Background: an optimization exercise with open tools, aiming at small area. Do not read the settings as production practice. Where RTL was checked, it was by simulation tests only, not by an equivalence proof against the original. The series may have gaps, and a smaller design here may also do less where the tests do not look. Function not checked in runs 2 and 3: the RTL went through the layout flow alone. The clock cells of runs 16 and 17 come from the design's own scripts or RTL, not from TritonCTS. The clock port is modelled as an ideal driver, which makes a skipped or thinned clock tree look cheaper than it is; a real chip needs a root buffer or a tree.

## flow/run.sh

```bash
#!/bin/bash
# synth_recipe.tcl (not shown) runs the flow's synth.tcl, then flattens the netlist and writes it again
# the make line also repeats each setting of config.mk as NAME=value (left out here)
make -C /OpenROAD-flow-scripts/flow DESIGN_CONFIG=/design/flow/config.mk WORK_HOME=/design/flow/orfs CLKGATE_MAP_FILE= SYNTH_SCRIPT=/design/flow/synth_recipe.tcl finish
```

## flow/config.mk

```make
export PLATFORM = sky130hd
export DESIGN_NAME = top_module
export DESIGN_NICKNAME = top_module
export VERILOG_FILES = /design/flow/design.v
export SDC_FILE = /design/flow/constraint.sdc
export NUM_CORES = 4
export LEC_CHECK = 0
export CAP_MARGIN = 20
export CORE_MARGIN = 2
export CORE_UTILIZATION = 40
export SLEW_MARGIN = 20
```

## flow/constraint.sdc

```tcl
create_clock -name core_clock -period 6.0 [get_ports {clk}]
set_input_delay 1.2000 -clock core_clock [delete_from_list [all_inputs] [get_ports {clk}]]
set_output_delay 1.2000 -clock core_clock [all_outputs]
set_load 0.01 [all_outputs]
```

## flow/design.v

```verilog
`timescale 1ns / 1ps
module debouncer(
    input               clk,
    input               reset,
    input               btnI,
    output              btnO
);
	parameter 	TIMER_COUNT 	= 32'd1000_000;
    reg             state;
    reg   [31:0]	timer;
    assign btnO = state;
    always@(posedge clk or posedge reset) begin
      if(reset) begin
        state  	    <= 1'b0;
        timer 		<= 32'd0;
      end
      else begin
         if (btnI != state) begin
            if(timer == TIMER_COUNT) begin
                state <= btnI;
                timer <= 32'd0;
            end
            else
                timer <= timer + 1;
         end
         else begin
            timer <= 32'd0;
         end
	  end
    end
endmodule
`timescale 1ns / 1ps
module code_detection(
    input               clk,
    input               reset,
    input               btnR,
    input               btnL,
    input               btnU,
    input               btnD,
    input               sw,
    output reg  [6:0]   SSG_D,
    output      [2:0]   SSG_EN   
    );
    parameter   IDLE    =   0;
    parameter   BTR1    =   1;
    parameter   BTL1    =   1;
	parameter   BTU1    =   1;
	parameter   BTD1    =   1;
    parameter   BTR0    =   2;
    parameter   BTL0    =   2;
	parameter   BTU0    =   2;
	parameter   BTD0    =   2;
    parameter   STATE_IDLE      = 0;
    parameter   STATE_TOP       = 1;
    parameter   STATE_LEFT1     = 2;
    parameter   STATE_LEFT2     = 3;
    parameter   STATE_ERROR     = 4;
    parameter   STATE_SUCC      = 5;
    parameter   STATE_FAILED    = 6;
	parameter 	TIMEOUT_COUNT 	= 32'd1000_000_000;
    reg   [3:0]     state;
    reg   [3:0]     next_state;
    reg   [1:0]     buttonR;
	reg   [1:0]     next_buttonR;
    reg   [1:0]     buttonL;
    reg   [1:0]     next_buttonL;
    reg   [1:0]     buttonU;
    reg   [1:0]     next_buttonU;
    reg   [1:0]     buttonD;
    reg   [1:0]     next_buttonD;
    reg   [2:0]     count;
    reg   [2:0]     next_count;
    reg   [3:0]     character;
    reg   [3:0]     next_character;
    reg   [31:0]	timer;
    reg   [1:0] 	attempt;
    reg             timer_en;
    wire        pressed;
    wire        timeout;
    wire        timer_start;
    wire        timer_rst;
    wire        attempt_plus;
    wire        valid;
    wire        bit0, bit1, bit2, bit3;
    wire [3:0]  button_bits;
    assign pressed      = ((buttonR == BTR0) || (buttonL == BTL0) || (buttonU == BTU0) || (buttonD == BTD0));
    assign bit0         = (buttonR == BTR0);
    assign bit1         = (buttonL == BTL0);
    assign bit2         = (buttonU == BTU0);
    assign bit3         = (buttonD == BTD0);
    assign button_bits  = {bit3, bit2, bit1, bit0};
    assign valid        = ((button_bits == 0) || (button_bits == 1) || (button_bits == 2) || (button_bits == 4) || (button_bits == 8));
    always@(*)begin
        case(buttonR)
            IDLE:
                if(btnR)
                    next_buttonR = BTR1;
                else 
                    next_buttonR = IDLE;
            BTR1:
                if(!btnR)
                    next_buttonR = BTR0;
                else 
                    next_buttonR = BTR1;
            BTR0:
                next_buttonR = IDLE;
            default:
                next_buttonR = IDLE;      
        endcase
    end
    always@(posedge clk or posedge reset) begin
        if(reset)
            buttonR  <=  IDLE;
        else 
            buttonR <=  next_buttonR;
    end
   always@(*)begin
        case(buttonL)
            IDLE:
                if(btnL)
                    next_buttonL = BTL1;
                else 
                    next_buttonL = IDLE;
            BTL1:
                if(!btnL)
                    next_buttonL = BTL0;
                else 
                    next_buttonL = BTL1;
            BTL0:
                next_buttonL = IDLE;
            default:
              next_buttonL = IDLE;      
        endcase
    end
    always@(posedge clk or posedge reset) begin
        if(reset)
            buttonL  <=  IDLE;
        else 
            buttonL <=  next_buttonL;
    end
    always@(*)begin
        case(buttonU)
            IDLE:
                if(btnU)
                    next_buttonU = BTU1;
                else 
                    next_buttonU = IDLE;
            BTU1:
                if(!btnU)
                    next_buttonU = BTU0;
                else 
                    next_buttonU = BTU1;
            BTU0:
                next_buttonU = IDLE;
            default:
                next_buttonU = IDLE;      
        endcase
    end
    always@(posedge clk or posedge reset) begin
        if(reset)
            buttonU  <=  IDLE;
        else 
            buttonU <=  next_buttonU;
    end
    always@(*)begin
        case(buttonD)
            IDLE:
                if(btnD)
                    next_buttonD = BTD1;
                else 
                    next_buttonD = IDLE;
            BTD1:
                if(!btnD)
                    next_buttonD = BTD0;
                else 
                    next_buttonD = BTD1;
            BTD0:
                next_buttonD = IDLE;
            default:
                next_buttonD = IDLE;      
        endcase
    end
    always@(posedge clk or posedge reset) begin
        if(reset)
            buttonD  <=  IDLE;
        else 
            buttonD <=  next_buttonD;
    end
    always@(*)begin
        case(state)
            STATE_IDLE: begin
                if(pressed) begin
                    next_character = 4'b0000;
                    next_count = count + 1;
                    if((((buttonU == BTU0) && !sw) || ((buttonD == BTD0) && sw)) && valid)
                        next_state = STATE_TOP;
                    else 
                        next_state = STATE_ERROR;
                end
                else begin
                    next_character = character;
                    next_count = 0;
                    next_state = STATE_IDLE;
                end
            end
            STATE_TOP: begin
                next_character = character;
                if(pressed) begin
                    next_count = count + 1;
                    if((((buttonL == BTL0) && !sw) || ((buttonR == BTR0) && sw)) && valid)
                        next_state = STATE_LEFT1;
                    else 
                        next_state = STATE_ERROR;
                end
                else begin
                    next_count = count;
                    next_state = STATE_TOP;
                end
            end
            STATE_LEFT1: begin
                next_character = character;
                if(pressed) begin
                    next_count = count + 1;
                    if((((buttonL == BTL0) && !sw) || ((buttonR == BTR0) && sw)) && valid)
                        next_state = STATE_LEFT2;
                    else 
                        next_state = STATE_ERROR;
                end
                else begin
                    next_count = count;
                    next_state = STATE_LEFT1;
                end
            end
            STATE_LEFT2: begin
                next_character = character;
                if(pressed) begin
                    next_count = count + 1;
                    if((((buttonR == BTR0) && !sw) || ((buttonL == BTL0) && sw)) && valid)
                        next_state = STATE_SUCC;
                    else 
                        next_state = STATE_ERROR;
                end
                else begin
                    next_count = count;
                    next_state = STATE_LEFT2;
                end
            end
            STATE_SUCC: begin
                next_character = 4'b1001;
                next_count = count;
                next_state = STATE_SUCC;
            end
            STATE_ERROR: begin
                if(pressed)
                    next_count = count + 1;
                else
                    next_count = count;
                if(next_count == 4) begin
                    next_character = 4'b1010;
                    if(attempt == 2)
                        next_state = STATE_FAILED;
                    else
                        next_state = STATE_IDLE;
				end
                else begin
                    next_character = character;
                    next_state = STATE_ERROR;
                end
            end
            STATE_FAILED: begin
                next_character = 4'b1010;
                next_count = count;
                next_state = STATE_FAILED;
            end
            default: begin
                next_character = 4'b0000;
                next_count = 0;
                next_state = STATE_IDLE;
            end    
        endcase
    end
    always@(posedge clk or posedge reset) begin
        if(reset) begin
            state  	  <=  STATE_IDLE;
        end
        else begin
            if(timeout)
                state <=  STATE_FAILED;
            else
                state <=  next_state;
	    end
    end
    assign timeout      = (timer == TIMEOUT_COUNT);
    assign timer_start  = ((state == STATE_IDLE) && pressed);
    assign timer_rst    = (((next_state == STATE_IDLE) && (state == STATE_ERROR)) || (state == STATE_SUCC));
    always@(posedge clk or posedge reset) begin
        if(reset) begin
            timer 		<= 32'd0;
            timer_en    <= 1'b0;
        end
        else begin
            if(timer_rst) begin
                timer 	 <= 32'd0;
                timer_en <= 1'b0;
            end
            else if(timer_start) begin
                timer_en <= 1'b1;
            end
            else if(!timeout && timer_en) begin
                timer 	 <= timer + 1;
            end
	   end
    end
    assign attempt_plus = ((state == STATE_ERROR) && (next_count == 4));
    always@(posedge clk or posedge reset) begin
        if(reset) begin
            attempt     <= 2'd0;
        end
        else begin         
            if(attempt_plus)
                attempt <= attempt + 1;
        end
    end
    always@(posedge clk or posedge reset) begin
        if(reset)
            count  <=  0;
        else 
           count <=  next_count;
    end
    always@(posedge clk or posedge reset) begin
        if(reset)
             character  <=  4'b0000;
        else 
             character <=  next_character;
    end
    always@(*)begin                 
        case(character)
            4'b0000: SSG_D = 7'b1000000;  
            4'b0001: SSG_D = 7'b1111001;  
            4'b0010: SSG_D = 7'b0100100;  
            4'b0011: SSG_D = 7'b0110000;  
            4'b0100: SSG_D = 7'b0011001;  
            4'b0101: SSG_D = 7'b0010010;  
            4'b0110: SSG_D = 7'b0000010;  
            4'b0111: SSG_D = 7'b1111000;  
            4'b1000: SSG_D = 7'b0000000;  
            4'b1001: SSG_D = 7'b0010000;  
			4'b1010: SSG_D = 7'b0000110;  
            default: SSG_D = 7'b1111111;  
        endcase
    end 
    assign      SSG_EN  =   3'b111;    
endmodule
`timescale 1ns / 1ps
module top_module(
    input               clk,
    input               reset,
    input               btnR,
    input               btnL,
    input               btnU,
    input               btnD,
    input               sw,
    output      [6:0]   SSG_D,
    output      [2:0]   SSG_EN
);
parameter   TIMEOUT_COUNT   = 200;
parameter   TIMER_COUNT     = 10;
wire DbtnR;
wire DbtnL;
wire DbtnU;
wire DbtnD;
code_detection #(
   .TIMEOUT_COUNT  (TIMEOUT_COUNT)
) uut (
    .clk        (clk),
    .reset      (reset),
    .btnR       (DbtnR),
    .btnL       (DbtnL),
    .btnU       (DbtnU),
    .btnD       (DbtnD),
    .sw         (sw),
    .SSG_D      (SSG_D),
    .SSG_EN     (SSG_EN)
);
debouncer #(
    .TIMER_COUNT    (TIMER_COUNT)
) uut1 (
    .clk        (clk),
    .reset      (reset),
    .btnI       (btnR),
    .btnO       (DbtnR)
);
debouncer #(
    .TIMER_COUNT    (TIMER_COUNT)
) uut2 (
    .clk        (clk),
    .reset      (reset),
    .btnI       (btnL),
    .btnO       (DbtnL)
);
debouncer #(
    .TIMER_COUNT    (TIMER_COUNT)
) uut3 (
    .clk        (clk),
    .reset      (reset),
    .btnI       (btnU),
    .btnO       (DbtnU)
);
debouncer #(
    .TIMER_COUNT    (TIMER_COUNT)
) uut4 (
    .clk        (clk),
    .reset      (reset),
    .btnI       (btnD),
    .btnO       (DbtnD)
);
endmodule
```

==> run_1/met1.png <==
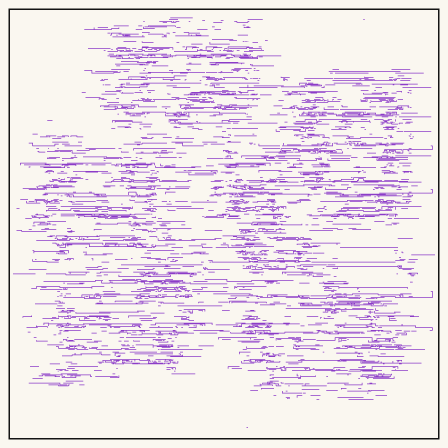
The layer holds 51% of the routed length. 959 nets have wire on it. The layer carries 9640 um of wire. The wires run mostly horizontal.

==> run_1/met2.png <==
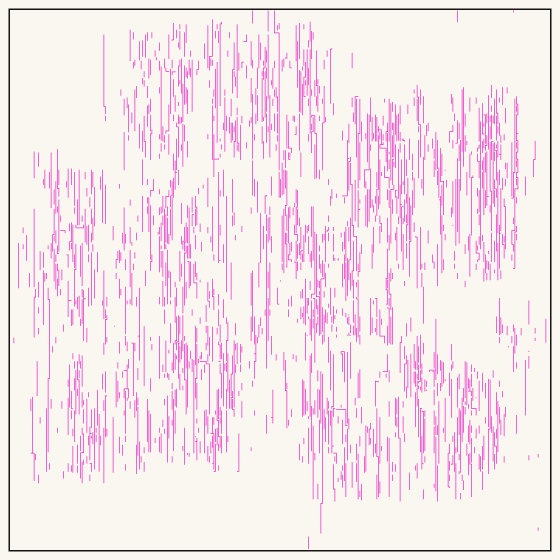
The wires run mostly vertical. 832 nets have wire on it.

==> parameters.txt, run 1 <==
Parameter                              Value

Status
  Status ... no timing/DRC/antenna violations

Yosys
  Ys Warns ... 2
  Number of flops mapped to enable cells by yosys ... 0
  Leading area contributor after synthesis ... sky130_fd_sc_hd__dfrtp_1
  Sequential element share of the synthesized area ... 0.4721
  Adder-Cell Fraction of Synth Area ... 0.01873
  Dominant cells by area after synthesis ... sky130_fd_sc_hd__dfrtp_1, sky130_fd_sc_hd__xor2_1, sky130_fd_sc_hd__nor2_1, sky130_fd_sc_hd__nand4_1, sky130_fd_sc_hd__xnor2_1
  Most frequently used cell type in the post-synthesis netlist ... sky130_fd_sc_hd__dfrtp_1
  Library cells used by synthesis ... 59
  Gate count of the mapped netlist ... 1021
  Xor-xnor portion of the synthesized cell area ... 0.1383

Route
  DR DRC count ... 0
  Number of vias after detailed routing ... 7222
  Antenna viol nets, final ... 0
  Detailed-routed wire length on met3 ... 446 um
  Uppermost layer routed ... met4
  Wire length on met1 ... 9.642 mm

Place
  Placer's final routability congestion estimate ... 0.7950
  Number of placed instances, taps included ... 1324
  Setup slack at placement ... 2517 ps

Global route
  Met2 routing resource usage after global routing ... 0.2456
  Number of antenna violations at the first check in global routing ... 0
  Wire length of the first global-routing pass ... 33.64 mm
  Congestion Overflow GR ... 0
  Global routing usage on met3 ... 0.02805
  Total global routing track utilization ... 0.1561

STA
  Pins Over Slew Limit ... 0
  Tightest Pin Transition ... 1018 ps
  Final number of setup-violating endpoints ... 0
  Share of the clock period used by the worst path ... 0.5336

Final layout
  Post-layout net count ... 1040
  Clock distribution area overhead in the final layout ... 0.05406
  Share of the core filled with cells in the final layout ... 0.4484
  Non-clock buffer share ... 0.02223

Clock network
  Skew-Pair Late Insertion Delay ... 430 ps
  Number of gates given a new drive strength after cts ... 0
  Clock buffers created by TritonCTS ... 17

Critical path
  Startpoint of the lowest-slack register-to-register path ... uut.buttonL[1]
  Crit path buffers/inverters ... 1
  Type of the setup path with the least slack ... reg2reg
  Critical Path, Cell by Cell ... nand2b_1, nand4_1, ha_1, nand3b_1, mux2i_1, a21o_1, buf_8, a22oi_1
  Arrival time at the worst endpoint ... 3490 ps

Job
  Max-cap violation count ... 0

Worst hold path
  Endpoint with the worst hold slack ... uut.buttonL[0]

Floorplan
  Number of cell rows ... 57
  DIE HEIGHT ... 160.2 um
  Core Region ... 0.02411 mm2
==> run_1/met4.png <==
Scale bar: 50 um. Cells faint in the background.
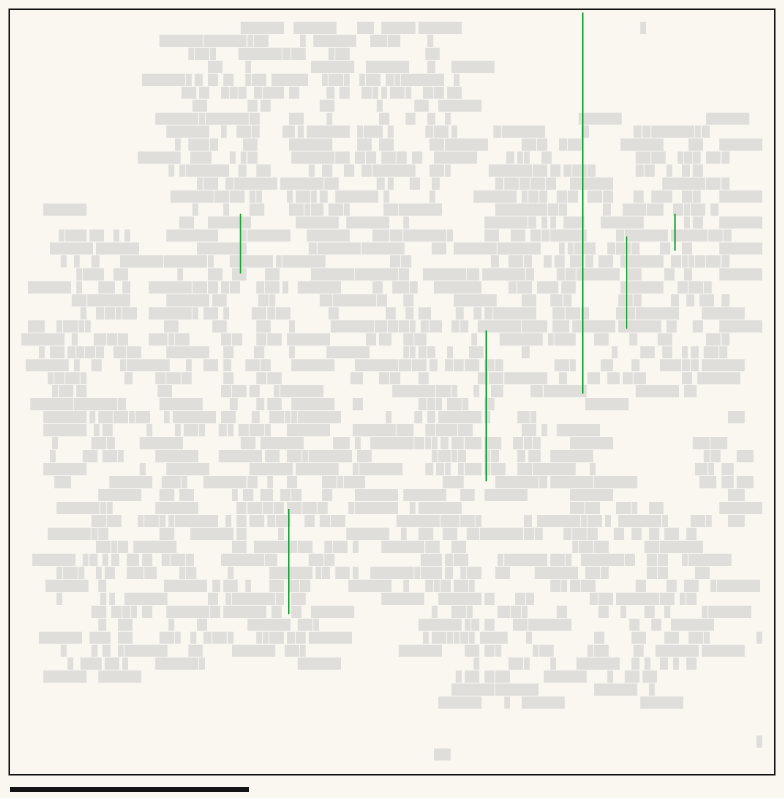
The layer carries 171 um of wire. The wires run mostly vertical. The longest straight run is 79.6 um. The layer holds 0.90% of the routed length.

==> inputs of run 2 (changes only) <==
==> flow/design.v (replaced) <==
module debouncer(
    input       clk,
    input       reset,
    input       btnI,
    output      stroke
);
    parameter TIMER_COUNT = 10;
    localparam [3:0] F  = 4'd12;
    localparam [3:0] R0 = 4'd14;
    localparam [3:0] R1 = 4'd15;
    reg       db;
    reg [3:0] cnt;
    assign stroke = cnt[3] & cnt[2] & cnt[1];
    always @(posedge clk or posedge reset) begin
        if (reset) begin
            db  <= 1'b0;
            cnt <= 4'd0;
        end else if (cnt == F) begin
            cnt <= btnI ? R1 : R0;
        end else if (cnt == R0) begin
            cnt <= btnI ? 4'd1 : 4'd0;
        end else if (cnt == R1) begin
            cnt <= btnI ? 4'd2 : 4'd0;
        end else if (btnI != db) begin
            if (cnt == TIMER_COUNT) begin
                db  <= btnI;
                cnt <= db ? F : 4'd0;
            end else
                cnt <= cnt + 4'd1;
        end else
            cnt <= 4'd0;
    end
endmodule
module code_detection(
    input               clk,
    input               reset,
    input               sR,
    input               sL,
    input               sU,
    input               sD,
    input               sw,
    output      [6:0]   SSG_D,
    output      [2:0]   SSG_EN
    );
    parameter TIMEOUT_COUNT = 200;
    localparam [1:0] ENTER = 2'd0;
    localparam [1:0] ERR   = 2'd1;
    localparam [1:0] SUCC  = 2'd2;
    localparam [1:0] FAIL  = 2'd3;
    reg [1:0] mode;
    reg [2:0] cnt;
    reg [1:0] attempt;
    reg       c9, cE;        
    reg [7:0] timer;         
    wire pressed = sR | sL | sU | sD;
    wire multi   = (sR & (sL | sU | sD)) | (sL & (sU | sD)) | (sU & sD);
    wire [1:0] step = cnt[1:0];
    wire idle    = (mode == ENTER) && (step == 2'd0);
    reg  key;
    always @(*) begin
        case (step)
            2'd0:    key = sw ? sD : sU;
            2'd1,
            2'd2:    key = sw ? sR : sL;
            default: key = sw ? sL : sR;
        endcase
    end
    wire good    = key & ~multi;
    wire [2:0] ecnt = cnt + {2'd0, pressed};
    wire hit4    = (ecnt == 3'd4);
    wire timeout = (timer == TIMEOUT_COUNT) && !idle;
    always @(posedge clk) begin
        if (idle || mode == SUCC)
            timer <= 8'd0;
        else
            timer <= timer + 8'd1;
    end
    always @(posedge clk or posedge reset) begin
        if (reset) begin
            mode    <= ENTER;
            cnt     <= 3'd0;
            attempt <= 2'd0;
            c9      <= 1'b0;
            cE      <= 1'b0;
        end else begin
            case (mode)
                ENTER: begin
                    if (pressed) begin
                        cnt <= cnt + 3'd1;
                        if (step == 2'd0) cE <= 1'b0;
                        if (!good)
                            mode <= ERR;
                        else if (step == 2'd3)
                            mode <= SUCC;
                    end else if (step == 2'd0)
                        cnt <= 3'd0;
                end
                ERR: begin
                    cnt <= ecnt;
                    if (hit4) begin
                        cE      <= 1'b1;
                        attempt <= attempt + 2'd1;
                        mode    <= (attempt == 2'd2) ? FAIL : ENTER;
                    end
                end
                SUCC: c9 <= 1'b1;
                default: cE <= 1'b1;
            endcase
            if (timeout) mode <= FAIL;
        end
    end
    assign SSG_D  = {~(c9 | cE), 1'b0, c9, 1'b0, cE, cE, 1'b0};
    assign SSG_EN = 3'b111;
endmodule
module top_module(
    input               clk,
    input               reset,
    input               btnR,
    input               btnL,
    input               btnU,
    input               btnD,
    input               sw,
    output      [6:0]   SSG_D,
    output      [2:0]   SSG_EN
);
parameter   TIMEOUT_COUNT   = 200;
parameter   TIMER_COUNT     = 10;
wire sR, sL, sU, sD;
code_detection #(
   .TIMEOUT_COUNT  (TIMEOUT_COUNT)
) uut (
    .clk        (clk),
    .reset      (reset),
    .sR         (sR),
    .sL         (sL),
    .sU         (sU),
    .sD         (sD),
    .sw         (sw),
    .SSG_D      (SSG_D),
    .SSG_EN     (SSG_EN)
);
debouncer #(.TIMER_COUNT(TIMER_COUNT)) uut1 (.clk(clk), .reset(reset), .btnI(btnR), .stroke(sR));
debouncer #(.TIMER_COUNT(TIMER_COUNT)) uut2 (.clk(clk), .reset(reset), .btnI(btnL), .stroke(sL));
debouncer #(.TIMER_COUNT(TIMER_COUNT)) uut3 (.clk(clk), .reset(reset), .btnI(btnU), .stroke(sU));
debouncer #(.TIMER_COUNT(TIMER_COUNT)) uut4 (.clk(clk), .reset(reset), .btnI(btnD), .stroke(sD));
endmodule
--- a/flow/config.mk
+++ b/flow/config.mk
@@ -5,6 +5,7 @@
 export SDC_FILE = /design/flow/constraint.sdc
 export NUM_CORES = 4
 export LEC_CHECK = 0
+export ABC_AREA = 1
 export CAP_MARGIN = 20
 export CORE_MARGIN = 2
 export CORE_UTILIZATION = 40
==> parameters.txt, run 2 <==
Parameter                              Value

Status
  Status ... no timing/DRC/antenna violations

Place
  Placer's final routability congestion estimate ... 0.8191
  Number of placed instances, taps included ... 402

Yosys
  Ys Warns ... 2
  Adder-Cell Fraction of Synth Area ... 0.1029
  Number of flops mapped to enable cells by yosys ... 0
  Most frequently used cell type in the post-synthesis netlist ... sky130_fd_sc_hd__nand2_1
  Xor-xnor portion of the synthesized cell area ... 0.03601
  Library cells used by synthesis ... 34
  Gate count of the mapped netlist ... 323
  Sequential element share of the synthesized area ... 0.3642

Route
  Number of vias after detailed routing ... 1984
  Antenna viol nets, final ... 0
  DR DRC count ... 0
  Wire length on met1 ... 2.161 mm
  Uppermost layer routed ... met4

Final layout
  Clock distribution area overhead in the final layout ... 0.03801
  Non-clock buffer share ... 0.04036
  Post-layout net count ... 361

Critical path
  Crit path buffers/inverters ... 1
  Startpoint of the lowest-slack register-to-register path ... uut4.cnt[2]
  Arrival time at the worst endpoint ... 1340 ps

STA
  Share of the clock period used by the worst path ... 0.4227
  Pins Over Slew Limit ... 0

Clock network
  Number of gates given a new drive strength after cts ... 0
  Skew-Pair Late Insertion Delay ... 290 ps
  Clock buffers created by TritonCTS ... 5

Floorplan
  Number of cell rows ... 28

Job
  Max-cap violation count ... 0
==> run_2/drive_strength.png <==
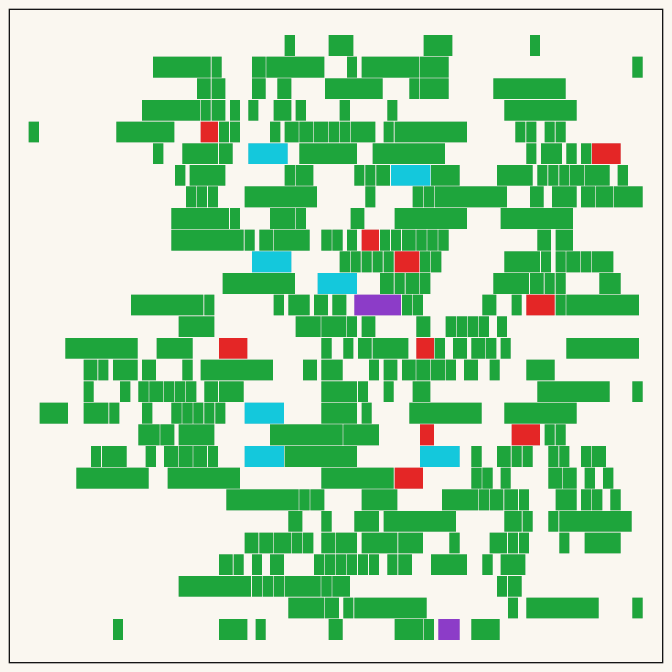
drive 3 to 4: drawn in purple, cells 2, share 0.60%. drive 2: drawn in red, cells 10, share 3.0%. drive 6 and up: drawn in cyan, cells 7, share 2.1%. drive 1 or less: drawn in green, cells 316, share 94%.

==> run_2/met2.png <==
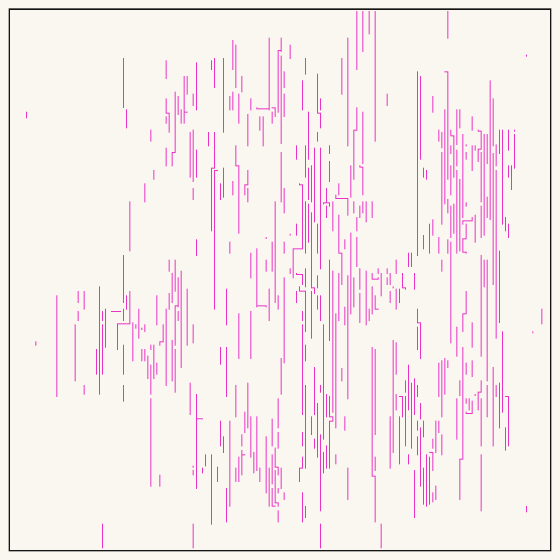
The layer holds 47% of the routed length. The layer carries 2090 um of wire.

==> run_2/met1.png <==
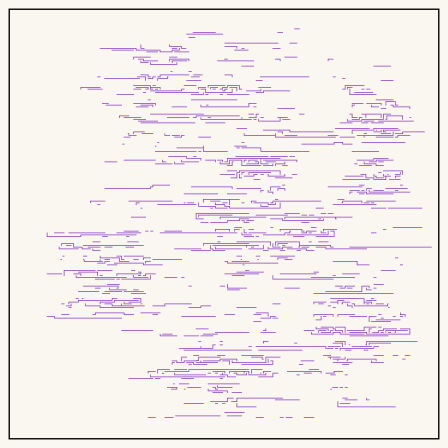
The layer carries 2160 um of wire. The layer holds 49% of the routed length. The wires run mostly horizontal. 328 nets have wire on it. The longest straight run is 15.6 um.

==> inputs of run 3 (changes only) <==
--- a/flow/config.mk
+++ b/flow/config.mk
@@ -5,7 +5,6 @@
 export SDC_FILE = /design/flow/constraint.sdc
 export NUM_CORES = 4
 export LEC_CHECK = 0
-export ABC_AREA = 1
 export CAP_MARGIN = 20
 export CORE_MARGIN = 2
 export CORE_UTILIZATION = 40
==> parameters.txt, run 3 <==
Parameter                              Value

Status
  Status ... no timing/DRC/antenna violations

Final layout
  Share of the core filled with cells in the final layout ... 0.4425
  Post-layout net count ... 323

Place
  Number of placed instances, taps included ... 366
  Setup slack at placement ... 2994 ps
  Placer's final routability congestion estimate ... 0.8495

Yosys
  Xor-xnor portion of the synthesized cell area ... 0.05095
  Number of flops mapped to enable cells by yosys ... 0
  Leading area contributor after synthesis ... sky130_fd_sc_hd__dfrtp_1
  Adder-Cell Fraction of Synth Area ... 0.09704
  Library cells used by synthesis ... 56
  Dominant cells by area after synthesis ... sky130_fd_sc_hd__dfrtp_1, sky130_fd_sc_hd__ha_1, sky130_fd_sc_hd__dfxtp_1, sky130_fd_sc_hd__o21ai_0, sky130_fd_sc_hd__a21oi_1
  Gate count of the mapped netlist ... 293
  Ys Warns ... 2

Global route
  Global routing usage on met3 ... 0.03343
  Total global routing track utilization ... 0.1367
  Congestion Overflow GR ... 0
  Met2 routing resource usage after global routing ... 0.2128
  Wire length of the first global-routing pass ... 8.121 mm
  Number of antenna violations at the first check in global routing ... 0

Route
  Antenna viol nets, final ... 0
  Number of vias after detailed routing ... 1994
  Wire length on met1 ... 2.285 mm
  Detailed-routed wire length on met3 ... 131 um
  DR DRC count ... 0

Job
  Max-cap violation count ... 0

STA
  Share of the clock period used by the worst path ... 0.5012
  Final number of setup-violating endpoints ... 0
  Pins Over Slew Limit ... 0
  Tightest Pin Transition ... 517.4 ps

Critical path
  Arrival time at the worst endpoint ... 3170 ps
  Startpoint of the lowest-slack register-to-register path ... uut3.cnt[3]
  Crit path buffers/inverters ... 1

Clock network
  Clock buffers created by TritonCTS ... 5
  Number of gates given a new drive strength after cts ... 0

Worst hold path
  Endpoint with the worst hold slack ... uut.attempt[0]

Floorplan
  DIE HEIGHT ... 84.29 um
  Number of cell rows ... 29
==> run_3/met2.png <==
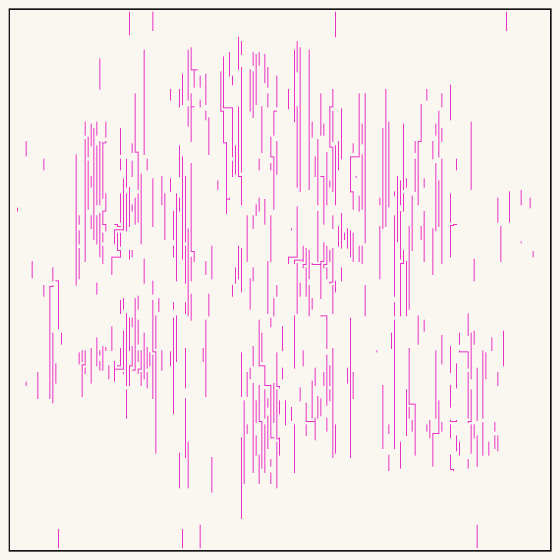
The layer holds 46% of the routed length. The longest straight run is 23.3 um.

==> run_3/drive_strength.png <==
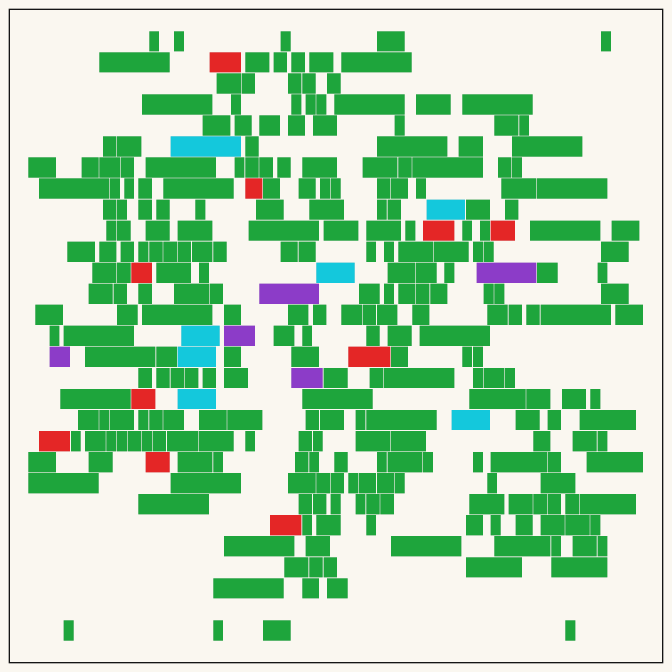
drive 1 or less: drawn in green, cells 275, share 93%. drive 2: drawn in red, cells 10, share 3.4%. drive 3 to 4: drawn in purple, cells 5, share 1.7%. drive 6 and up: drawn in cyan, cells 7, share 2.4%.

==> run_3/met1.png <==
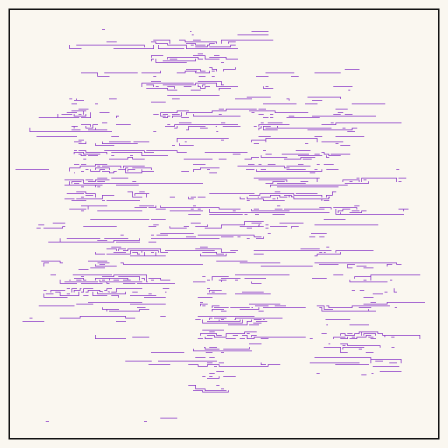
The longest straight run is 23.5 um. The layer holds 50% of the routed length. 287 nets have wire on it. The layer carries 2290 um of wire. The wires run mostly horizontal.

==> inputs of run 4 (changes only) <==
--- a/flow/design.v
+++ b/flow/design.v
@@ -1,35 +1,26 @@
-module debouncer(
-    input       clk,
-    input       reset,
-    input       btnI,
-    output      stroke
-);
-    parameter TIMER_COUNT = 10;
-    localparam [3:0] F  = 4'd12;
-    localparam [3:0] R0 = 4'd14;
-    localparam [3:0] R1 = 4'd15;
-    reg       db;
-    reg [3:0] cnt;
-    assign stroke = cnt[3] & cnt[2] & cnt[1];
-    always @(posedge clk or posedge reset) begin
-        if (reset) begin
-            db  <= 1'b0;
-            cnt <= 4'd0;
-        end else if (cnt == F) begin
-            cnt <= btnI ? R1 : R0;
-        end else if (cnt == R0) begin
-            cnt <= btnI ? 4'd1 : 4'd0;
-        end else if (cnt == R1) begin
-            cnt <= btnI ? 4'd2 : 4'd0;
-        end else if (btnI != db) begin
-            if (cnt == TIMER_COUNT) begin
-                db  <= btnI;
-                cnt <= db ? F : 4'd0;
-            end else
-                cnt <= cnt + 4'd1;
-        end else
-            cnt <= 4'd0;
-    end
+module debouncer #(parameter TIMER_COUNT = 10) (input clk, input reset, input btnI, output stroke);
+    reg a, b;            
+    reg [3:0] r;         
+    localparam [3:0] POL = 4'b1010, START = 4'b1011;
+    wire [3:0] q = r ^ POL;
+    wire D   = b & ~a;
+    wire m   = btnI ^ D;
+    wire c10 = q[0] & ~q[1] & q[2];
+    wire e   = m & c10;
+    reg f;
+    always @(*) case ({q[0], q[1], q[3]})
+        3'b000: f = 1; 3'b001: f = 0; 3'b010: f = 0; 3'b011: f = 1;
+        3'b100: f = 1; 3'b101: f = 1; 3'b110: f = 1; default: f = 0;
+    endcase
+    wire [3:0] qn = m ? {q[2:0], f} : START;
+    assign stroke = a & ~b;
+    always @(posedge clk or posedge reset)
+        if (reset) begin a <= 0; b <= 0; r <= START ^ POL; end
+        else begin
+            a <= b & (a | e);
+            b <= ~a & (b | e);
+            r <= qn ^ POL;
+        end
 endmodule
 module code_detection(
     input               clk,
@@ -42,7 +33,7 @@
     output      [6:0]   SSG_D,
     output      [2:0]   SSG_EN
     );
-    parameter TIMEOUT_COUNT = 200;
+    parameter TIMEOUT_COUNT = 200;    
     localparam [1:0] ENTER = 2'd0;
     localparam [1:0] ERR   = 2'd1;
     localparam [1:0] SUCC  = 2'd2;
@@ -51,7 +42,7 @@
     reg [2:0] cnt;
     reg [1:0] attempt;
     reg       c9, cE;        
-    reg [7:0] timer;         
+    reg [7:0] timer;
     wire pressed = sR | sL | sU | sD;
     wire multi   = (sR & (sL | sU | sD)) | (sL & (sU | sD)) | (sU & sD);
     wire [1:0] step = cnt[1:0];
@@ -68,12 +59,13 @@
     wire good    = key & ~multi;
     wire [2:0] ecnt = cnt + {2'd0, pressed};
     wire hit4    = (ecnt == 3'd4);
-    wire timeout = (timer == TIMEOUT_COUNT) && !idle;
+    wire timeout = !idle && !timer[1] && !timer[2] && !timer[3] &&
+                   timer[5] && timer[6] && !timer[7];
     always @(posedge clk) begin
         if (idle || mode == SUCC)
             timer <= 8'd0;
         else
-            timer <= timer + 8'd1;
+            timer <= {~timer[6:0], timer[7] ^ (timer[3] & ~timer[0])};
     end
     always @(posedge clk or posedge reset) begin
         if (reset) begin
@@ -104,7 +96,7 @@
                     end
                 end
                 SUCC: c9 <= 1'b1;
-                default: cE <= 1'b1;
+                default: begin c9 <= 1'b0; cE <= 1'b1; end
             endcase
             if (timeout) mode <= FAIL;
         end
--- a/flow/config.mk
+++ b/flow/config.mk
@@ -5,6 +5,7 @@
 export SDC_FILE = /design/flow/constraint.sdc
 export NUM_CORES = 4
 export LEC_CHECK = 0
+export ABC_AREA = 1
 export CAP_MARGIN = 20
 export CORE_MARGIN = 2
 export CORE_UTILIZATION = 40
==> parameters.txt, run 4 <==
Parameter                              Value

Status
  Status ... no timing/DRC/antenna violations

Yosys
  Dominant cells by area after synthesis ... sky130_fd_sc_hd__dfrtp_1, sky130_fd_sc_hd__dfxtp_1, sky130_fd_sc_hd__nand2_1, sky130_fd_sc_hd__dfstp_2, sky130_fd_sc_hd__inv_1
  Xor-xnor portion of the synthesized cell area ... 0.01334
  Leading area contributor after synthesis ... sky130_fd_sc_hd__dfrtp_1
  Number of flops mapped to enable cells by yosys ... 0
  Adder-Cell Fraction of Synth Area ... 0.03812
  Most frequently used cell type in the post-synthesis netlist ... sky130_fd_sc_hd__nand2_1
  Compound-gate portion of the synthesized area ... 0.1207
  Ys Warns ... 2
  Library cells used by synthesis ... 30

Global route
  Wire length of the first global-routing pass ... 5.595 mm
  Number of antenna violations at the first check in global routing ... 0
  Met2 routing resource usage after global routing ... 0.2044
  Total global routing track utilization ... 0.1357
  Global routing usage on met3 ... 0.04201

Critical path
  Type of the setup path with the least slack ... reg2out
  Crit path buffers/inverters ... 1
  Arrival time at the worst endpoint ... 1340 ps
  Critical Path, Cell by Cell ... nor2_1, clkdlybuf4s50_1
  Startpoint of the lowest-slack register-to-register path ... uut2.a

Final layout
  Non-clock buffer share ... 0.04914
  Clock distribution area overhead in the final layout ... 0.03714
  Share of the core filled with cells in the final layout ... 0.4636
  Register with the most flip-flops ... uut.timer
  Post-layout net count ... 253
  Inserted Diodes ... 0

STA
  Final number of setup-violating endpoints ... 0
  Minimum clock period after layout ... 2537 ps
  Pins Over Slew Limit ... 0
  Share of the clock period used by the worst path ... 0.4228

Route
  DR DRC count ... 0
  Wire length on met1 ... 1.608 mm
  Number of vias after detailed routing ... 1422
  Antenna viol nets, final ... 0
  Uppermost layer routed ... met4

Worst hold path
  Endpoint with the worst hold slack ... uut3.r[3]
  Cells on Worst Hold Path ... 1

Job
  Max-cap violation count ... 0

Floorplan
  DIE HEIGHT ... 74.17 um
  Number of cell rows ... 25
  Core Region ... 0.004723 mm2

Clock network
  Skew-Pair Late Insertion Delay ... 290 ps
  Clock buffers created by TritonCTS ... 5
  Post-CTS clock slew at the launch and capture registers of the worst setup and hold paths ... 80 ps
  Number of gates given a new drive strength after cts ... 0

Place
  Placer's final routability congestion estimate ... 0.8120
  Setup slack at placement ... 3434 ps
==> run_4/met1.png <==
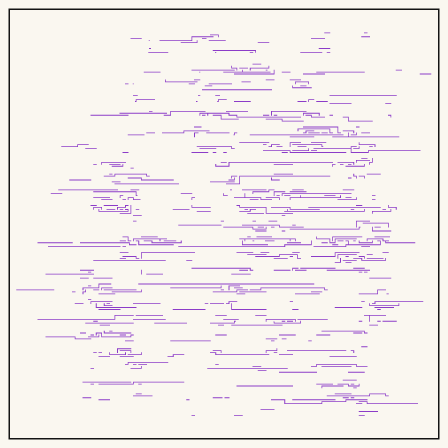
The layer holds 51% of the routed length. 229 nets have wire on it. The layer carries 1610 um of wire.

==> run_4/met2.png <==
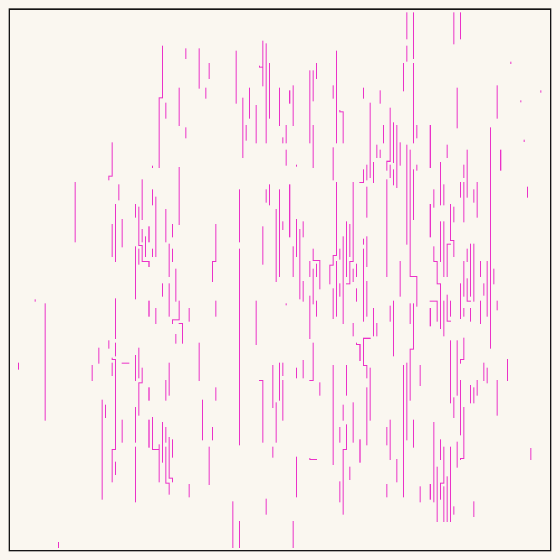
The longest straight run is 30.3 um. The layer carries 1360 um of wire. The wires run mostly vertical. The layer holds 43% of the routed length. 206 nets have wire on it.

==> run_4/final_ir_drop.png <==
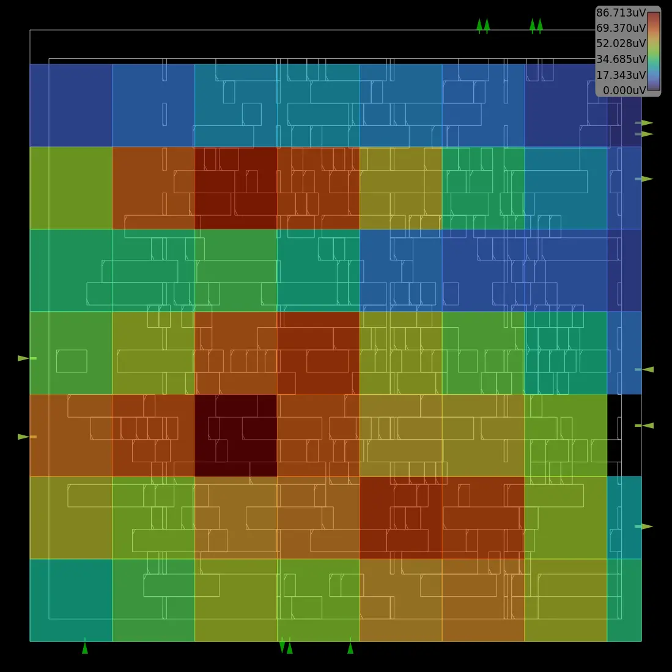

==> inputs of run 5 (changes only) <==
--- a/flow/design.v
+++ b/flow/design.v
@@ -39,9 +39,10 @@
     localparam [1:0] SUCC  = 2'd2;
     localparam [1:0] FAIL  = 2'd3;
     reg [1:0] mode;
-    reg [2:0] cnt;
-    reg [1:0] attempt;
-    reg       c9, cE;        
+    reg [2:0] cnt;           
+    reg [1:0] att;           
+    reg       was_succ;      
+    reg       showE;         
     reg [7:0] timer;
     wire pressed = sR | sL | sU | sD;
     wire multi   = (sR & (sL | sU | sD)) | (sL & (sU | sD)) | (sU & sD);
@@ -57,8 +58,8 @@
         endcase
     end
     wire good    = key & ~multi;
-    wire [2:0] ecnt = cnt + {2'd0, pressed};
-    wire hit4    = (ecnt == 3'd4);
+    wire [2:0] ncnt = cnt + {2'd0, pressed};
+    wire hit4    = (mode == ERR) && (ncnt == 3'd4);
     wire timeout = !idle && !timer[1] && !timer[2] && !timer[3] &&
                    timer[5] && timer[6] && !timer[7];
     always @(posedge clk) begin
@@ -69,39 +70,32 @@
     end
     always @(posedge clk or posedge reset) begin
         if (reset) begin
-            mode    <= ENTER;
-            cnt     <= 3'd0;
-            attempt <= 2'd0;
-            c9      <= 1'b0;
-            cE      <= 1'b0;
+            mode     <= ENTER;
+            cnt      <= 3'd0;
+            att      <= 2'd0;
+            was_succ <= 1'b0;
+            showE    <= 1'b0;
         end else begin
-            case (mode)
-                ENTER: begin
-                    if (pressed) begin
-                        cnt <= cnt + 3'd1;
-                        if (step == 2'd0) cE <= 1'b0;
-                        if (!good)
-                            mode <= ERR;
-                        else if (step == 2'd3)
-                            mode <= SUCC;
-                    end else if (step == 2'd0)
-                        cnt <= 3'd0;
-                end
-                ERR: begin
-                    cnt <= ecnt;
-                    if (hit4) begin
-                        cE      <= 1'b1;
-                        attempt <= attempt + 2'd1;
-                        mode    <= (attempt == 2'd2) ? FAIL : ENTER;
-                    end
-                end
-                SUCC: c9 <= 1'b1;
-                default: begin c9 <= 1'b0; cE <= 1'b1; end
+            cnt      <= (idle && !pressed) ? 3'd0 : ncnt;
+            was_succ <= (mode == SUCC);
+            showE    <= (mode == FAIL) || hit4;
+            if (hit4) att <= {att[0], 1'b1};
+            if (timeout)
+                mode <= FAIL;
+            else case (mode)
+                ENTER: if (pressed) begin
+                           if (!good)
+                               mode <= ERR;
+                           else if (step == 2'd3)
+                               mode <= SUCC;
+                       end
+                ERR:   if (hit4) mode <= att[1] ? FAIL : ENTER;
+                default: ;
             endcase
-            if (timeout) mode <= FAIL;
         end
     end
-    assign SSG_D  = {~(c9 | cE), 1'b0, c9, 1'b0, cE, cE, 1'b0};
+    wire dispE = showE | (idle & att[0]);
+    assign SSG_D  = {~(was_succ | dispE), 1'b0, was_succ, 1'b0, dispE, dispE, 1'b0};
     assign SSG_EN = 3'b111;
 endmodule
 module top_module(
==> parameters.txt, run 5 <==
Parameter                              Value

Yosys
  Sequential element share of the synthesized area ... 0.5276
  Adder-Cell Fraction of Synth Area ... 0.02665
  Library cells used by synthesis ... 24
  Compound-gate portion of the synthesized area ... 0.07928
  Ys Warns ... 2
  Xor-xnor portion of the synthesized cell area ... 0.009327
  Gate count of the mapped netlist ... 218
  Leading area contributor after synthesis ... sky130_fd_sc_hd__dfrtp_1

Route
  DR DRC count ... 0
  Wire length on met1 ... 1.442 mm
  Number of vias after detailed routing ... 1339
  Uppermost layer routed ... met4

STA
  Share of the clock period used by the worst path ... 0.5032

Clock network
  Post-CTS clock slew at the launch and capture registers of the worst setup and hold paths ... 70 ps
  Skew-Pair Late Insertion Delay ... 280 ps
  Number of gates given a new drive strength after cts ... 0

Place
  Placer's final routability congestion estimate ... 0.7486
  Setup slack at placement ... 3267 ps

Floorplan
  Number of cell rows ... 24
  DIE HEIGHT ... 72.52 um
  Core Region ... 0.004444 mm2

Final layout
  Inserted Diodes ... 0
  Share of the core filled with cells in the final layout ... 0.4724
  Non-clock buffer share ... 0.05125

Worst hold path
  Cells on Worst Hold Path ... 1

Critical path
  Type of the setup path with the least slack ... reg2out

Global route
  Global routing usage on met3 ... 0.04167
  Met2 routing resource usage after global routing ... 0.1960
  Wire length of the first global-routing pass ... 5.126 mm
  Congestion Overflow GR ... 0

Job
  Max-cap violation count ... 0

Status
  Status ... no timing/DRC/antenna violations
==> run_5/met1.png <==
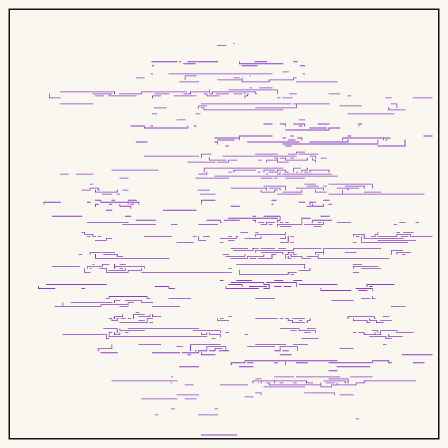
The layer carries 1440 um of wire. The wires run mostly horizontal. 222 nets have wire on it. The longest straight run is 20.7 um.

==> run_5/drive_strength.png <==
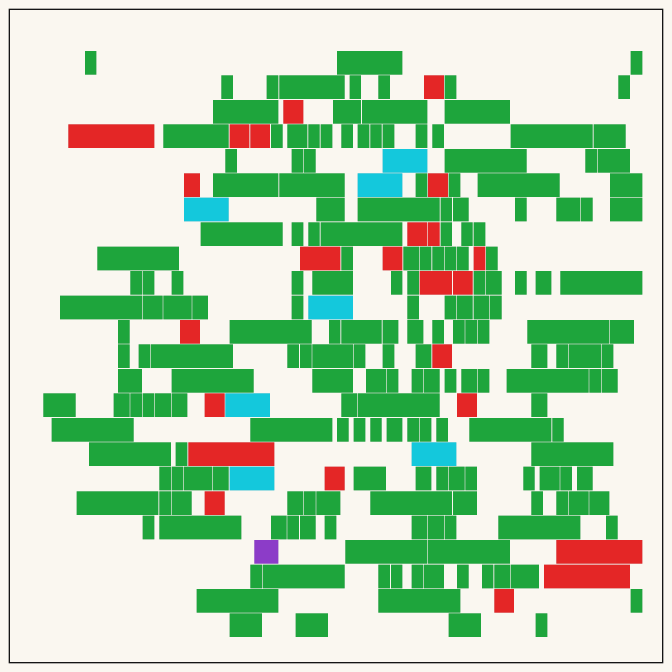
drive 1 or less: drawn in green, cells 200, share 86%. drive 6 and up: drawn in cyan, cells 7, share 3.0%. drive 2: drawn in red, cells 24, share 10%. drive 3 to 4: drawn in purple, cells 1, share 0.43%.

==> run_5/met2.png <==
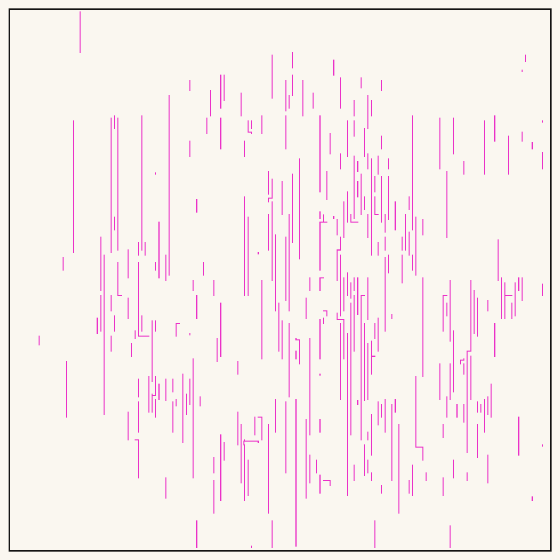
The layer carries 1290 um of wire. 194 nets have wire on it. The longest straight run is 24.1 um.

==> inputs of run 6 (changes only) <==
==> flow/flow/run.sh (new file) <==
#!/bin/bash
# Layout flow: the standard ORFS flow (standard.sh) with three changes:
#  - ABC maps with an area-recovering script (flow/abc_area.script) and
#    Yosys does not pre-extract adders (ABC maps the logic itself);
#  - ports are buffered with the smallest buffer, sky130_fd_sc_hd__buf_1;
#  - CTS does not add dummy clock loads.
# Each tool's output stays in orfs/logs; make's output goes to standard.log.
set -euo pipefail
HERE=$(pwd)
rm -rf "$HERE/orfs_scripts"
cp -r "$FLOW_HOME/scripts" "$HERE/orfs_scripts"
cp "$HERE/flow/abc_area.script" "$HERE/orfs_scripts/abc_area.script"
export SCRIPTS_DIR="$HERE/orfs_scripts"
export ADDER_MAP_FILE=
export BUFFER_PORTS_ARGS="-buffer_cell sky130_fd_sc_hd__buf_1"
export CTS_ARGS="-sink_clustering_enable -repair_clock_nets -dont_use_dummy_load"
bash standard.sh > standard.log 2>&1
==> flow/flow/abc_area.script (new file) <==
strash
dc2
&get -n
&dch
&nf -R 1000
&put
==> flow/standard.sh (new file) <==
#!/bin/bash
# synth_recipe.tcl (not shown) runs the flow's synth.tcl, then flattens the netlist and writes it again
# the make line also repeats each setting of config.mk as NAME=value (left out here)
make -C /OpenROAD-flow-scripts/flow DESIGN_CONFIG=/design/flow/config.mk WORK_HOME=/design/flow/orfs CLKGATE_MAP_FILE= SYNTH_SCRIPT=/design/flow/synth_recipe.tcl "${@:-finish}"
removed: flow/run.sh
==> parameters.txt, run 6 <==
Parameter                              Value

Status
  Status ... no timing/DRC/antenna violations

Yosys
  Compound-gate portion of the synthesized area ... 0.08622
  Dominant cells by area after synthesis ... sky130_fd_sc_hd__dfrtp_1, sky130_fd_sc_hd__dfxtp_1, sky130_fd_sc_hd__nor2_1, sky130_fd_sc_hd__dfstp_2, sky130_fd_sc_hd__buf_4
  Gate count of the mapped netlist ... 160
  Adder-Cell Fraction of Synth Area ... 0.02358
  Leading area contributor after synthesis ... sky130_fd_sc_hd__dfrtp_1
  Xor-xnor portion of the synthesized cell area ... 0.04643
  Number of flops mapped to enable cells by yosys ... 0
  Sequential element share of the synthesized area ... 0.5836

STA
  Tightest Pin Transition ... 751.8 ps
  Minimum clock period after layout ... 2935 ps
  Share of the clock period used by the worst path ... 0.4892
  Pins Over Slew Limit ... 0
  Final number of setup-violating endpoints ... 0

Critical path
  Crit path buffers/inverters ... 1
  Startpoint of the lowest-slack register-to-register path ... uut4.b
  Type of the setup path with the least slack ... reg2out

Global route
  Total global routing track utilization ... 0.1250
  Met2 routing resource usage after global routing ... 0.2083
  Number of antenna violations at the first check in global routing ... 0
  Wire length of the first global-routing pass ... 4.657 mm
  Global routing usage on met3 ... 0.03801

Worst hold path
  Endpoint with the worst hold slack ... uut.timer[5]
  Cells on Worst Hold Path ... 1

Route
  Detailed-routed wire length on met3 ... 79 um
  DR DRC count ... 0
  Uppermost layer routed ... met4
  Antenna viol nets, final ... 0

Final layout
  Post-layout net count ... 179
  Share of the core filled with cells in the final layout ... 0.4503
  Non-clock buffer share ... 0.02069
  Inserted Diodes ... 0
  Register with the most flip-flops ... uut.timer

Floorplan
  Number of cell rows ... 23
  Core Region ... 0.004029 mm2

Clock network
  Post-CTS clock slew at the launch and capture registers of the worst setup and hold paths ... 70 ps
  Number of gates given a new drive strength after cts ... 0
==> run_6/drive_strength.png <==
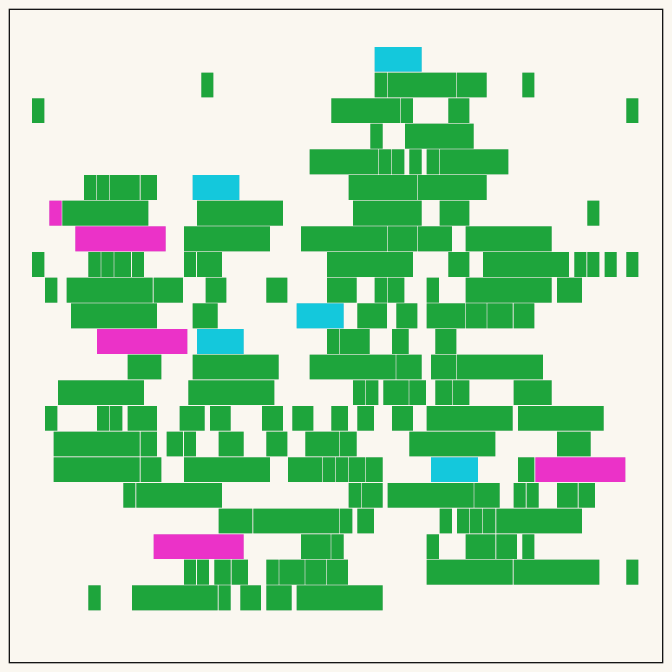
drive 1 or less: drawn in green, cells 160, share 94%. drive 6 and up: drawn in cyan, cells 5, share 2.9%. drive 2: drawn in magenta, cells 5, share 2.9%.

==> run_6/final_ir_drop.png <==
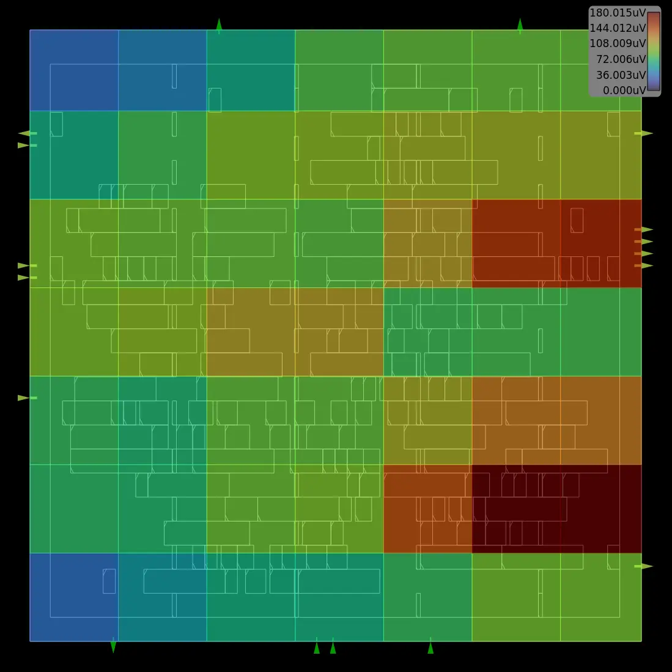

==> run_6/met2.png <==
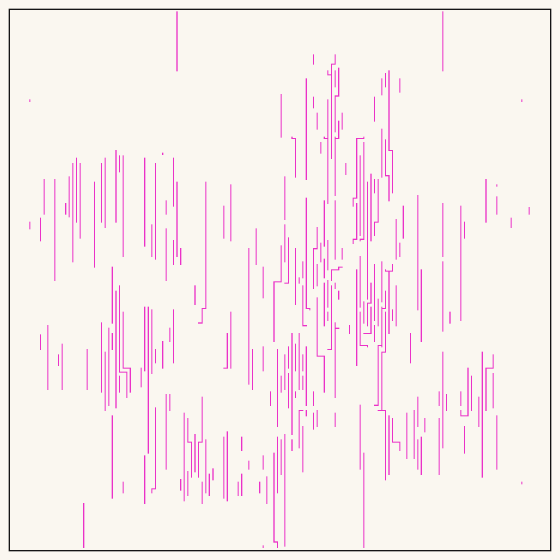
The layer carries 1330 um of wire. The layer holds 51% of the routed length. The longest straight run is 18.7 um.

==> inputs of run 7 (changes only) <==
--- a/flow/flow/run.sh
+++ b/flow/flow/run.sh
@@ -13,5 +13,5 @@
 export SCRIPTS_DIR="$HERE/orfs_scripts"
 export ADDER_MAP_FILE=
 export BUFFER_PORTS_ARGS="-buffer_cell sky130_fd_sc_hd__buf_1"
-export CTS_ARGS="-sink_clustering_enable -repair_clock_nets -dont_use_dummy_load"
+export CTS_ARGS="-sink_clustering_enable -sink_clustering_size 50 -sink_clustering_max_diameter 500 -repair_clock_nets -dont_use_dummy_load"
 bash standard.sh > standard.log 2>&1
==> parameters.txt, run 7 <==
Parameter                              Value

Status
  Status ... no timing/DRC/antenna violations

STA
  Minimum clock period after layout ... 2935 ps
  Tightest Pin Transition ... 751.8 ps
  Share of the clock period used by the worst path ... 0.4892
  Pins Over Slew Limit ... 0
  Final number of setup-violating endpoints ... 0

Yosys
  Xor-xnor portion of the synthesized cell area ... 0.04643
  Dominant cells by area after synthesis ... sky130_fd_sc_hd__dfrtp_1, sky130_fd_sc_hd__dfxtp_1, sky130_fd_sc_hd__nor2_1, sky130_fd_sc_hd__dfstp_2, sky130_fd_sc_hd__buf_4
  Ys Warns ... 2
  Gate count of the mapped netlist ... 160
  Sequential element share of the synthesized area ... 0.5836
  Compound-gate portion of the synthesized area ... 0.08622
  Adder-Cell Fraction of Synth Area ... 0.02358
  Number of flops mapped to enable cells by yosys ... 0
  Leading area contributor after synthesis ... sky130_fd_sc_hd__dfrtp_1

Route
  Antenna viol nets, final ... 0
  Detailed-routed wire length on met3 ... 79 um
  DR DRC count ... 0
  Uppermost layer routed ... met4
  Number of vias after detailed routing ... 1089

Place
  Setup slack at placement ... 3081 ps
  Number of placed instances, taps included ... 215

Floorplan
  Core Region ... 0.004029 mm2
  DIE HEIGHT ... 69.15 um
  Number of cell rows ... 23

Final layout
  Clock distribution area overhead in the final layout ... 0.03793
  Non-clock buffer share ... 0.02069
  Post-layout net count ... 179
  Register with the most flip-flops ... uut.timer
  Inserted Diodes ... 0
  Share of the core filled with cells in the final layout ... 0.4503

Clock network
  Post-CTS clock slew at the launch and capture registers of the worst setup and hold paths ... 70 ps
  Skew-Pair Late Insertion Delay ... 290 ps
  Clock buffers created by TritonCTS ... 5
  Number of gates given a new drive strength after cts ... 0

Global route
  Global routing usage on met3 ... 0.03801
  Met2 routing resource usage after global routing ... 0.2083
  Wire length of the first global-routing pass ... 4.657 mm
  Total global routing track utilization ... 0.1250

Critical path
  Type of the setup path with the least slack ... reg2out
  Startpoint of the lowest-slack register-to-register path ... uut4.b
  Critical Path, Cell by Cell ... nor4_1, a21o_1, nor2_1, buf_1

Job
  Max-cap violation count ... 0

Worst hold path
  Endpoint with the worst hold slack ... uut.timer[5]
==> run_7/met1.png <==
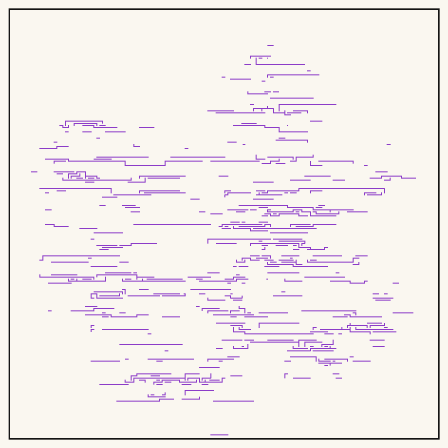
155 nets have wire on it. The wires run mostly horizontal.

==> inputs of run 8 (changes only) <==
--- a/flow/flow/run.sh
+++ b/flow/flow/run.sh
@@ -13,5 +13,5 @@
 export SCRIPTS_DIR="$HERE/orfs_scripts"
 export ADDER_MAP_FILE=
 export BUFFER_PORTS_ARGS="-buffer_cell sky130_fd_sc_hd__buf_1"
-export CTS_ARGS="-sink_clustering_enable -sink_clustering_size 50 -sink_clustering_max_diameter 500 -repair_clock_nets -dont_use_dummy_load"
+export CTS_ARGS="-root_buf sky130_fd_sc_hd__clkbuf_4 -buf_list sky130_fd_sc_hd__clkbuf_4 -sink_clustering_enable -sink_clustering_size 50 -sink_clustering_max_diameter 500 -repair_clock_nets -dont_use_dummy_load"
 bash standard.sh > standard.log 2>&1
==> parameters.txt, run 8 <==
Parameter                              Value

Yosys
  Number of flops mapped to enable cells by yosys ... 0
  Compound-gate portion of the synthesized area ... 0.08622
  Gate count of the mapped netlist ... 160
  Library cells used by synthesis ... 29
  Adder-Cell Fraction of Synth Area ... 0.02358
  Ys Warns ... 2

Place
  Setup slack at placement ... 3081 ps
  Number of placed instances, taps included ... 215

Global route
  Congestion Overflow GR ... 0

Clock network
  Skew-Pair Late Insertion Delay ... 340 ps
  Post-CTS clock slew at the launch and capture registers of the worst setup and hold paths ... 110 ps
  Clock buffers created by TritonCTS ... 5

Critical path
  Type of the setup path with the least slack ... reg2out
  Arrival time at the worst endpoint ... 1800 ps

Worst hold path
  Cells on Worst Hold Path ... 1

Route
  Uppermost layer routed ... met4
  Detailed-routed wire length on met3 ... 116 um
  Antenna viol nets, final ... 0
  Number of vias after detailed routing ... 1082

Floorplan
  Core Region ... 0.004029 mm2

Status
  Status ... no timing/DRC/antenna violations

Final layout
  Register with the most flip-flops ... uut.timer

STA
  Minimum clock period after layout ... 2997 ps
==> run_8/met2.png <==
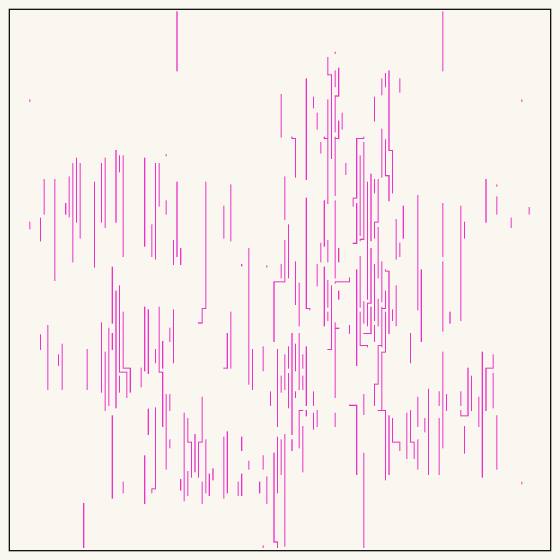
The layer carries 1300 um of wire. The longest straight run is 17.3 um. The wires run mostly vertical.

==> run_8/met1.png <==
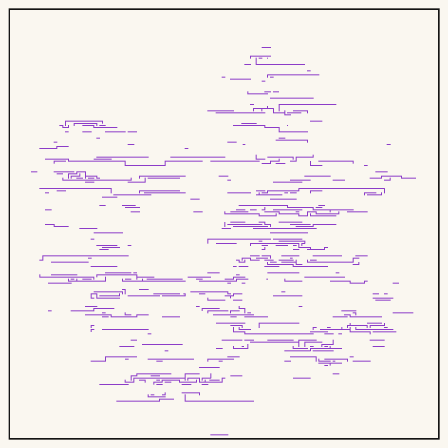
The layer carries 1130 um of wire. The layer holds 43% of the routed length. The wires run mostly horizontal. The longest straight run is 13.8 um.

==> run_8/drive_strength.png <==
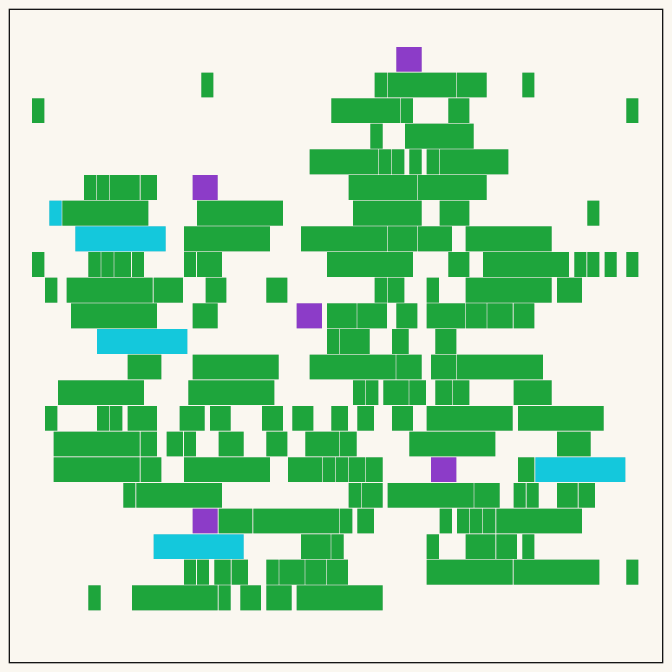
drive 3 to 4: drawn in purple, cells 5, share 2.9%. drive 1 or less: drawn in green, cells 160, share 94%. drive 2: drawn in cyan, cells 5, share 2.9%.

==> inputs of run 9 (changes only) <==
--- a/flow/design.v
+++ b/flow/design.v
@@ -1,26 +1,49 @@
-module debouncer #(parameter TIMER_COUNT = 10) (input clk, input reset, input btnI, output stroke);
-    reg a, b;            
-    reg [3:0] r;         
-    localparam [3:0] POL = 4'b1010, START = 4'b1011;
-    wire [3:0] q = r ^ POL;
-    wire D   = b & ~a;
-    wire m   = btnI ^ D;
-    wire c10 = q[0] & ~q[1] & q[2];
-    wire e   = m & c10;
-    reg f;
-    always @(*) case ({q[0], q[1], q[3]})
-        3'b000: f = 1; 3'b001: f = 0; 3'b010: f = 0; 3'b011: f = 1;
-        3'b100: f = 1; 3'b101: f = 1; 3'b110: f = 1; default: f = 0;
-    endcase
-    wire [3:0] qn = m ? {q[2:0], f} : START;
-    assign stroke = a & ~b;
-    always @(posedge clk or posedge reset)
-        if (reset) begin a <= 0; b <= 0; r <= START ^ POL; end
-        else begin
-            a <= b & (a | e);
-            b <= ~a & (b | e);
-            r <= qn ^ POL;
+module debouncer #(parameter TIMER_COUNT = 10) (
+    input       clk,
+    input       reset,
+    input       btnI,
+    output      stroke
+);
+    localparam [3:0] N0 = 4'd12;
+    reg        db;
+    reg  [3:0] r;                  
+    wire [3:0] q   = r ^ N0;
+    wire m   = btnI ^ db;          
+    wire c10 = ~q[0] & q[1] & ~q[3];    
+    wire isF = ~q[0] & ~q[1] & ~q[2];    
+    reg  f;
+    always @(*) begin
+        case (q)
+        4'd0: f = 1'b1;
+        4'd1: f = 1'b1;
+        4'd2: f = 1'b0;
+        4'd3: f = 1'b1;
+        4'd4: f = 1'b1;
+        4'd5: f = 1'b1;
+        4'd6: f = 1'b0;
+        4'd7: f = 1'b1;
+        4'd8: f = 1'b1;
+        4'd9: f = 1'b1;
+        4'd10: f = 1'b1;
+        4'd11: f = 1'b0;
+        4'd12: f = 1'b1;
+        4'd13: f = 1'b0;
+        4'd14: f = 1'b1;
+        4'd15: f = 1'b0;
+        endcase
+    end
+    wire [3:0] qn = m ? ({q[2:0], f} ^ {1'b0, db & c10, 2'b00})
+                      : (N0 ^ {isF, 3'b000});
+    assign stroke = (~q[0] & ~q[1] & ~q[3]) | (~q[1] & ~q[2] & ~q[3]);
+    always @(posedge clk or posedge reset) begin
+        if (reset) begin
+            db <= 1'b0;
+            r  <= 4'd0;
+        end else begin
+            if (c10) db <= btnI;    
+            r  <= qn ^ N0;
         end
+    end
 endmodule
 module code_detection(
     input               clk,
==> flow/flow/run.sh (replaced) <==
#!/bin/bash
# Layout flow: the standard ORFS flow (standard.sh) with these changes:
#  - ABC maps with an area-recovering script (flow/abc_area.script) and
#    Yosys does not pre-extract adders (ABC maps the logic itself);
#  - ports are buffered with the smallest buffer, sky130_fd_sc_hd__buf_1;
#  - CTS uses clkbuf_4 and no dummy clock loads;
#  - tie cells are not duplicated per port (one TIEHI and one TIELO cell).
# Each tool's output stays in orfs/logs; make's output goes to standard.log.
set -euo pipefail
HERE=$(pwd)
rm -rf "$HERE/orfs_scripts"
cp -r "$FLOW_HOME/scripts" "$HERE/orfs_scripts"
cp "$HERE/flow/abc_area.script" "$HERE/orfs_scripts/abc_area.script"
export SCRIPTS_DIR="$HERE/orfs_scripts"
export ADDER_MAP_FILE=
export BUFFER_PORTS_ARGS="-buffer_cell sky130_fd_sc_hd__buf_1"
export SKIP_REPAIR_TIE_FANOUT=1
export CTS_ARGS="-root_buf sky130_fd_sc_hd__clkbuf_4 -buf_list sky130_fd_sc_hd__clkbuf_4 -sink_clustering_enable -sink_clustering_size 50 -sink_clustering_max_diameter 500 -repair_clock_nets -dont_use_dummy_load"
bash standard.sh > standard.log 2>&1
==> parameters.txt, run 9 <==
Parameter                              Value

Final layout
  Share of the core filled with cells in the final layout ... 0.4435
  Post-layout net count ... 172
  Register with the most flip-flops ... uut.timer
  Clock distribution area overhead in the final layout ... 0.02261
  Inserted Diodes ... 0

Global route
  Wire length of the first global-routing pass ... 4.333 mm
  Global routing usage on met3 ... 0.04561
  Met2 routing resource usage after global routing ... 0.2116

STA
  Pins Over Slew Limit ... 0
  Share of the clock period used by the worst path ... 0.4893
  Final number of setup-violating endpoints ... 0
  Tightest Pin Transition ... 597.3 ps

Yosys
  Gate count of the mapped netlist ... 157
  Library cells used by synthesis ... 33
  Adder-Cell Fraction of Synth Area ... 0
  Compound-gate portion of the synthesized area ... 0.1398
  Sequential element share of the synthesized area ... 0.5562
  Most frequently used cell type in the post-synthesis netlist ... sky130_fd_sc_hd__dfrtp_1
  Xor-xnor portion of the synthesized cell area ... 0.04399
  Number of flops mapped to enable cells by yosys ... 0
  Leading area contributor after synthesis ... sky130_fd_sc_hd__dfrtp_1

Critical path
  Crit path buffers/inverters ... 1
  Type of the setup path with the least slack ... reg2out
  Startpoint of the lowest-slack register-to-register path ... uut2.r[0]

Route
  Wire length on met1 ... 1.106 mm
  Antenna viol nets, final ... 0
  Detailed-routed wire length on met3 ... 106 um
  Number of vias after detailed routing ... 1061
  Uppermost layer routed ... met4

Clock network
  Clock buffers created by TritonCTS ... 5
  Skew-Pair Late Insertion Delay ... 320 ps

Floorplan
  DIE HEIGHT ... 67.10 um
  Number of cell rows ... 22
  Core Region ... 0.003744 mm2

Worst hold path
  Cells on Worst Hold Path ... 1
  Endpoint with the worst hold slack ... uut.timer[5]

Job
  Max-cap violation count ... 0

Status
  Status ... no timing/DRC/antenna violations
==> run_9/met1.png <==
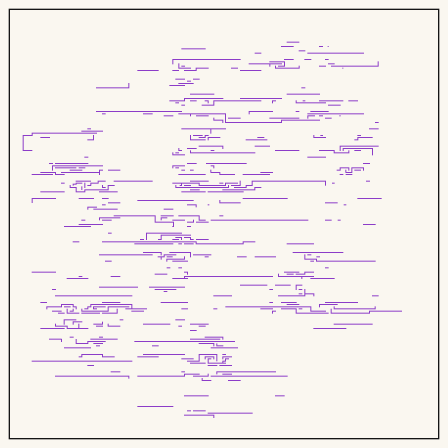
The longest straight run is 15.6 um. 159 nets have wire on it. The wires run mostly horizontal. The layer carries 1110 um of wire.

==> run_9/final_ir_drop.png <==
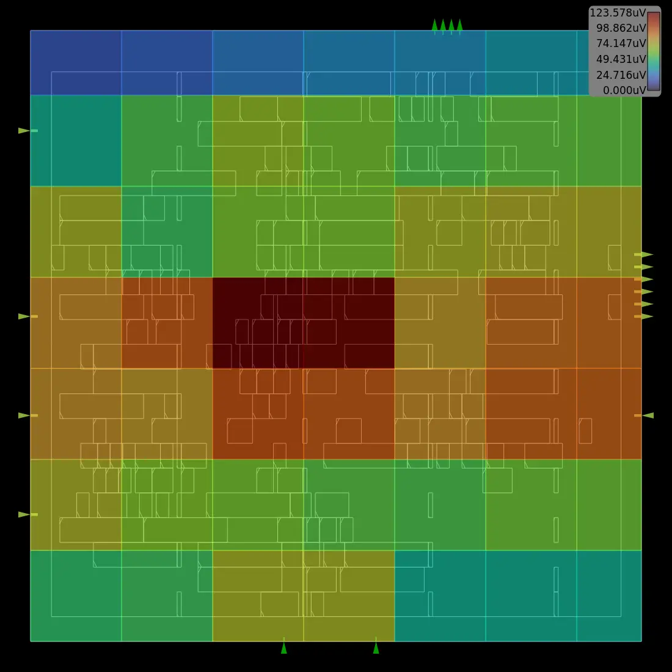

==> run_9/met2.png <==
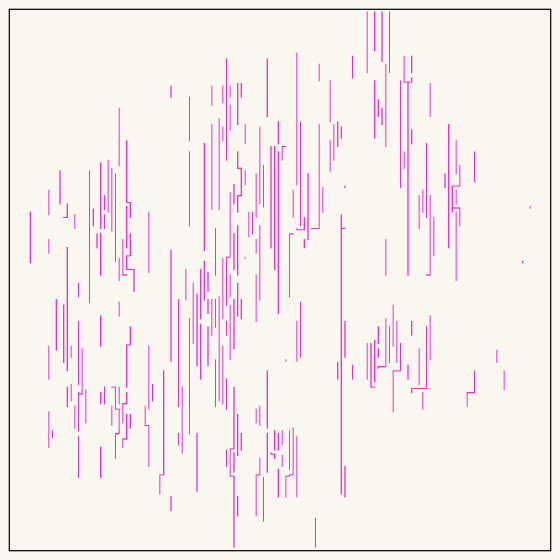
The wires run mostly vertical. The longest straight run is 34.7 um. The layer carries 1200 um of wire. 151 nets have wire on it.

==> inputs of run 10 (changes only) <==
--- a/flow/design.v
+++ b/flow/design.v
@@ -59,17 +59,18 @@
     parameter TIMEOUT_COUNT = 200;    
     localparam [1:0] ENTER = 2'd0;
     localparam [1:0] ERR   = 2'd1;
-    localparam [1:0] SUCC  = 2'd2;
-    localparam [1:0] FAIL  = 2'd3;
+    localparam [1:0] SUCC  = 2'd3;
+    localparam [1:0] FAIL  = 2'd2;
     reg [1:0] mode;
-    reg [2:0] cnt;           
-    reg [1:0] att;           
-    reg       was_succ;      
-    reg       showE;         
+    reg [1:0] cnt10;         
+    reg       cnt2;          
+    wire [2:0] cnt = {cnt2, cnt10};
+    reg [1:0] att;
     reg [7:0] timer;
     wire pressed = sR | sL | sU | sD;
     wire multi   = (sR & (sL | sU | sD)) | (sL & (sU | sD)) | (sU & sD);
     wire [1:0] step = cnt[1:0];
+    wire locked  = (mode == SUCC) || (mode == FAIL);
     wire idle    = (mode == ENTER) && (step == 2'd0);
     reg  key;
     always @(*) begin
@@ -85,40 +86,47 @@
     wire hit4    = (mode == ERR) && (ncnt == 3'd4);
     wire timeout = !idle && !timer[1] && !timer[2] && !timer[3] &&
                    timer[5] && timer[6] && !timer[7];
+    reg [1:0] nmode;
+    always @(*) begin
+        nmode = mode;
+        if (timeout)
+            nmode = FAIL;
+        else case (mode)
+            ENTER: if (pressed) begin
+                       if (!good)
+                           nmode = ERR;
+                       else if (step == 2'd3)
+                           nmode = SUCC;
+                   end
+            ERR:   if (hit4) nmode = att[1] ? FAIL : ENTER;
+            default: ;
+        endcase
+    end
     always @(posedge clk) begin
         if (idle || mode == SUCC)
             timer <= 8'd0;
         else
             timer <= {~timer[6:0], timer[7] ^ (timer[3] & ~timer[0])};
     end
+    always @(posedge clk)
+        cnt2 <= !(idle && !pressed) && ncnt[2];
     always @(posedge clk or posedge reset) begin
         if (reset) begin
             mode     <= ENTER;
-            cnt      <= 3'd0;
+            cnt10    <= 2'd0;
             att      <= 2'd0;
-            was_succ <= 1'b0;
-            showE    <= 1'b0;
         end else begin
-            cnt      <= (idle && !pressed) ? 3'd0 : ncnt;
-            was_succ <= (mode == SUCC);
-            showE    <= (mode == FAIL) || hit4;
-            if (hit4) att <= {att[0], 1'b1};
-            if (timeout)
-                mode <= FAIL;
-            else case (mode)
-                ENTER: if (pressed) begin
-                           if (!good)
-                               mode <= ERR;
-                           else if (step == 2'd3)
-                               mode <= SUCC;
-                       end
-                ERR:   if (hit4) mode <= att[1] ? FAIL : ENTER;
-                default: ;
-            endcase
+            mode     <= nmode;
+            cnt10    <= (idle && !pressed) ? 2'd0 : ncnt[1:0];
+            if (nmode == SUCC || nmode == FAIL)
+                att <= {mode == FAIL || hit4, mode == SUCC};
+            else if (hit4)
+                att <= {att[0], 1'b1};
         end
     end
-    wire dispE = showE | (idle & att[0]);
-    assign SSG_D  = {~(was_succ | dispE), 1'b0, was_succ, 1'b0, dispE, dispE, 1'b0};
+    wire disp9 = locked & att[0];
+    wire dispE = (locked & att[1]) | (idle & att[0]);
+    assign SSG_D  = {~(disp9 | dispE), 1'b0, disp9, 1'b0, dispE, dispE, 1'b0};
     assign SSG_EN = 3'b111;
 endmodule
 module top_module(
--- a/flow/config.mk
+++ b/flow/config.mk
@@ -8,5 +8,5 @@
 export ABC_AREA = 1
 export CAP_MARGIN = 20
 export CORE_MARGIN = 2
-export CORE_UTILIZATION = 40
+export CORE_UTILIZATION = 75
 export SLEW_MARGIN = 20
==> parameters.txt, run 10 <==
Parameter                              Value

Yosys
  Sequential element share of the synthesized area ... 0.5420
  Ys Warns ... 2
  Dominant cells by area after synthesis ... sky130_fd_sc_hd__dfrtp_1, sky130_fd_sc_hd__dfxtp_1, sky130_fd_sc_hd__nor2_1, sky130_fd_sc_hd__buf_4, sky130_fd_sc_hd__o21ai_0
  Number of flops mapped to enable cells by yosys ... 0
  FFs w/ async S/R, synth ... 0.7429
  Xor-xnor portion of the synthesized cell area ... 0.04000
  Most frequently used cell type in the post-synthesis netlist ... sky130_fd_sc_hd__nor2_1
  Gate count of the mapped netlist ... 160
  Leading area contributor after synthesis ... sky130_fd_sc_hd__dfrtp_1

Job
  Max-cap violation count ... 0

Critical path
  Critical Path, Cell by Cell ... nor2_1, a32o_1, buf_1
  Crit path buffers/inverters ... 1
  Arrival time at the worst endpoint ... 1440 ps
  Type of the setup path with the least slack ... reg2out
  Worst Path Max Fanout ... 4
  Startpoint of the lowest-slack register-to-register path ... uut1.r[2]

Worst hold path
  Endpoint with the worst hold slack ... uut.timer[5]
  Cells on Worst Hold Path ... 1

Global route
  Met2 routing resource usage after global routing ... 0.4212
  Congestion Overflow GR ... 0
  Total global routing track utilization ... 0.2428
  Global routing usage on met3 ... 0.06442
  Number of antenna violations at the first check in global routing ... 0

Final layout
  Register with the most flip-flops ... uut.timer
  Non-clock buffer share ... 0.02385
  Sequential cell area ... 830.8 um2
  Clock distribution area overhead in the final layout ... 0.02385
  Post-layout net count ... 175
  Inserted Diodes ... 0
  Share of the core filled with cells in the final layout ... 0.8106

Place
  Number of placed instances, taps included ... 188
  Placer's final routability congestion estimate ... 0.8019

Clock network
  Post-CTS clock slew at the launch and capture registers of the worst setup and hold paths ... 90 ps
  Number of gates given a new drive strength after cts ... 0
  Skew-Pair Late Insertion Delay ... 320 ps
  Max Buffers Root-to-Sink ... 2
  Clock buffers created by TritonCTS ... 5

STA
  Pins Over Slew Limit ... 0
  Final number of setup-violating endpoints ... 0
  Minimum clock period after layout ... 2640 ps

Route
  DR DRC count ... 0
  Wire length on met1 ... 1.059 mm
  Detailed-routed wire length on met3 ... 94 um
  Uppermost layer routed ... met4

Floorplan
  DIE HEIGHT ... 49.21 um
  Core Region ... 0.001942 mm2

Status
  Status ... no timing/DRC/antenna violations
==> run_10/drive_strength.png <==
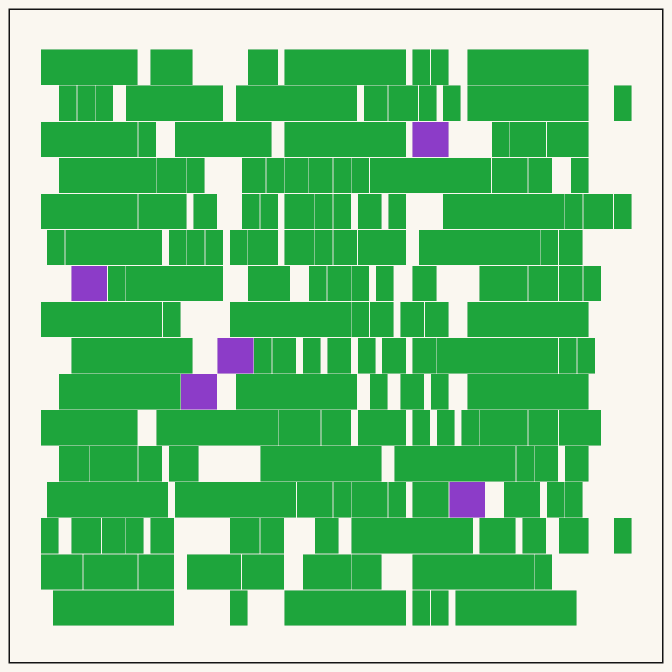
drive 1 or less: drawn in green, cells 161, share 97%. drive 3 to 4: drawn in purple, cells 5, share 3.0%.

==> run_10/met3.png <==
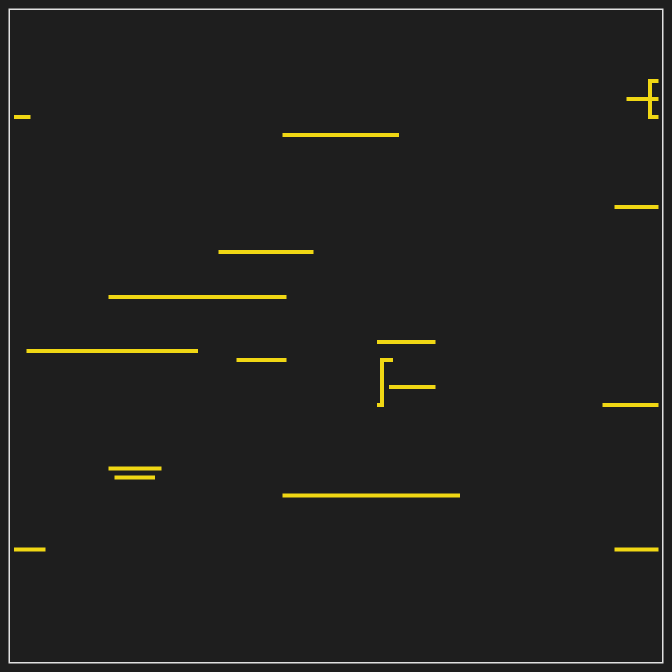
The layer carries 94.7 um of wire. The longest straight run is 13.1 um. 13 nets have wire on it. The wires run mostly horizontal. The layer holds 3.9% of the routed length.

==> run_10/final_ir_drop.png <==
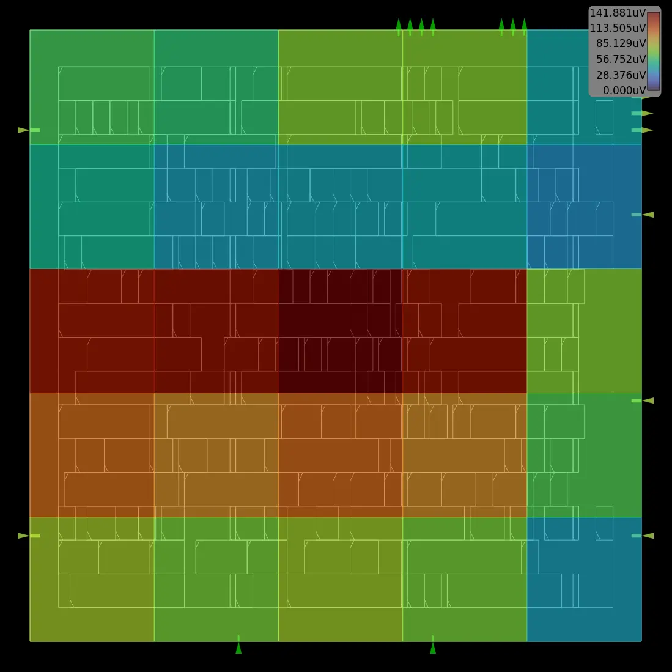

==> inputs of run 11 (changes only) <==
--- a/flow/config.mk
+++ b/flow/config.mk
@@ -8,5 +8,5 @@
 export ABC_AREA = 1
 export CAP_MARGIN = 20
 export CORE_MARGIN = 2
-export CORE_UTILIZATION = 75
+export CORE_UTILIZATION = 40
 export SLEW_MARGIN = 20
==> parameters.txt, run 11 <==
Parameter                              Value

Final layout
  Clock distribution area overhead in the final layout ... 0.02346
  Register with the most flip-flops ... uut.timer
  Share of the core filled with cells in the final layout ... 0.4371
  Non-clock buffer share ... 0.02346
  Inserted Diodes ... 0
  Sequential cell area ... 830.8 um2

Yosys
  Most frequently used cell type in the post-synthesis netlist ... sky130_fd_sc_hd__nor2_1
  Xor-xnor portion of the synthesized cell area ... 0.04000
  FFs w/ async S/R, synth ... 0.7429
  Ys Warns ... 2
  Sequential element share of the synthesized area ... 0.5420
  Dominant cells by area after synthesis ... sky130_fd_sc_hd__dfrtp_1, sky130_fd_sc_hd__dfxtp_1, sky130_fd_sc_hd__nor2_1, sky130_fd_sc_hd__buf_4, sky130_fd_sc_hd__o21ai_0
  Library cells used by synthesis ... 27
  Adder-Cell Fraction of Synth Area ... 0.006531
  Leading area contributor after synthesis ... sky130_fd_sc_hd__dfrtp_1

Status
  Status ... no timing/DRC/antenna violations

Job
  Max-cap violation count ... 0

Critical path
  Critical Path, Cell by Cell ... nor2_1, a32o_1, buf_1
  Startpoint of the lowest-slack register-to-register path ... uut4.r[0]
  Type of the setup path with the least slack ... reg2out
  Arrival time at the worst endpoint ... 1480 ps
  Worst Path Max Fanout ... 4
  Crit path buffers/inverters ... 1

Route
  Antenna viol nets, final ... 0
  Number of vias after detailed routing ... 1079
  DR DRC count ... 0
  Detailed-routed wire length on met3 ... 83 um
  Wire length on met1 ... 1.139 mm

STA
  Minimum clock period after layout ... 2677 ps
  Final number of setup-violating endpoints ... 0
  Tightest Pin Transition ... 911.1 ps
  Pins Over Slew Limit ... 0

Place
  Number of placed instances, taps included ... 209
  Setup slack at placement ... 3273 ps

Clock network
  Number of gates given a new drive strength after cts ... 0
  Clock buffers created by TritonCTS ... 5
  Max Buffers Root-to-Sink ... 2
  Post-CTS clock slew at the launch and capture registers of the worst setup and hold paths ... 110 ps
  Skew-Pair Late Insertion Delay ... 330 ps

Global route
  Total global routing track utilization ... 0.1358
  Met2 routing resource usage after global routing ... 0.2323
  Congestion Overflow GR ... 0
  Number of antenna violations at the first check in global routing ... 0
  Global routing usage on met3 ... 0.04770
  Wire length of the first global-routing pass ... 4.485 mm

Worst hold path
  Cells on Worst Hold Path ... 1
  Endpoint with the worst hold slack ... uut.timer[5]

Floorplan
  Number of cell rows ... 22
  DIE HEIGHT ... 65.90 um
  Core Region ... 0.003661 mm2
==> run_11/met1.png <==
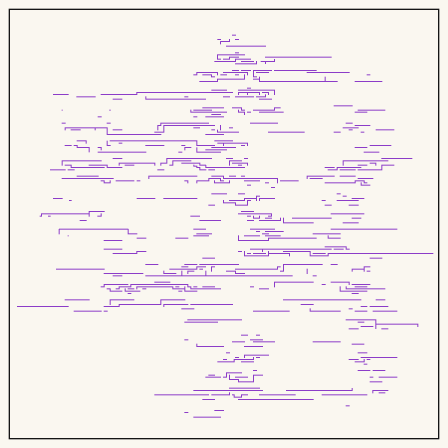
162 nets have wire on it. The wires run mostly horizontal. The longest straight run is 22.5 um.

==> run_11/drive_strength.png <==
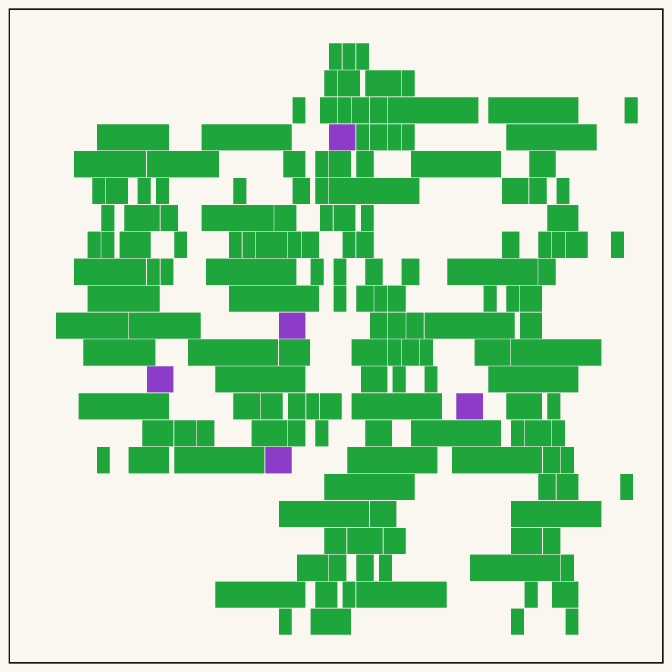
drive 3 to 4: drawn in purple, cells 5, share 3.0%. drive 1 or less: drawn in green, cells 161, share 97%.

==> run_11/final_ir_drop.png <==
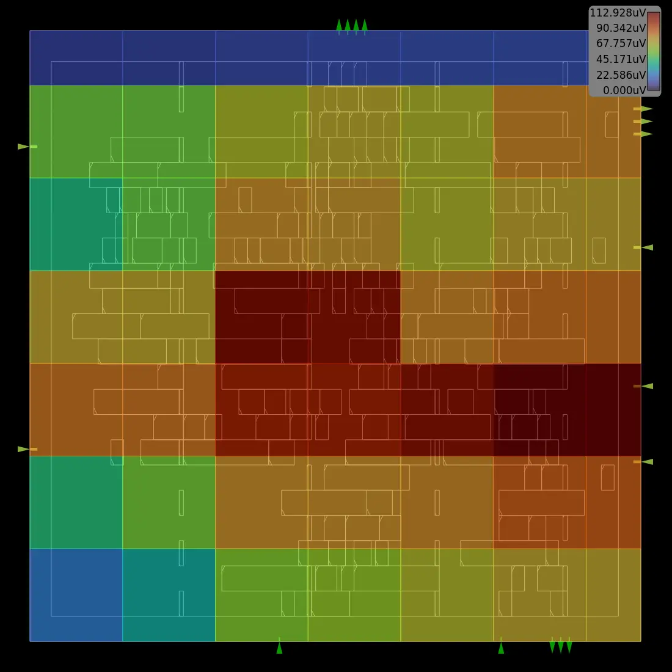

==> inputs of run 12 (changes only) <==
--- a/flow/design.v
+++ b/flow/design.v
@@ -68,20 +68,15 @@
     reg [1:0] att;
     reg [7:0] timer;
     wire pressed = sR | sL | sU | sD;
-    wire multi   = (sR & (sL | sU | sD)) | (sL & (sU | sD)) | (sU & sD);
     wire [1:0] step = cnt[1:0];
     wire locked  = (mode == SUCC) || (mode == FAIL);
     wire idle    = (mode == ENTER) && (step == 2'd0);
-    reg  key;
-    always @(*) begin
-        case (step)
-            2'd0:    key = sw ? sD : sU;
-            2'd1,
-            2'd2:    key = sw ? sR : sL;
-            default: key = sw ? sL : sR;
-        endcase
-    end
-    wire good    = key & ~multi;
+    wire s0 = (step == 2'd0), s3 = (step == 2'd3), s12 = !s0 && !s3;
+    wire eU = s0 & ~sw, eD = s0 & sw;
+    wire eL = (s12 & ~sw) | (s3 & sw);
+    wire eR = (s12 & sw) | (s3 & ~sw);
+    wire wrong   = (sR & ~eR) | (sL & ~eL) | (sU & ~eU) | (sD & ~eD);
+    wire good    = ~wrong;
     wire [2:0] ncnt = cnt + {2'd0, pressed};
     wire hit4    = (mode == ERR) && (ncnt == 3'd4);
     wire timeout = !idle && !timer[1] && !timer[2] && !timer[3] &&
==> flow/flow/abc_area.script (replaced) <==
strash
dc2
&get -n
&dc2
&dch
&nf -R 1000
&put
==> parameters.txt, run 12 <==
Parameter                              Value

Status
  Status ... no timing/DRC/antenna violations

Yosys
  Number of flops mapped to enable cells by yosys ... 0
  Xor-xnor portion of the synthesized cell area ... 0.05093
  Dominant cells by area after synthesis ... sky130_fd_sc_hd__dfrtp_1, sky130_fd_sc_hd__dfxtp_1, sky130_fd_sc_hd__buf_4, sky130_fd_sc_hd__xnor2_1, sky130_fd_sc_hd__nor2_1
  Leading area contributor after synthesis ... sky130_fd_sc_hd__dfrtp_1
  Sequential element share of the synthesized area ... 0.5368
  Proportion of netlist area held by the largest area contributor ... 0.4204
  Gate count of the mapped netlist ... 155
  FFs w/ async S/R, synth ... 0.7429
  Adder-Cell Fraction of Synth Area ... 0
  Compound-gate portion of the synthesized area ... 0.1180
  Most frequently used cell type in the post-synthesis netlist ... sky130_fd_sc_hd__dfrtp_1
  Commonest cells in the netlist ... sky130_fd_sc_hd__dfrtp_1, sky130_fd_sc_hd__nor2_1, sky130_fd_sc_hd__clkinv_1
  Ys Warns ... 2

Place
  Setup slack at placement ... 3064 ps
  Placer's final routability congestion estimate ... 0.8238

Worst hold path
  Cells on Worst Hold Path ... 1

Route
  Detailed-routed wire length on met3 ... 97 um
  DR DRC count ... 0
  Wire length on met1 ... 1.132 mm
  Antenna viol nets, final ... 0
  Uppermost layer routed ... met4
  Number of vias after detailed routing ... 1024

Global route
  Met2 routing resource usage after global routing ... 0.2263
  Number of antenna violations at the first check in global routing ... 0
  Total global routing track utilization ... 0.1334
  Wire length of the first global-routing pass ... 4.436 mm
  GRT busiest layer ... met2
  Global routing usage on met3 ... 0.04089
  Congestion Overflow GR ... 0

Floorplan
  Core Region ... 0.003689 mm2
  Number of cell rows ... 22

Final layout
  Non-clock buffer share ... 0.02324
  Register with the most flip-flops ... uut.timer
  Sequential cell area ... 830.8 um2
  Inserted Diodes ... 0
  Post-layout net count ... 170
  Clock distribution area overhead in the final layout ... 0.02324
  Fraction of standard cell area in multi-input logic ... 0.3788

Critical path
  Crit path buffers/inverters ... 1
  Arrival time at the worst endpoint ... 1810 ps
  Startpoint of the lowest-slack register-to-register path ... uut2.r[0]
  Critical Path, Cell by Cell ... nor4_1, nand2_1, o21ai_0, nor2_1, buf_1
  Worst Path Max Fanout ... 6

Clock network
  Clock buffers created by TritonCTS ... 5
  Skew-Pair Late Insertion Delay ... 320 ps
  Number of gates given a new drive strength after cts ... 0

Job
  Max-cap violation count ... 0

STA
  Share of the clock period used by the worst path ... 0.5012
  Pins Over Slew Limit ... 0
  Minimum clock period after layout ... 3007 ps
==> run_12/met1.png <==
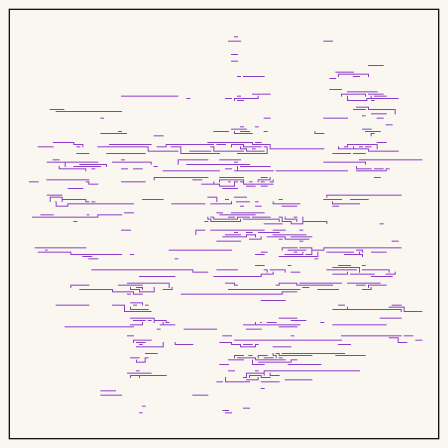
The layer carries 1130 um of wire. The longest straight run is 16.6 um. 158 nets have wire on it.

==> run_12/drive_strength.png <==
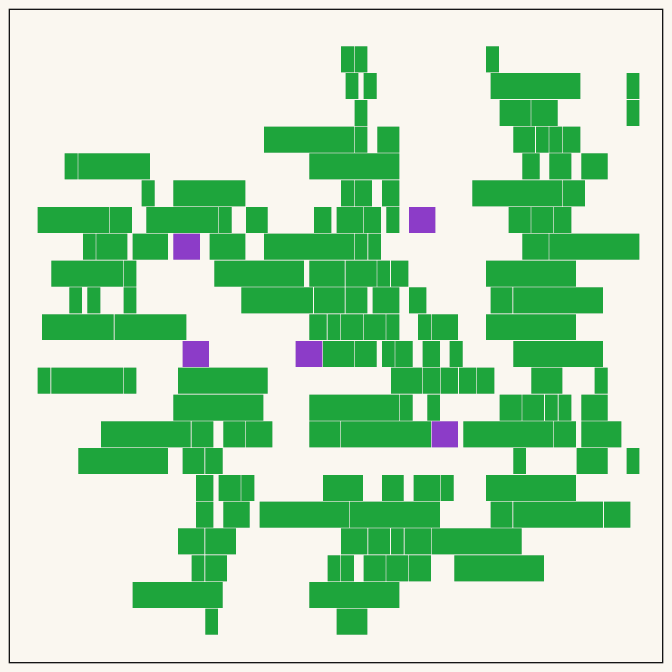
drive 3 to 4: drawn in purple, cells 5, share 3.1%. drive 1 or less: drawn in green, cells 156, share 97%.

==> run_12/final_ir_drop.png <==
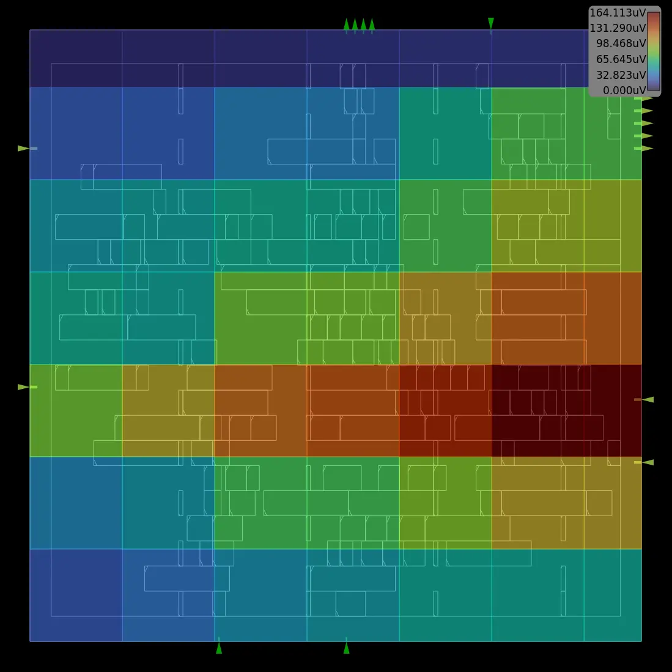

==> inputs of run 13 (changes only) <==
==> flow/flow/abc_area.script (replaced) <==
strash
dc2
&get -n
&dch
&nf -R 1000
&put
==> parameters.txt, run 13 <==
Parameter                              Value

Final layout
  Non-clock buffer share ... 0.02358
  Post-layout net count ... 171
  Register with the most flip-flops ... uut.timer
  Sequential cell area ... 830.8 um2

Global route
  Congestion Overflow GR ... 0
  Met2 routing resource usage after global routing ... 0.2159
  Global routing usage on met3 ... 0.05651
  Wire length of the first global-routing pass ... 4.291 mm
  Total global routing track utilization ... 0.1338

Yosys
  Sequential element share of the synthesized area ... 0.5452
  Dominant cells by area after synthesis ... sky130_fd_sc_hd__dfrtp_1, sky130_fd_sc_hd__dfxtp_1, sky130_fd_sc_hd__nor2_1, sky130_fd_sc_hd__buf_4, sky130_fd_sc_hd__xnor2_1
  Compound-gate portion of the synthesized area ... 0.1026
  Leading area contributor after synthesis ... sky130_fd_sc_hd__dfrtp_1
  Ys Warns ... 2
  Most frequently used cell type in the post-synthesis netlist ... sky130_fd_sc_hd__nor2_1
  Proportion of netlist area held by the largest area contributor ... 0.4269
  Number of flops mapped to enable cells by yosys ... 0

Floorplan
  Number of cell rows ... 22
  Core Region ... 0.003661 mm2

Critical path
  Startpoint of the lowest-slack register-to-register path ... uut1.r[0]
  Worst Path Max Fanout ... 5
  Arrival time at the worst endpoint ... 1850 ps

STA
  Minimum clock period after layout ... 3054 ps
  Pins Over Slew Limit ... 0
  Share of the clock period used by the worst path ... 0.5090

Clock network
  Clock buffers created by TritonCTS ... 5
  Number of gates given a new drive strength after cts ... 0
  Max Buffers Root-to-Sink ... 2
  Skew-Pair Late Insertion Delay ... 330 ps

Route
  Uppermost layer routed ... met4
  DR DRC count ... 0
  Number of vias after detailed routing ... 1012
  Antenna viol nets, final ... 0
  Detailed-routed wire length on met3 ... 99 um

Worst hold path
  Cells on Worst Hold Path ... 1

Status
  Status ... no timing/DRC/antenna violations

Place
  Setup slack at placement ... 3031 ps
  Number of placed instances, taps included ... 205
==> run_13/met1.png <==
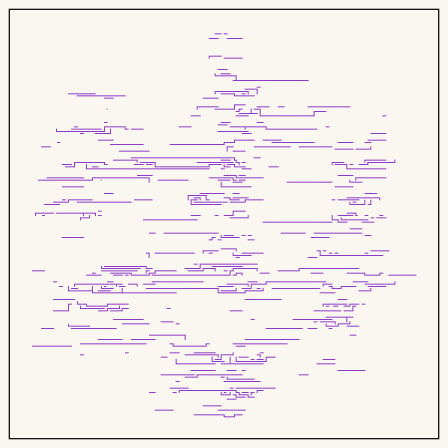
158 nets have wire on it. The layer carries 1100 um of wire. The layer holds 48% of the routed length.

==> run_13/met2.png <==
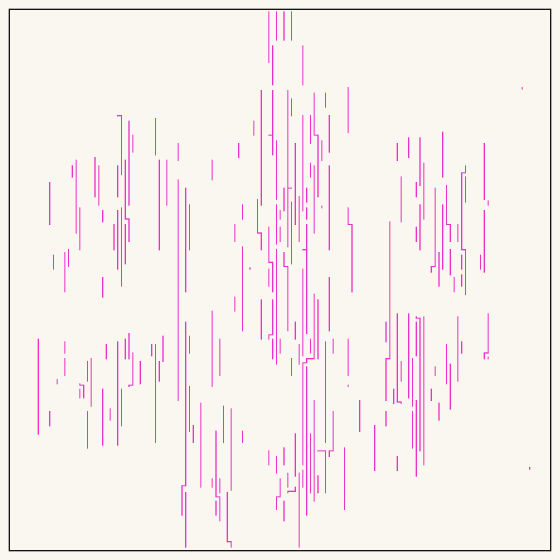
The layer holds 47% of the routed length. 145 nets have wire on it. The wires run mostly vertical.

==> run_13/drive_strength.png <==
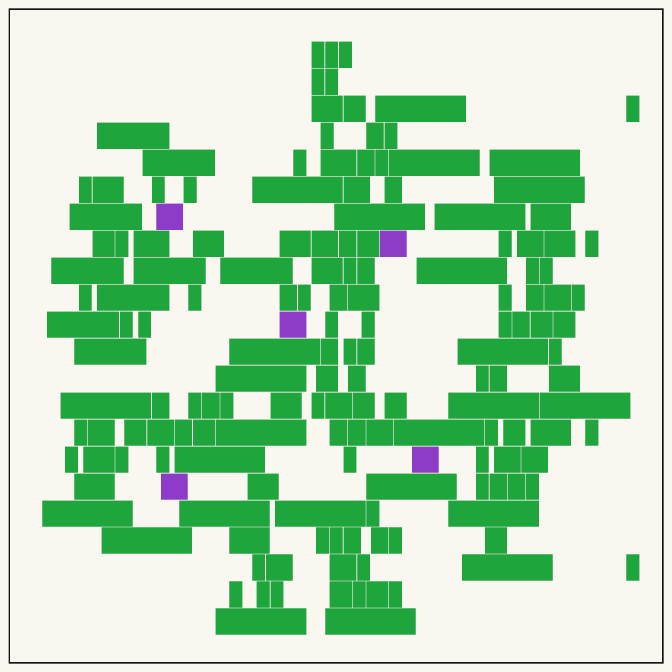
drive 1 or less: drawn in green, cells 157, share 97%. drive 3 to 4: drawn in purple, cells 5, share 3.1%.

==> inputs of run 14 (changes only) <==
==> flow/flow/abc_area.script (replaced) <==
strash
&get -n
&dch
&nf -R 1000
&put
==> parameters.txt, run 14 <==
Parameter                              Value

Job
  Max-cap violation count ... 0

Status
  Status ... no timing/DRC/antenna violations

Yosys
  FFs w/ async S/R, synth ... 0.7429
  Most frequently used cell type in the post-synthesis netlist ... sky130_fd_sc_hd__dfrtp_1
  Proportion of netlist area held by the largest area contributor ... 0.4305
  Compound-gate portion of the synthesized area ... 0.1291
  Leading area contributor after synthesis ... sky130_fd_sc_hd__dfrtp_1
  Sequential element share of the synthesized area ... 0.5497
  Number of flops mapped to enable cells by yosys ... 0
  Adder-Cell Fraction of Synth Area ... 0
  Xor-xnor portion of the synthesized cell area ... 0.04636
  Gate count of the mapped netlist ... 147
  Dominant cells by area after synthesis ... sky130_fd_sc_hd__dfrtp_1, sky130_fd_sc_hd__dfxtp_1, sky130_fd_sc_hd__nor2_1, sky130_fd_sc_hd__buf_4, sky130_fd_sc_hd__o21ai_0
  Ys Warns ... 2

Global route
  Global routing usage on met3 ... 0.05137
  Met2 routing resource usage after global routing ... 0.2156
  Wire length of the first global-routing pass ... 4.367 mm
  GRT busiest layer ... met2
  Number of antenna violations at the first check in global routing ... 0
  Congestion Overflow GR ... 0

Final layout
  Post-layout net count ... 162
  Number of combinational gates with multiple inputs ... 97
  Inserted Diodes ... 0
  Sequential cell area ... 830.8 um2
  Register with the most flip-flops ... uut.timer

Route
  Wire length on met1 ... 1.083 mm
  Number of vias after detailed routing ... 1025
  DR DRC count ... 0
  Antenna viol nets, final ... 0
  Detailed-routed wire length on met3 ... 133 um
  Uppermost layer routed ... met4

Critical path
  Critical Path, Cell by Cell ... nor4_1, a22o_1, nor2_1, buf_1
  Startpoint of the lowest-slack register-to-register path ... uut1.r[2]
  Arrival time at the worst endpoint ... 1830 ps
  Crit path buffers/inverters ... 1
  Startpoint type of the worst setup path ... flip-flop
  Type of the setup path with the least slack ... reg2out

STA
  Final number of setup-violating endpoints ... 0
  Share of the clock period used by the worst path ... 0.5044

Clock network
  Max Buffers Root-to-Sink ... 2
  Number of gates given a new drive strength after cts ... 0
  Skew-Pair Late Insertion Delay ... 340 ps
  Buffers inserted by post-CTS timing repair ... 0
  Clock buffers created by TritonCTS ... 5
  Post-CTS clock slew at the launch and capture registers of the worst setup and hold paths ... 100 ps

Worst hold path
  Endpoint with the worst hold slack ... uut.timer[5]
  Cells on Worst Hold Path ... 1

Floorplan
  DIE HEIGHT ... 65.47 um
  Core Region ... 0.003633 mm2
  Number of cell rows ... 22

Place
  Placed wire-length estimate ... 1.684 mm
==> run_14/met3.png <==
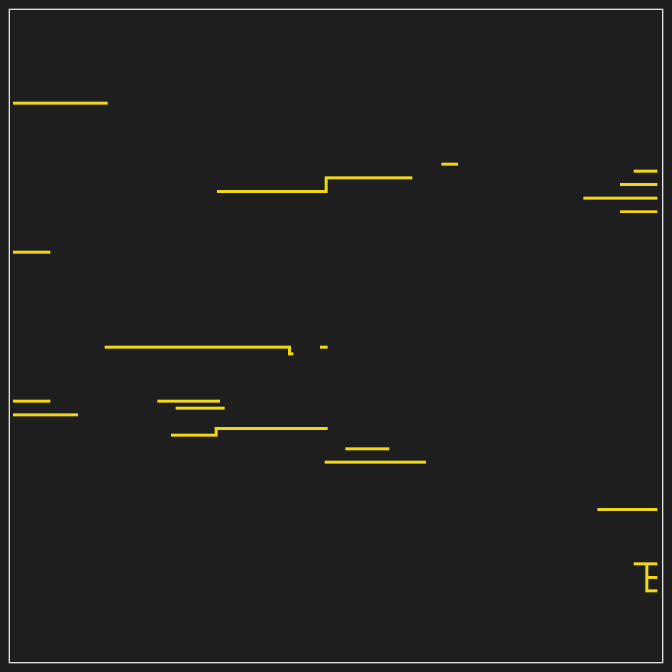
The layer carries 133 um of wire. The longest straight run is 18.4 um. The wires run mostly horizontal.

==> run_14/final_ir_drop.png <==
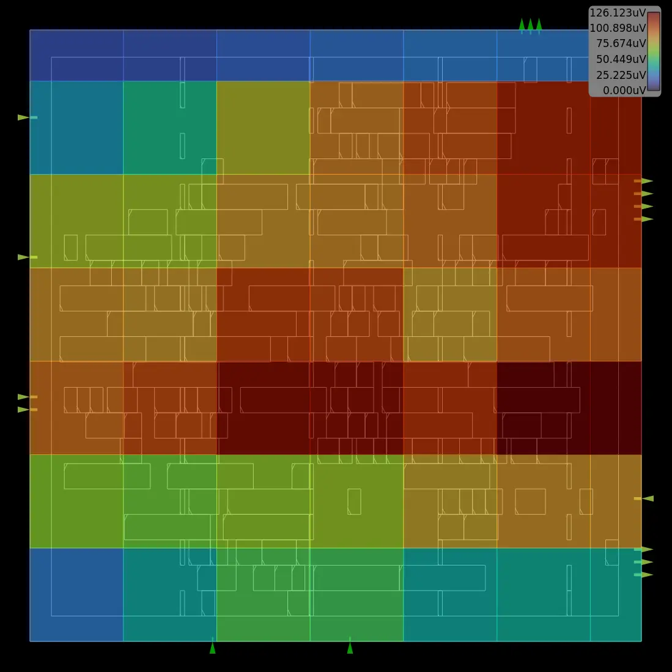

==> run_14/met2.png <==
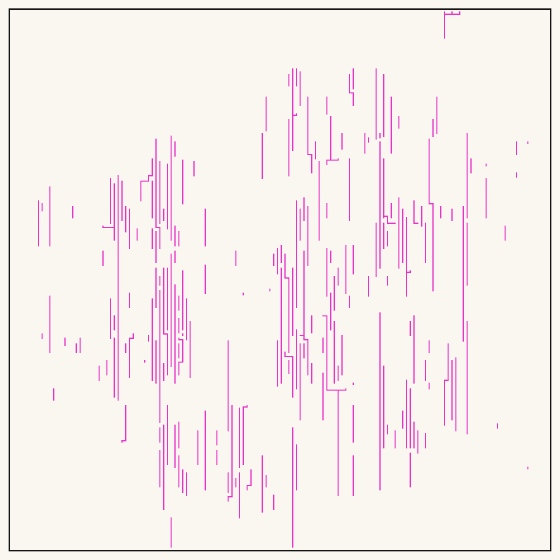
The layer holds 45% of the routed length. The longest straight run is 27.2 um. The layer carries 1040 um of wire.

==> inputs of run 15 (changes only) <==
--- a/flow/flow/run.sh
+++ b/flow/flow/run.sh
@@ -4,7 +4,8 @@
 #    Yosys does not pre-extract adders (ABC maps the logic itself);
 #  - ports are buffered with the smallest buffer, sky130_fd_sc_hd__buf_1;
 #  - CTS uses clkbuf_4 and no dummy clock loads;
-#  - tie cells are not duplicated per port (one TIEHI and one TIELO cell).
+#  - tie cells are not duplicated per port: one conb_1 drives all constants
+#    (flow/merge_ties.tcl).
 # Each tool's output stays in orfs/logs; make's output goes to standard.log.
 set -euo pipefail
 HERE=$(pwd)
@@ -15,5 +16,6 @@
 export ADDER_MAP_FILE=
 export BUFFER_PORTS_ARGS="-buffer_cell sky130_fd_sc_hd__buf_1"
 export SKIP_REPAIR_TIE_FANOUT=1
+export PRE_FLOORPLAN_TCL="$HERE/flow/merge_ties.tcl"
 export CTS_ARGS="-root_buf sky130_fd_sc_hd__clkbuf_4 -buf_list sky130_fd_sc_hd__clkbuf_4 -sink_clustering_enable -sink_clustering_size 50 -sink_clustering_max_diameter 500 -repair_clock_nets -dont_use_dummy_load"
 bash standard.sh > standard.log 2>&1
==> flow/flow/merge_ties.tcl (new file) <==
# Drive both constants from one tie cell: synthesis leaves one conb_1 for the
# ones (HI used) and one for the zeros (LO used); move the zeros' net to the
# LO pin of the first cell and delete the second.
set block [ord::get_db_block]
set his {}
set los {}
foreach inst [$block getInsts] {
  if { [[$inst getMaster] getName] == "sky130_fd_sc_hd__conb_1" } {
    set hi_net [[$inst findITerm HI] getNet]
    set lo_net [[$inst findITerm LO] getNet]
    if { $hi_net != "NULL" && $lo_net == "NULL" } { lappend his $inst }
    if { $lo_net != "NULL" && $hi_net == "NULL" } { lappend los $inst }
  }
}
if { [llength $his] == 1 && [llength $los] == 1 } {
  set keep [lindex $his 0]
  set drop [lindex $los 0]
  set net [[$drop findITerm LO] getNet]
  [$drop findITerm LO] disconnect
  [$keep findITerm LO] connect $net
  odb::dbInst_destroy $drop
  puts "merge_ties: [$keep getName] now drives [$net getName] too"
}
==> parameters.txt, run 15 <==
Parameter                              Value

Status
  Status ... no timing/DRC/antenna violations

Place
  Number of placed instances, taps included ... 195
  Placed wire-length estimate ... 1.854 mm

Floorplan
  Core Region ... 0.003633 mm2
  Number of cell rows ... 22
  DIE HEIGHT ... 65.40 um

STA
  Pins Over Slew Limit ... 0
  Share of the clock period used by the worst path ... 0.5052
  Final number of setup-violating endpoints ... 0
  Tightest Pin Transition ... 901.7 ps
  Minimum clock period after layout ... 3031 ps

Route
  Number of vias after detailed routing ... 1035
  Antenna viol nets, final ... 0
  Detailed-routed wire length on met3 ... 100 um
  Uppermost layer routed ... met4
  DR DRC count ... 0

Global route
  Global routing usage on met3 ... 0.05137
  Wire length of the first global-routing pass ... 4.436 mm
  Number of antenna violations at the first check in global routing ... 0
  GRT busiest layer ... met2

Critical path
  Crit path buffers/inverters ... 1
  Type of the setup path with the least slack ... reg2out
  Startpoint type of the worst setup path ... flip-flop
  Startpoint of the lowest-slack register-to-register path ... uut1.r[2]
  Arrival time at the worst endpoint ... 1830 ps
  Critical Path, Cell by Cell ... nor4_1, a22o_1, nor2_1, buf_1

Clock network
  Clock buffers created by TritonCTS ... 5
  Skew-Pair Late Insertion Delay ... 330 ps
  Post-CTS clock slew at the launch and capture registers of the worst setup and hold paths ... 100 ps
  Buffers inserted by post-CTS timing repair ... 0

Worst hold path
  Cells on Worst Hold Path ... 1
  Endpoint with the worst hold slack ... uut.timer[5]

Yosys
  Ys Warns ... 2

Job
  Max-cap violation count ... 0

Final layout
  Share of the core filled with cells in the final layout ... 0.4335
  Post-layout net count ... 162
  Fraction of standard cell area in multi-input logic ... 0.3725
  Clock distribution area overhead in the final layout ... 0.02383
==> run_15/met2.png <==
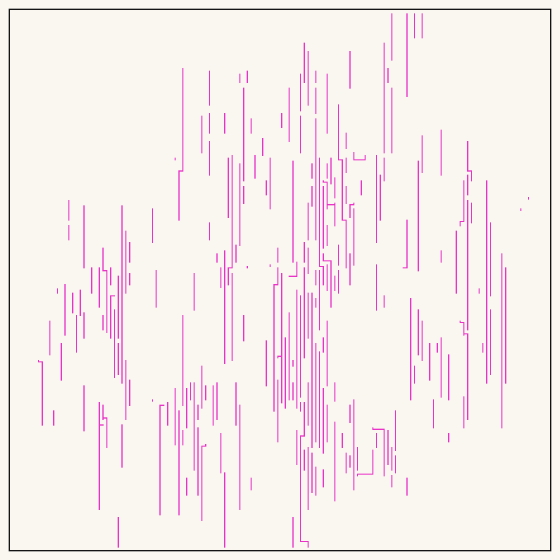
148 nets have wire on it. The layer holds 51% of the routed length. The wires run mostly vertical. The longest straight run is 24.5 um.

==> run_15/drive_strength.png <==
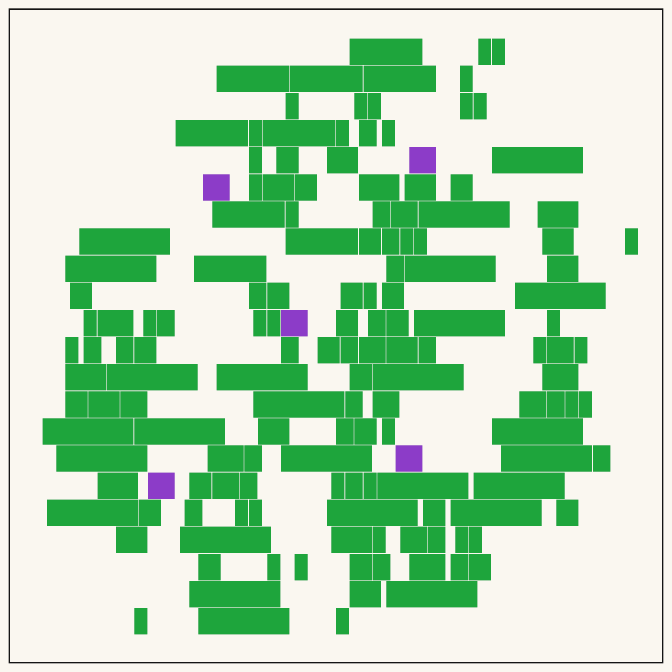
drive 3 to 4: drawn in purple, cells 5, share 3.3%. drive 1 or less: drawn in green, cells 147, share 97%.

==> run_15/met1.png <==
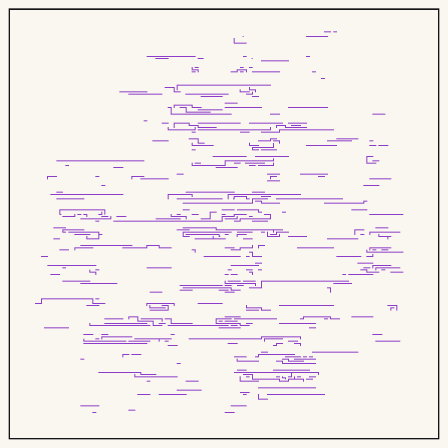
148 nets have wire on it. The layer holds 43% of the routed length. The longest straight run is 16.6 um.

==> inputs of run 16 (changes only) <==
==> flow/flow/run.sh (replaced) <==
#!/bin/bash
# Layout flow: the standard ORFS flow (standard.sh) with these changes:
#  - ABC maps with an area-recovering script (flow/abc_area.script) and
#    Yosys does not pre-extract adders (ABC maps the logic itself);
#  - ports are buffered with the smallest buffer, sky130_fd_sc_hd__buf_1;
#  - clock distribution: instead of clock_tree_synthesis, the clock port
#    drives 2 clkbuf_8 buffers, each driving the registers of one
#    region (flow/clock_buffers.tcl); the rest of the CTS step is unchanged;
#  - tie cells are not duplicated per port: one conb_1 drives all constants
#    (flow/merge_ties.tcl).
# Each tool's output stays in orfs/logs; make's output goes to standard.log.
set -euo pipefail
HERE=$(pwd)
rm -rf "$HERE/orfs_scripts"
cp -r "$FLOW_HOME/scripts" "$HERE/orfs_scripts"
cp "$HERE/flow/abc_area.script" "$HERE/orfs_scripts/abc_area.script"
export SCRIPTS_DIR="$HERE/orfs_scripts"
export ADDER_MAP_FILE=
export BUFFER_PORTS_ARGS="-buffer_cell sky130_fd_sc_hd__buf_1"
export SKIP_REPAIR_TIE_FANOUT=1
export PRE_FLOORPLAN_TCL="$HERE/flow/merge_ties.tcl"
python3 - "$HERE/orfs_scripts/cts.tcl" "$HERE/flow/clock_buffers.tcl" <<'PY'
import sys
p, tcl = sys.argv[1], sys.argv[2]
t = open(p).read()
old = "log_cmd clock_tree_synthesis {*}$cts_args"
assert old in t
t = t.replace(old, "source " + tcl + "\nclock_buffers sky130_fd_sc_hd__clkbuf_8 1\nset_propagated_clock [all_clocks]")
open(p, "w").write(t)
PY
bash standard.sh > standard.log 2>&1
==> flow/flow/clock_buffers.tcl (new file) <==
proc split_sinks { sinks depth } {
  if { $depth == 0 } { return [list $sinks] }
  set xs {}; set ys {}
  foreach s $sinks { lappend xs [lindex $s 1]; lappend ys [lindex $s 2] }
  set dx [expr {[tcl::mathfunc::max {*}$xs] - [tcl::mathfunc::min {*}$xs]}]
  set dy [expr {[tcl::mathfunc::max {*}$ys] - [tcl::mathfunc::min {*}$ys]}]
  set idx [expr {$dx >= $dy ? 1 : 2}]
  set sorted [lsort -integer -index $idx $sinks]
  set h [expr {[llength $sorted] / 2}]
  return [concat [split_sinks [lrange $sorted 0 [expr {$h - 1}]] [expr {$depth - 1}]] \
                 [split_sinks [lrange $sorted $h end] [expr {$depth - 1}]]]
}
proc clock_buffers { master_name depth } {
  set block [ord::get_db_block]
  set port_net [[$block findBTerm clk] getNet]
  set master [[ord::get_db] findMaster $master_name]
  set sinks {}
  foreach it [$port_net getITerms] {
    set box [[$it getInst] getBBox]
    lappend sinks [list $it [expr {([$box xMin] + [$box xMax]) / 2}] [expr {([$box yMin] + [$box yMax]) / 2}]]
  }
  set i 0
  foreach group [split_sinks $sinks $depth] {
    set buf [odb::dbInst_create $block $master clkbuf_leaf_${i}_clk]
    set net [odb::dbNet_create $block clknet_leaf_${i}_clk]
    $net setSigType CLOCK
    set sx 0; set sy 0
    foreach s $group {
      set it [lindex $s 0]
      $it disconnect
      $it connect $net
      set sx [expr {$sx + [lindex $s 1]}]; set sy [expr {$sy + [lindex $s 2]}]
    }
    [$buf findITerm A] connect $port_net
    [$buf findITerm X] connect $net
    set n [llength $group]
    $buf setLocation [expr {$sx / $n}] [expr {$sy / $n}]
    $buf setPlacementStatus PLACED
    puts "clock_buffers: $master_name clkbuf_leaf_${i}_clk drives $n clock pins"
    incr i
  }
}
==> parameters.txt, run 16 <==
Parameter                              Value

Place
  Placed wire-length estimate ... 1.854 mm
  Number of placed instances, taps included ... 195
  Placer's final routability congestion estimate ... 0.7614

STA
  Final number of setup-violating endpoints ... 0
  Pins Over Slew Limit ... 0
  Tightest Pin Transition ... 911.1 ps
  Share of the clock period used by the worst path ... 0.5002
  Minimum clock period after layout ... 3001 ps

Global route
  GRT busiest layer ... met2
  Total global routing track utilization ... 0.1252
  Congestion Overflow GR ... 0

Job
  Max-cap violation count ... 0

Final layout
  Post-layout net count ... 159
  Register with the most flip-flops ... uut.timer
  Sequential cell area ... 830.8 um2
  Number of combinational gates with multiple inputs ... 96

Route
  Wire length on met1 ... 1.072 mm
  Uppermost layer routed ... met4
  Detailed-routed wire length on met3 ... 60 um
  Antenna viol nets, final ... 0
  Number of vias after detailed routing ... 1012

Worst hold path
  Endpoint with the worst hold slack ... uut.timer[5]
  Cells on Worst Hold Path ... 1

Critical path
  Arrival time at the worst endpoint ... 3060 ps
  Startpoint of the lowest-slack register-to-register path ... uut1.r[2]
  Worst Path Max Fanout ... 6

Status
  Status ... no timing/DRC/antenna violations

Floorplan
  Core Region ... 0.003633 mm2
==> run_16/final_ir_drop.png <==
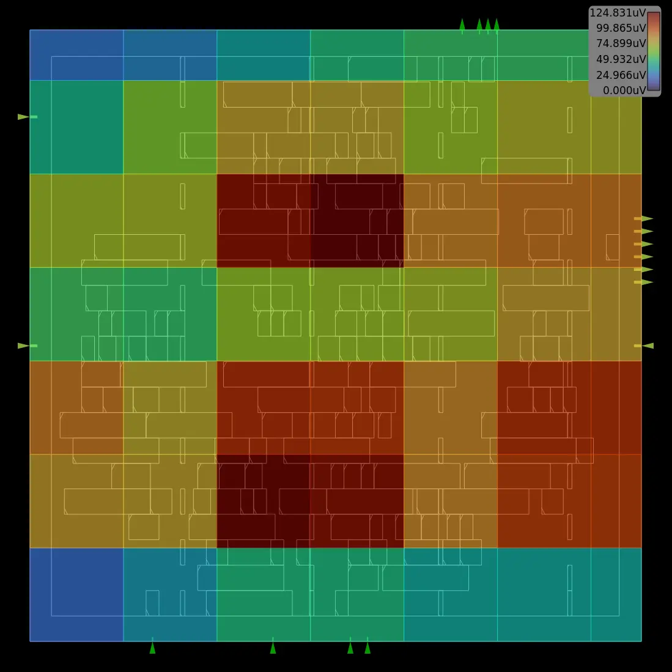

==> run_16/met2.png <==
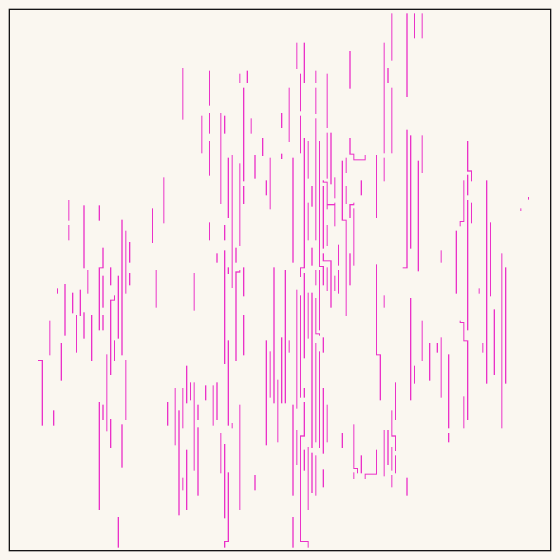
The layer carries 1230 um of wire. The wires run mostly vertical. 145 nets have wire on it.

==> run_16/drive_strength.png <==
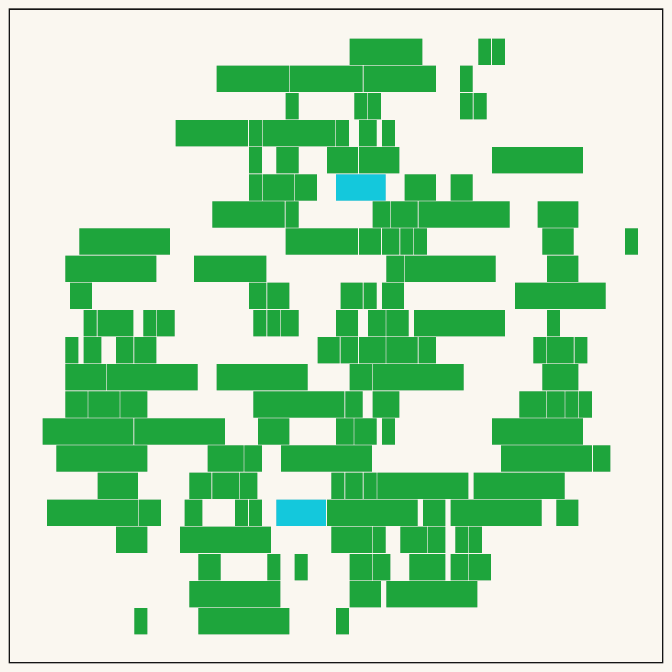
drive 1 or less: drawn in green, cells 147, share 99%. drive 6 and up: drawn in cyan, cells 2, share 1.3%.

==> inputs of run 17 (changes only) <==
--- a/flow/flow/run.sh
+++ b/flow/flow/run.sh
@@ -4,7 +4,7 @@
 #    Yosys does not pre-extract adders (ABC maps the logic itself);
 #  - ports are buffered with the smallest buffer, sky130_fd_sc_hd__buf_1;
 #  - clock distribution: instead of clock_tree_synthesis, the clock port
-#    drives 2 clkbuf_8 buffers, each driving the registers of one
+#    drives 4 clkbuf_4 buffers, each driving the registers of one
 #    region (flow/clock_buffers.tcl); the rest of the CTS step is unchanged;
 #  - tie cells are not duplicated per port: one conb_1 drives all constants
 #    (flow/merge_ties.tcl).
@@ -25,7 +25,7 @@
 t = open(p).read()
 old = "log_cmd clock_tree_synthesis {*}$cts_args"
 assert old in t
-t = t.replace(old, "source " + tcl + "\nclock_buffers sky130_fd_sc_hd__clkbuf_8 1\nset_propagated_clock [all_clocks]")
+t = t.replace(old, "source " + tcl + "\nclock_buffers sky130_fd_sc_hd__clkbuf_4 2\nset_propagated_clock [all_clocks]")
 open(p, "w").write(t)
 PY
 bash standard.sh > standard.log 2>&1
==> parameters.txt, run 17 <==
Parameter                              Value

Place
  Setup slack at placement ... 2932 ps
  Placer's final routability congestion estimate ... 0.7614

Floorplan
  Core Region ... 0.003633 mm2
  Number of cell rows ... 22
  DIE HEIGHT ... 65.40 um

Global route
  Met2 routing resource usage after global routing ... 0.2258
  Wire length of the first global-routing pass ... 4.395 mm
  Global routing usage on met3 ... 0.01027
  Total global routing track utilization ... 0.1249

Clock network
  Post-CTS clock slew at the launch and capture registers of the worst setup and hold paths ... 90 ps
  Buffers inserted by post-CTS timing repair ... 0

Final layout
  Sequential cell area ... 830.8 um2
  Post-layout net count ... 161
  Register with the most flip-flops ... uut.timer
  Inserted Diodes ... 0
  Fraction of standard cell area in multi-input logic ... 0.3743

STA
  Tightest Pin Transition ... 895.1 ps
  Final number of setup-violating endpoints ... 0
  Share of the clock period used by the worst path ... 0.4980
  Pins Over Slew Limit ... 0

Critical path
  Type of the setup path with the least slack ... reg2reg
  Arrival time at the worst endpoint ... 3040 ps
  Worst Path Max Fanout ... 6
  Critical Path, Cell by Cell ... nor2b_1, o21ai_0, nand4_1, and3_1, xnor2_1, nor4_1, a2111o_1, nor2_1, a22oi_1, nand2_1
  Startpoint of the lowest-slack register-to-register path ... uut3.r[2]
  Crit path buffers/inverters ... 0

Route
  Detailed-routed wire length on met3 ... 77 um
  DR DRC count ... 0
  Number of vias after detailed routing ... 1030
  Wire length on met1 ... 999 um
  Uppermost layer routed ... met4
  Antenna viol nets, final ... 0

Yosys
  Ys Warns ... 2

Status
  Status ... no timing/DRC/antenna violations
==> run_17/met2.png <==
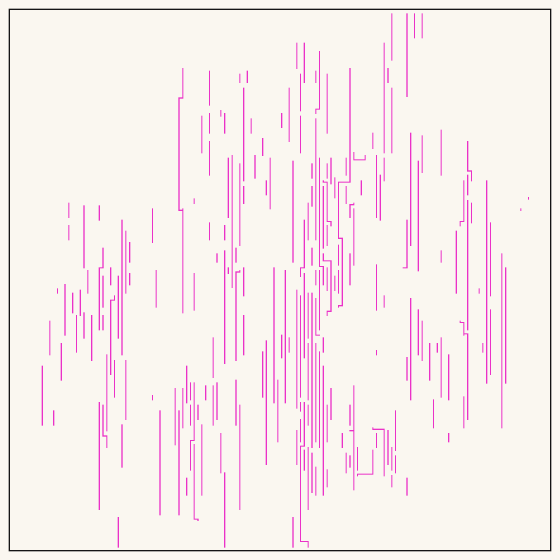
The longest straight run is 24.5 um. The layer carries 1250 um of wire.

==> run_17/met1.png <==
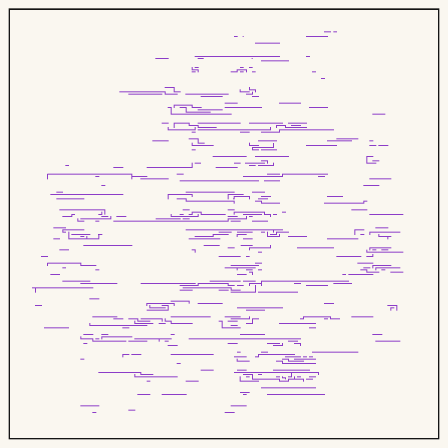
The longest straight run is 17.5 um. The layer carries 1000 um of wire. The wires run mostly horizontal. The layer holds 42% of the routed length. 147 nets have wire on it.

==> run_17/drive_strength.png <==
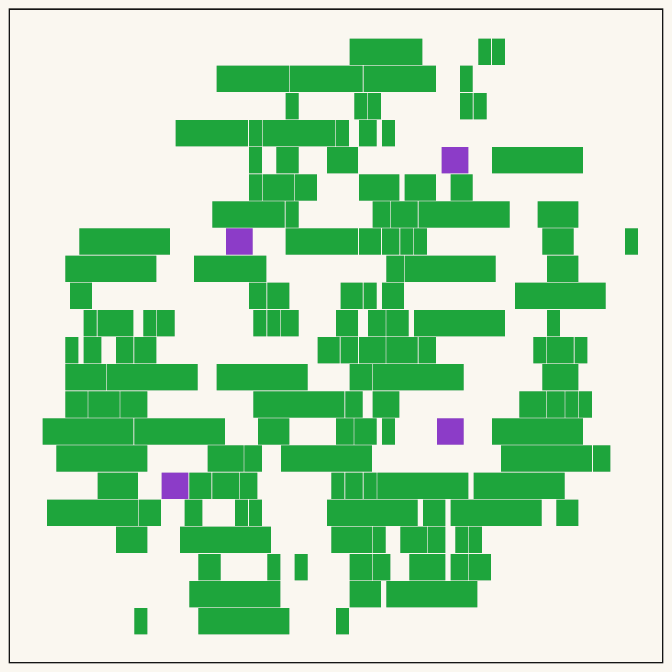
drive 1 or less: drawn in green, cells 147, share 97%. drive 3 to 4: drawn in purple, cells 4, share 2.6%.

afterwards: timing with drivers on the ports:
Ports are ideal in the flow. The routed layouts listed here were re-timed in OpenROAD.
Step 1 assumes that a clkbuf_16 drives the clock port and a buf_2 every other input.
Step 2, shift: input delay + t, output delay - t, t = (earliest + latest rising clock arrival at the registers) / 2. This alone moves slack from input paths to output paths.
Three values: ideal, step 1, step 2; two values: the first two.
| run | t (ns) | setup WS [ns] | worst setup path at the end | clock arrival spread, ns | pins driven straight from the clock port |
|---|---|---|---|---|---|
| run 1 | 0.472 | 2.798 / 2.798 / 2.798 | register to register | 0.014 / 0.013 | 1 |
| run 2 | 0.316 | 3.464 / 3.436 / 3.427 | input to register | 0.004 / 0.004 | 1 |
| run 3 | 0.312 | 2.993 / 2.993 / 2.993 | register to register | 0.005 / 0.004 | 1 |
| run 4 | 0.307 | 3.463 / 3.438 / 3.428 | input to register | 0.009 / 0.009 | 1 |
| run 5 | 0.306 | 2.981 / 2.955 / 3.262 | register to output | 0.005 / 0.005 | 1 |
| run 6 | 0.303 | 3.065 / 3.041 / 3.054 | input to register | 0.014 / 0.014 | 1 |
| run 7 | 0.303 | 3.065 / 3.041 / 3.054 | input to register | 0.014 / 0.014 | 1 |
| run 8 | 0.355 | 3.003 / 2.982 / 3.068 | input to register | 0.024 / 0.023 | 1 |
| run 9 | 0.337 | 3.064 / 3.042 / 3.379 | register to output | 0.017 / 0.017 | 1 |
| run 10 | 0.336 | 3.360 / 3.342 / 3.244 | input to register | 0.012 / 0.012 | 1 |
| run 11 | 0.341 | 3.323 / 3.301 / 3.246 | input to register | 0.029 / 0.029 | 1 |
| run 12 | 0.342 | 2.993 / 2.970 / 3.051 | input to register | 0.009 / 0.009 | 1 |
| run 13 | 0.342 | 2.946 / 2.925 / 2.996 | register to register | 0.008 / 0.008 | 1 |
| run 14 | 0.346 | 2.974 / 2.952 / 3.068 | input to register | 0.024 / 0.024 | 1 |
| run 15 | 0.344 | 2.969 / 2.947 / 2.947 | input to register | 0.020 / 0.020 | 1 |
| run 16 | 0.193 | 2.999 / 2.999 / 2.931 | input to register | 0.009 / 0.009 | 2 |
| run 17 | 0.192 | 3.012 / 3.012 / 2.940 | input to register | 0.013 / 0.014 | 4 |
After both steps setup and hold are still met in every run listed. For run 10, which loses most, drivers alone change the setup slack by -0.018 ns; drivers and shift together by -0.116 ns.
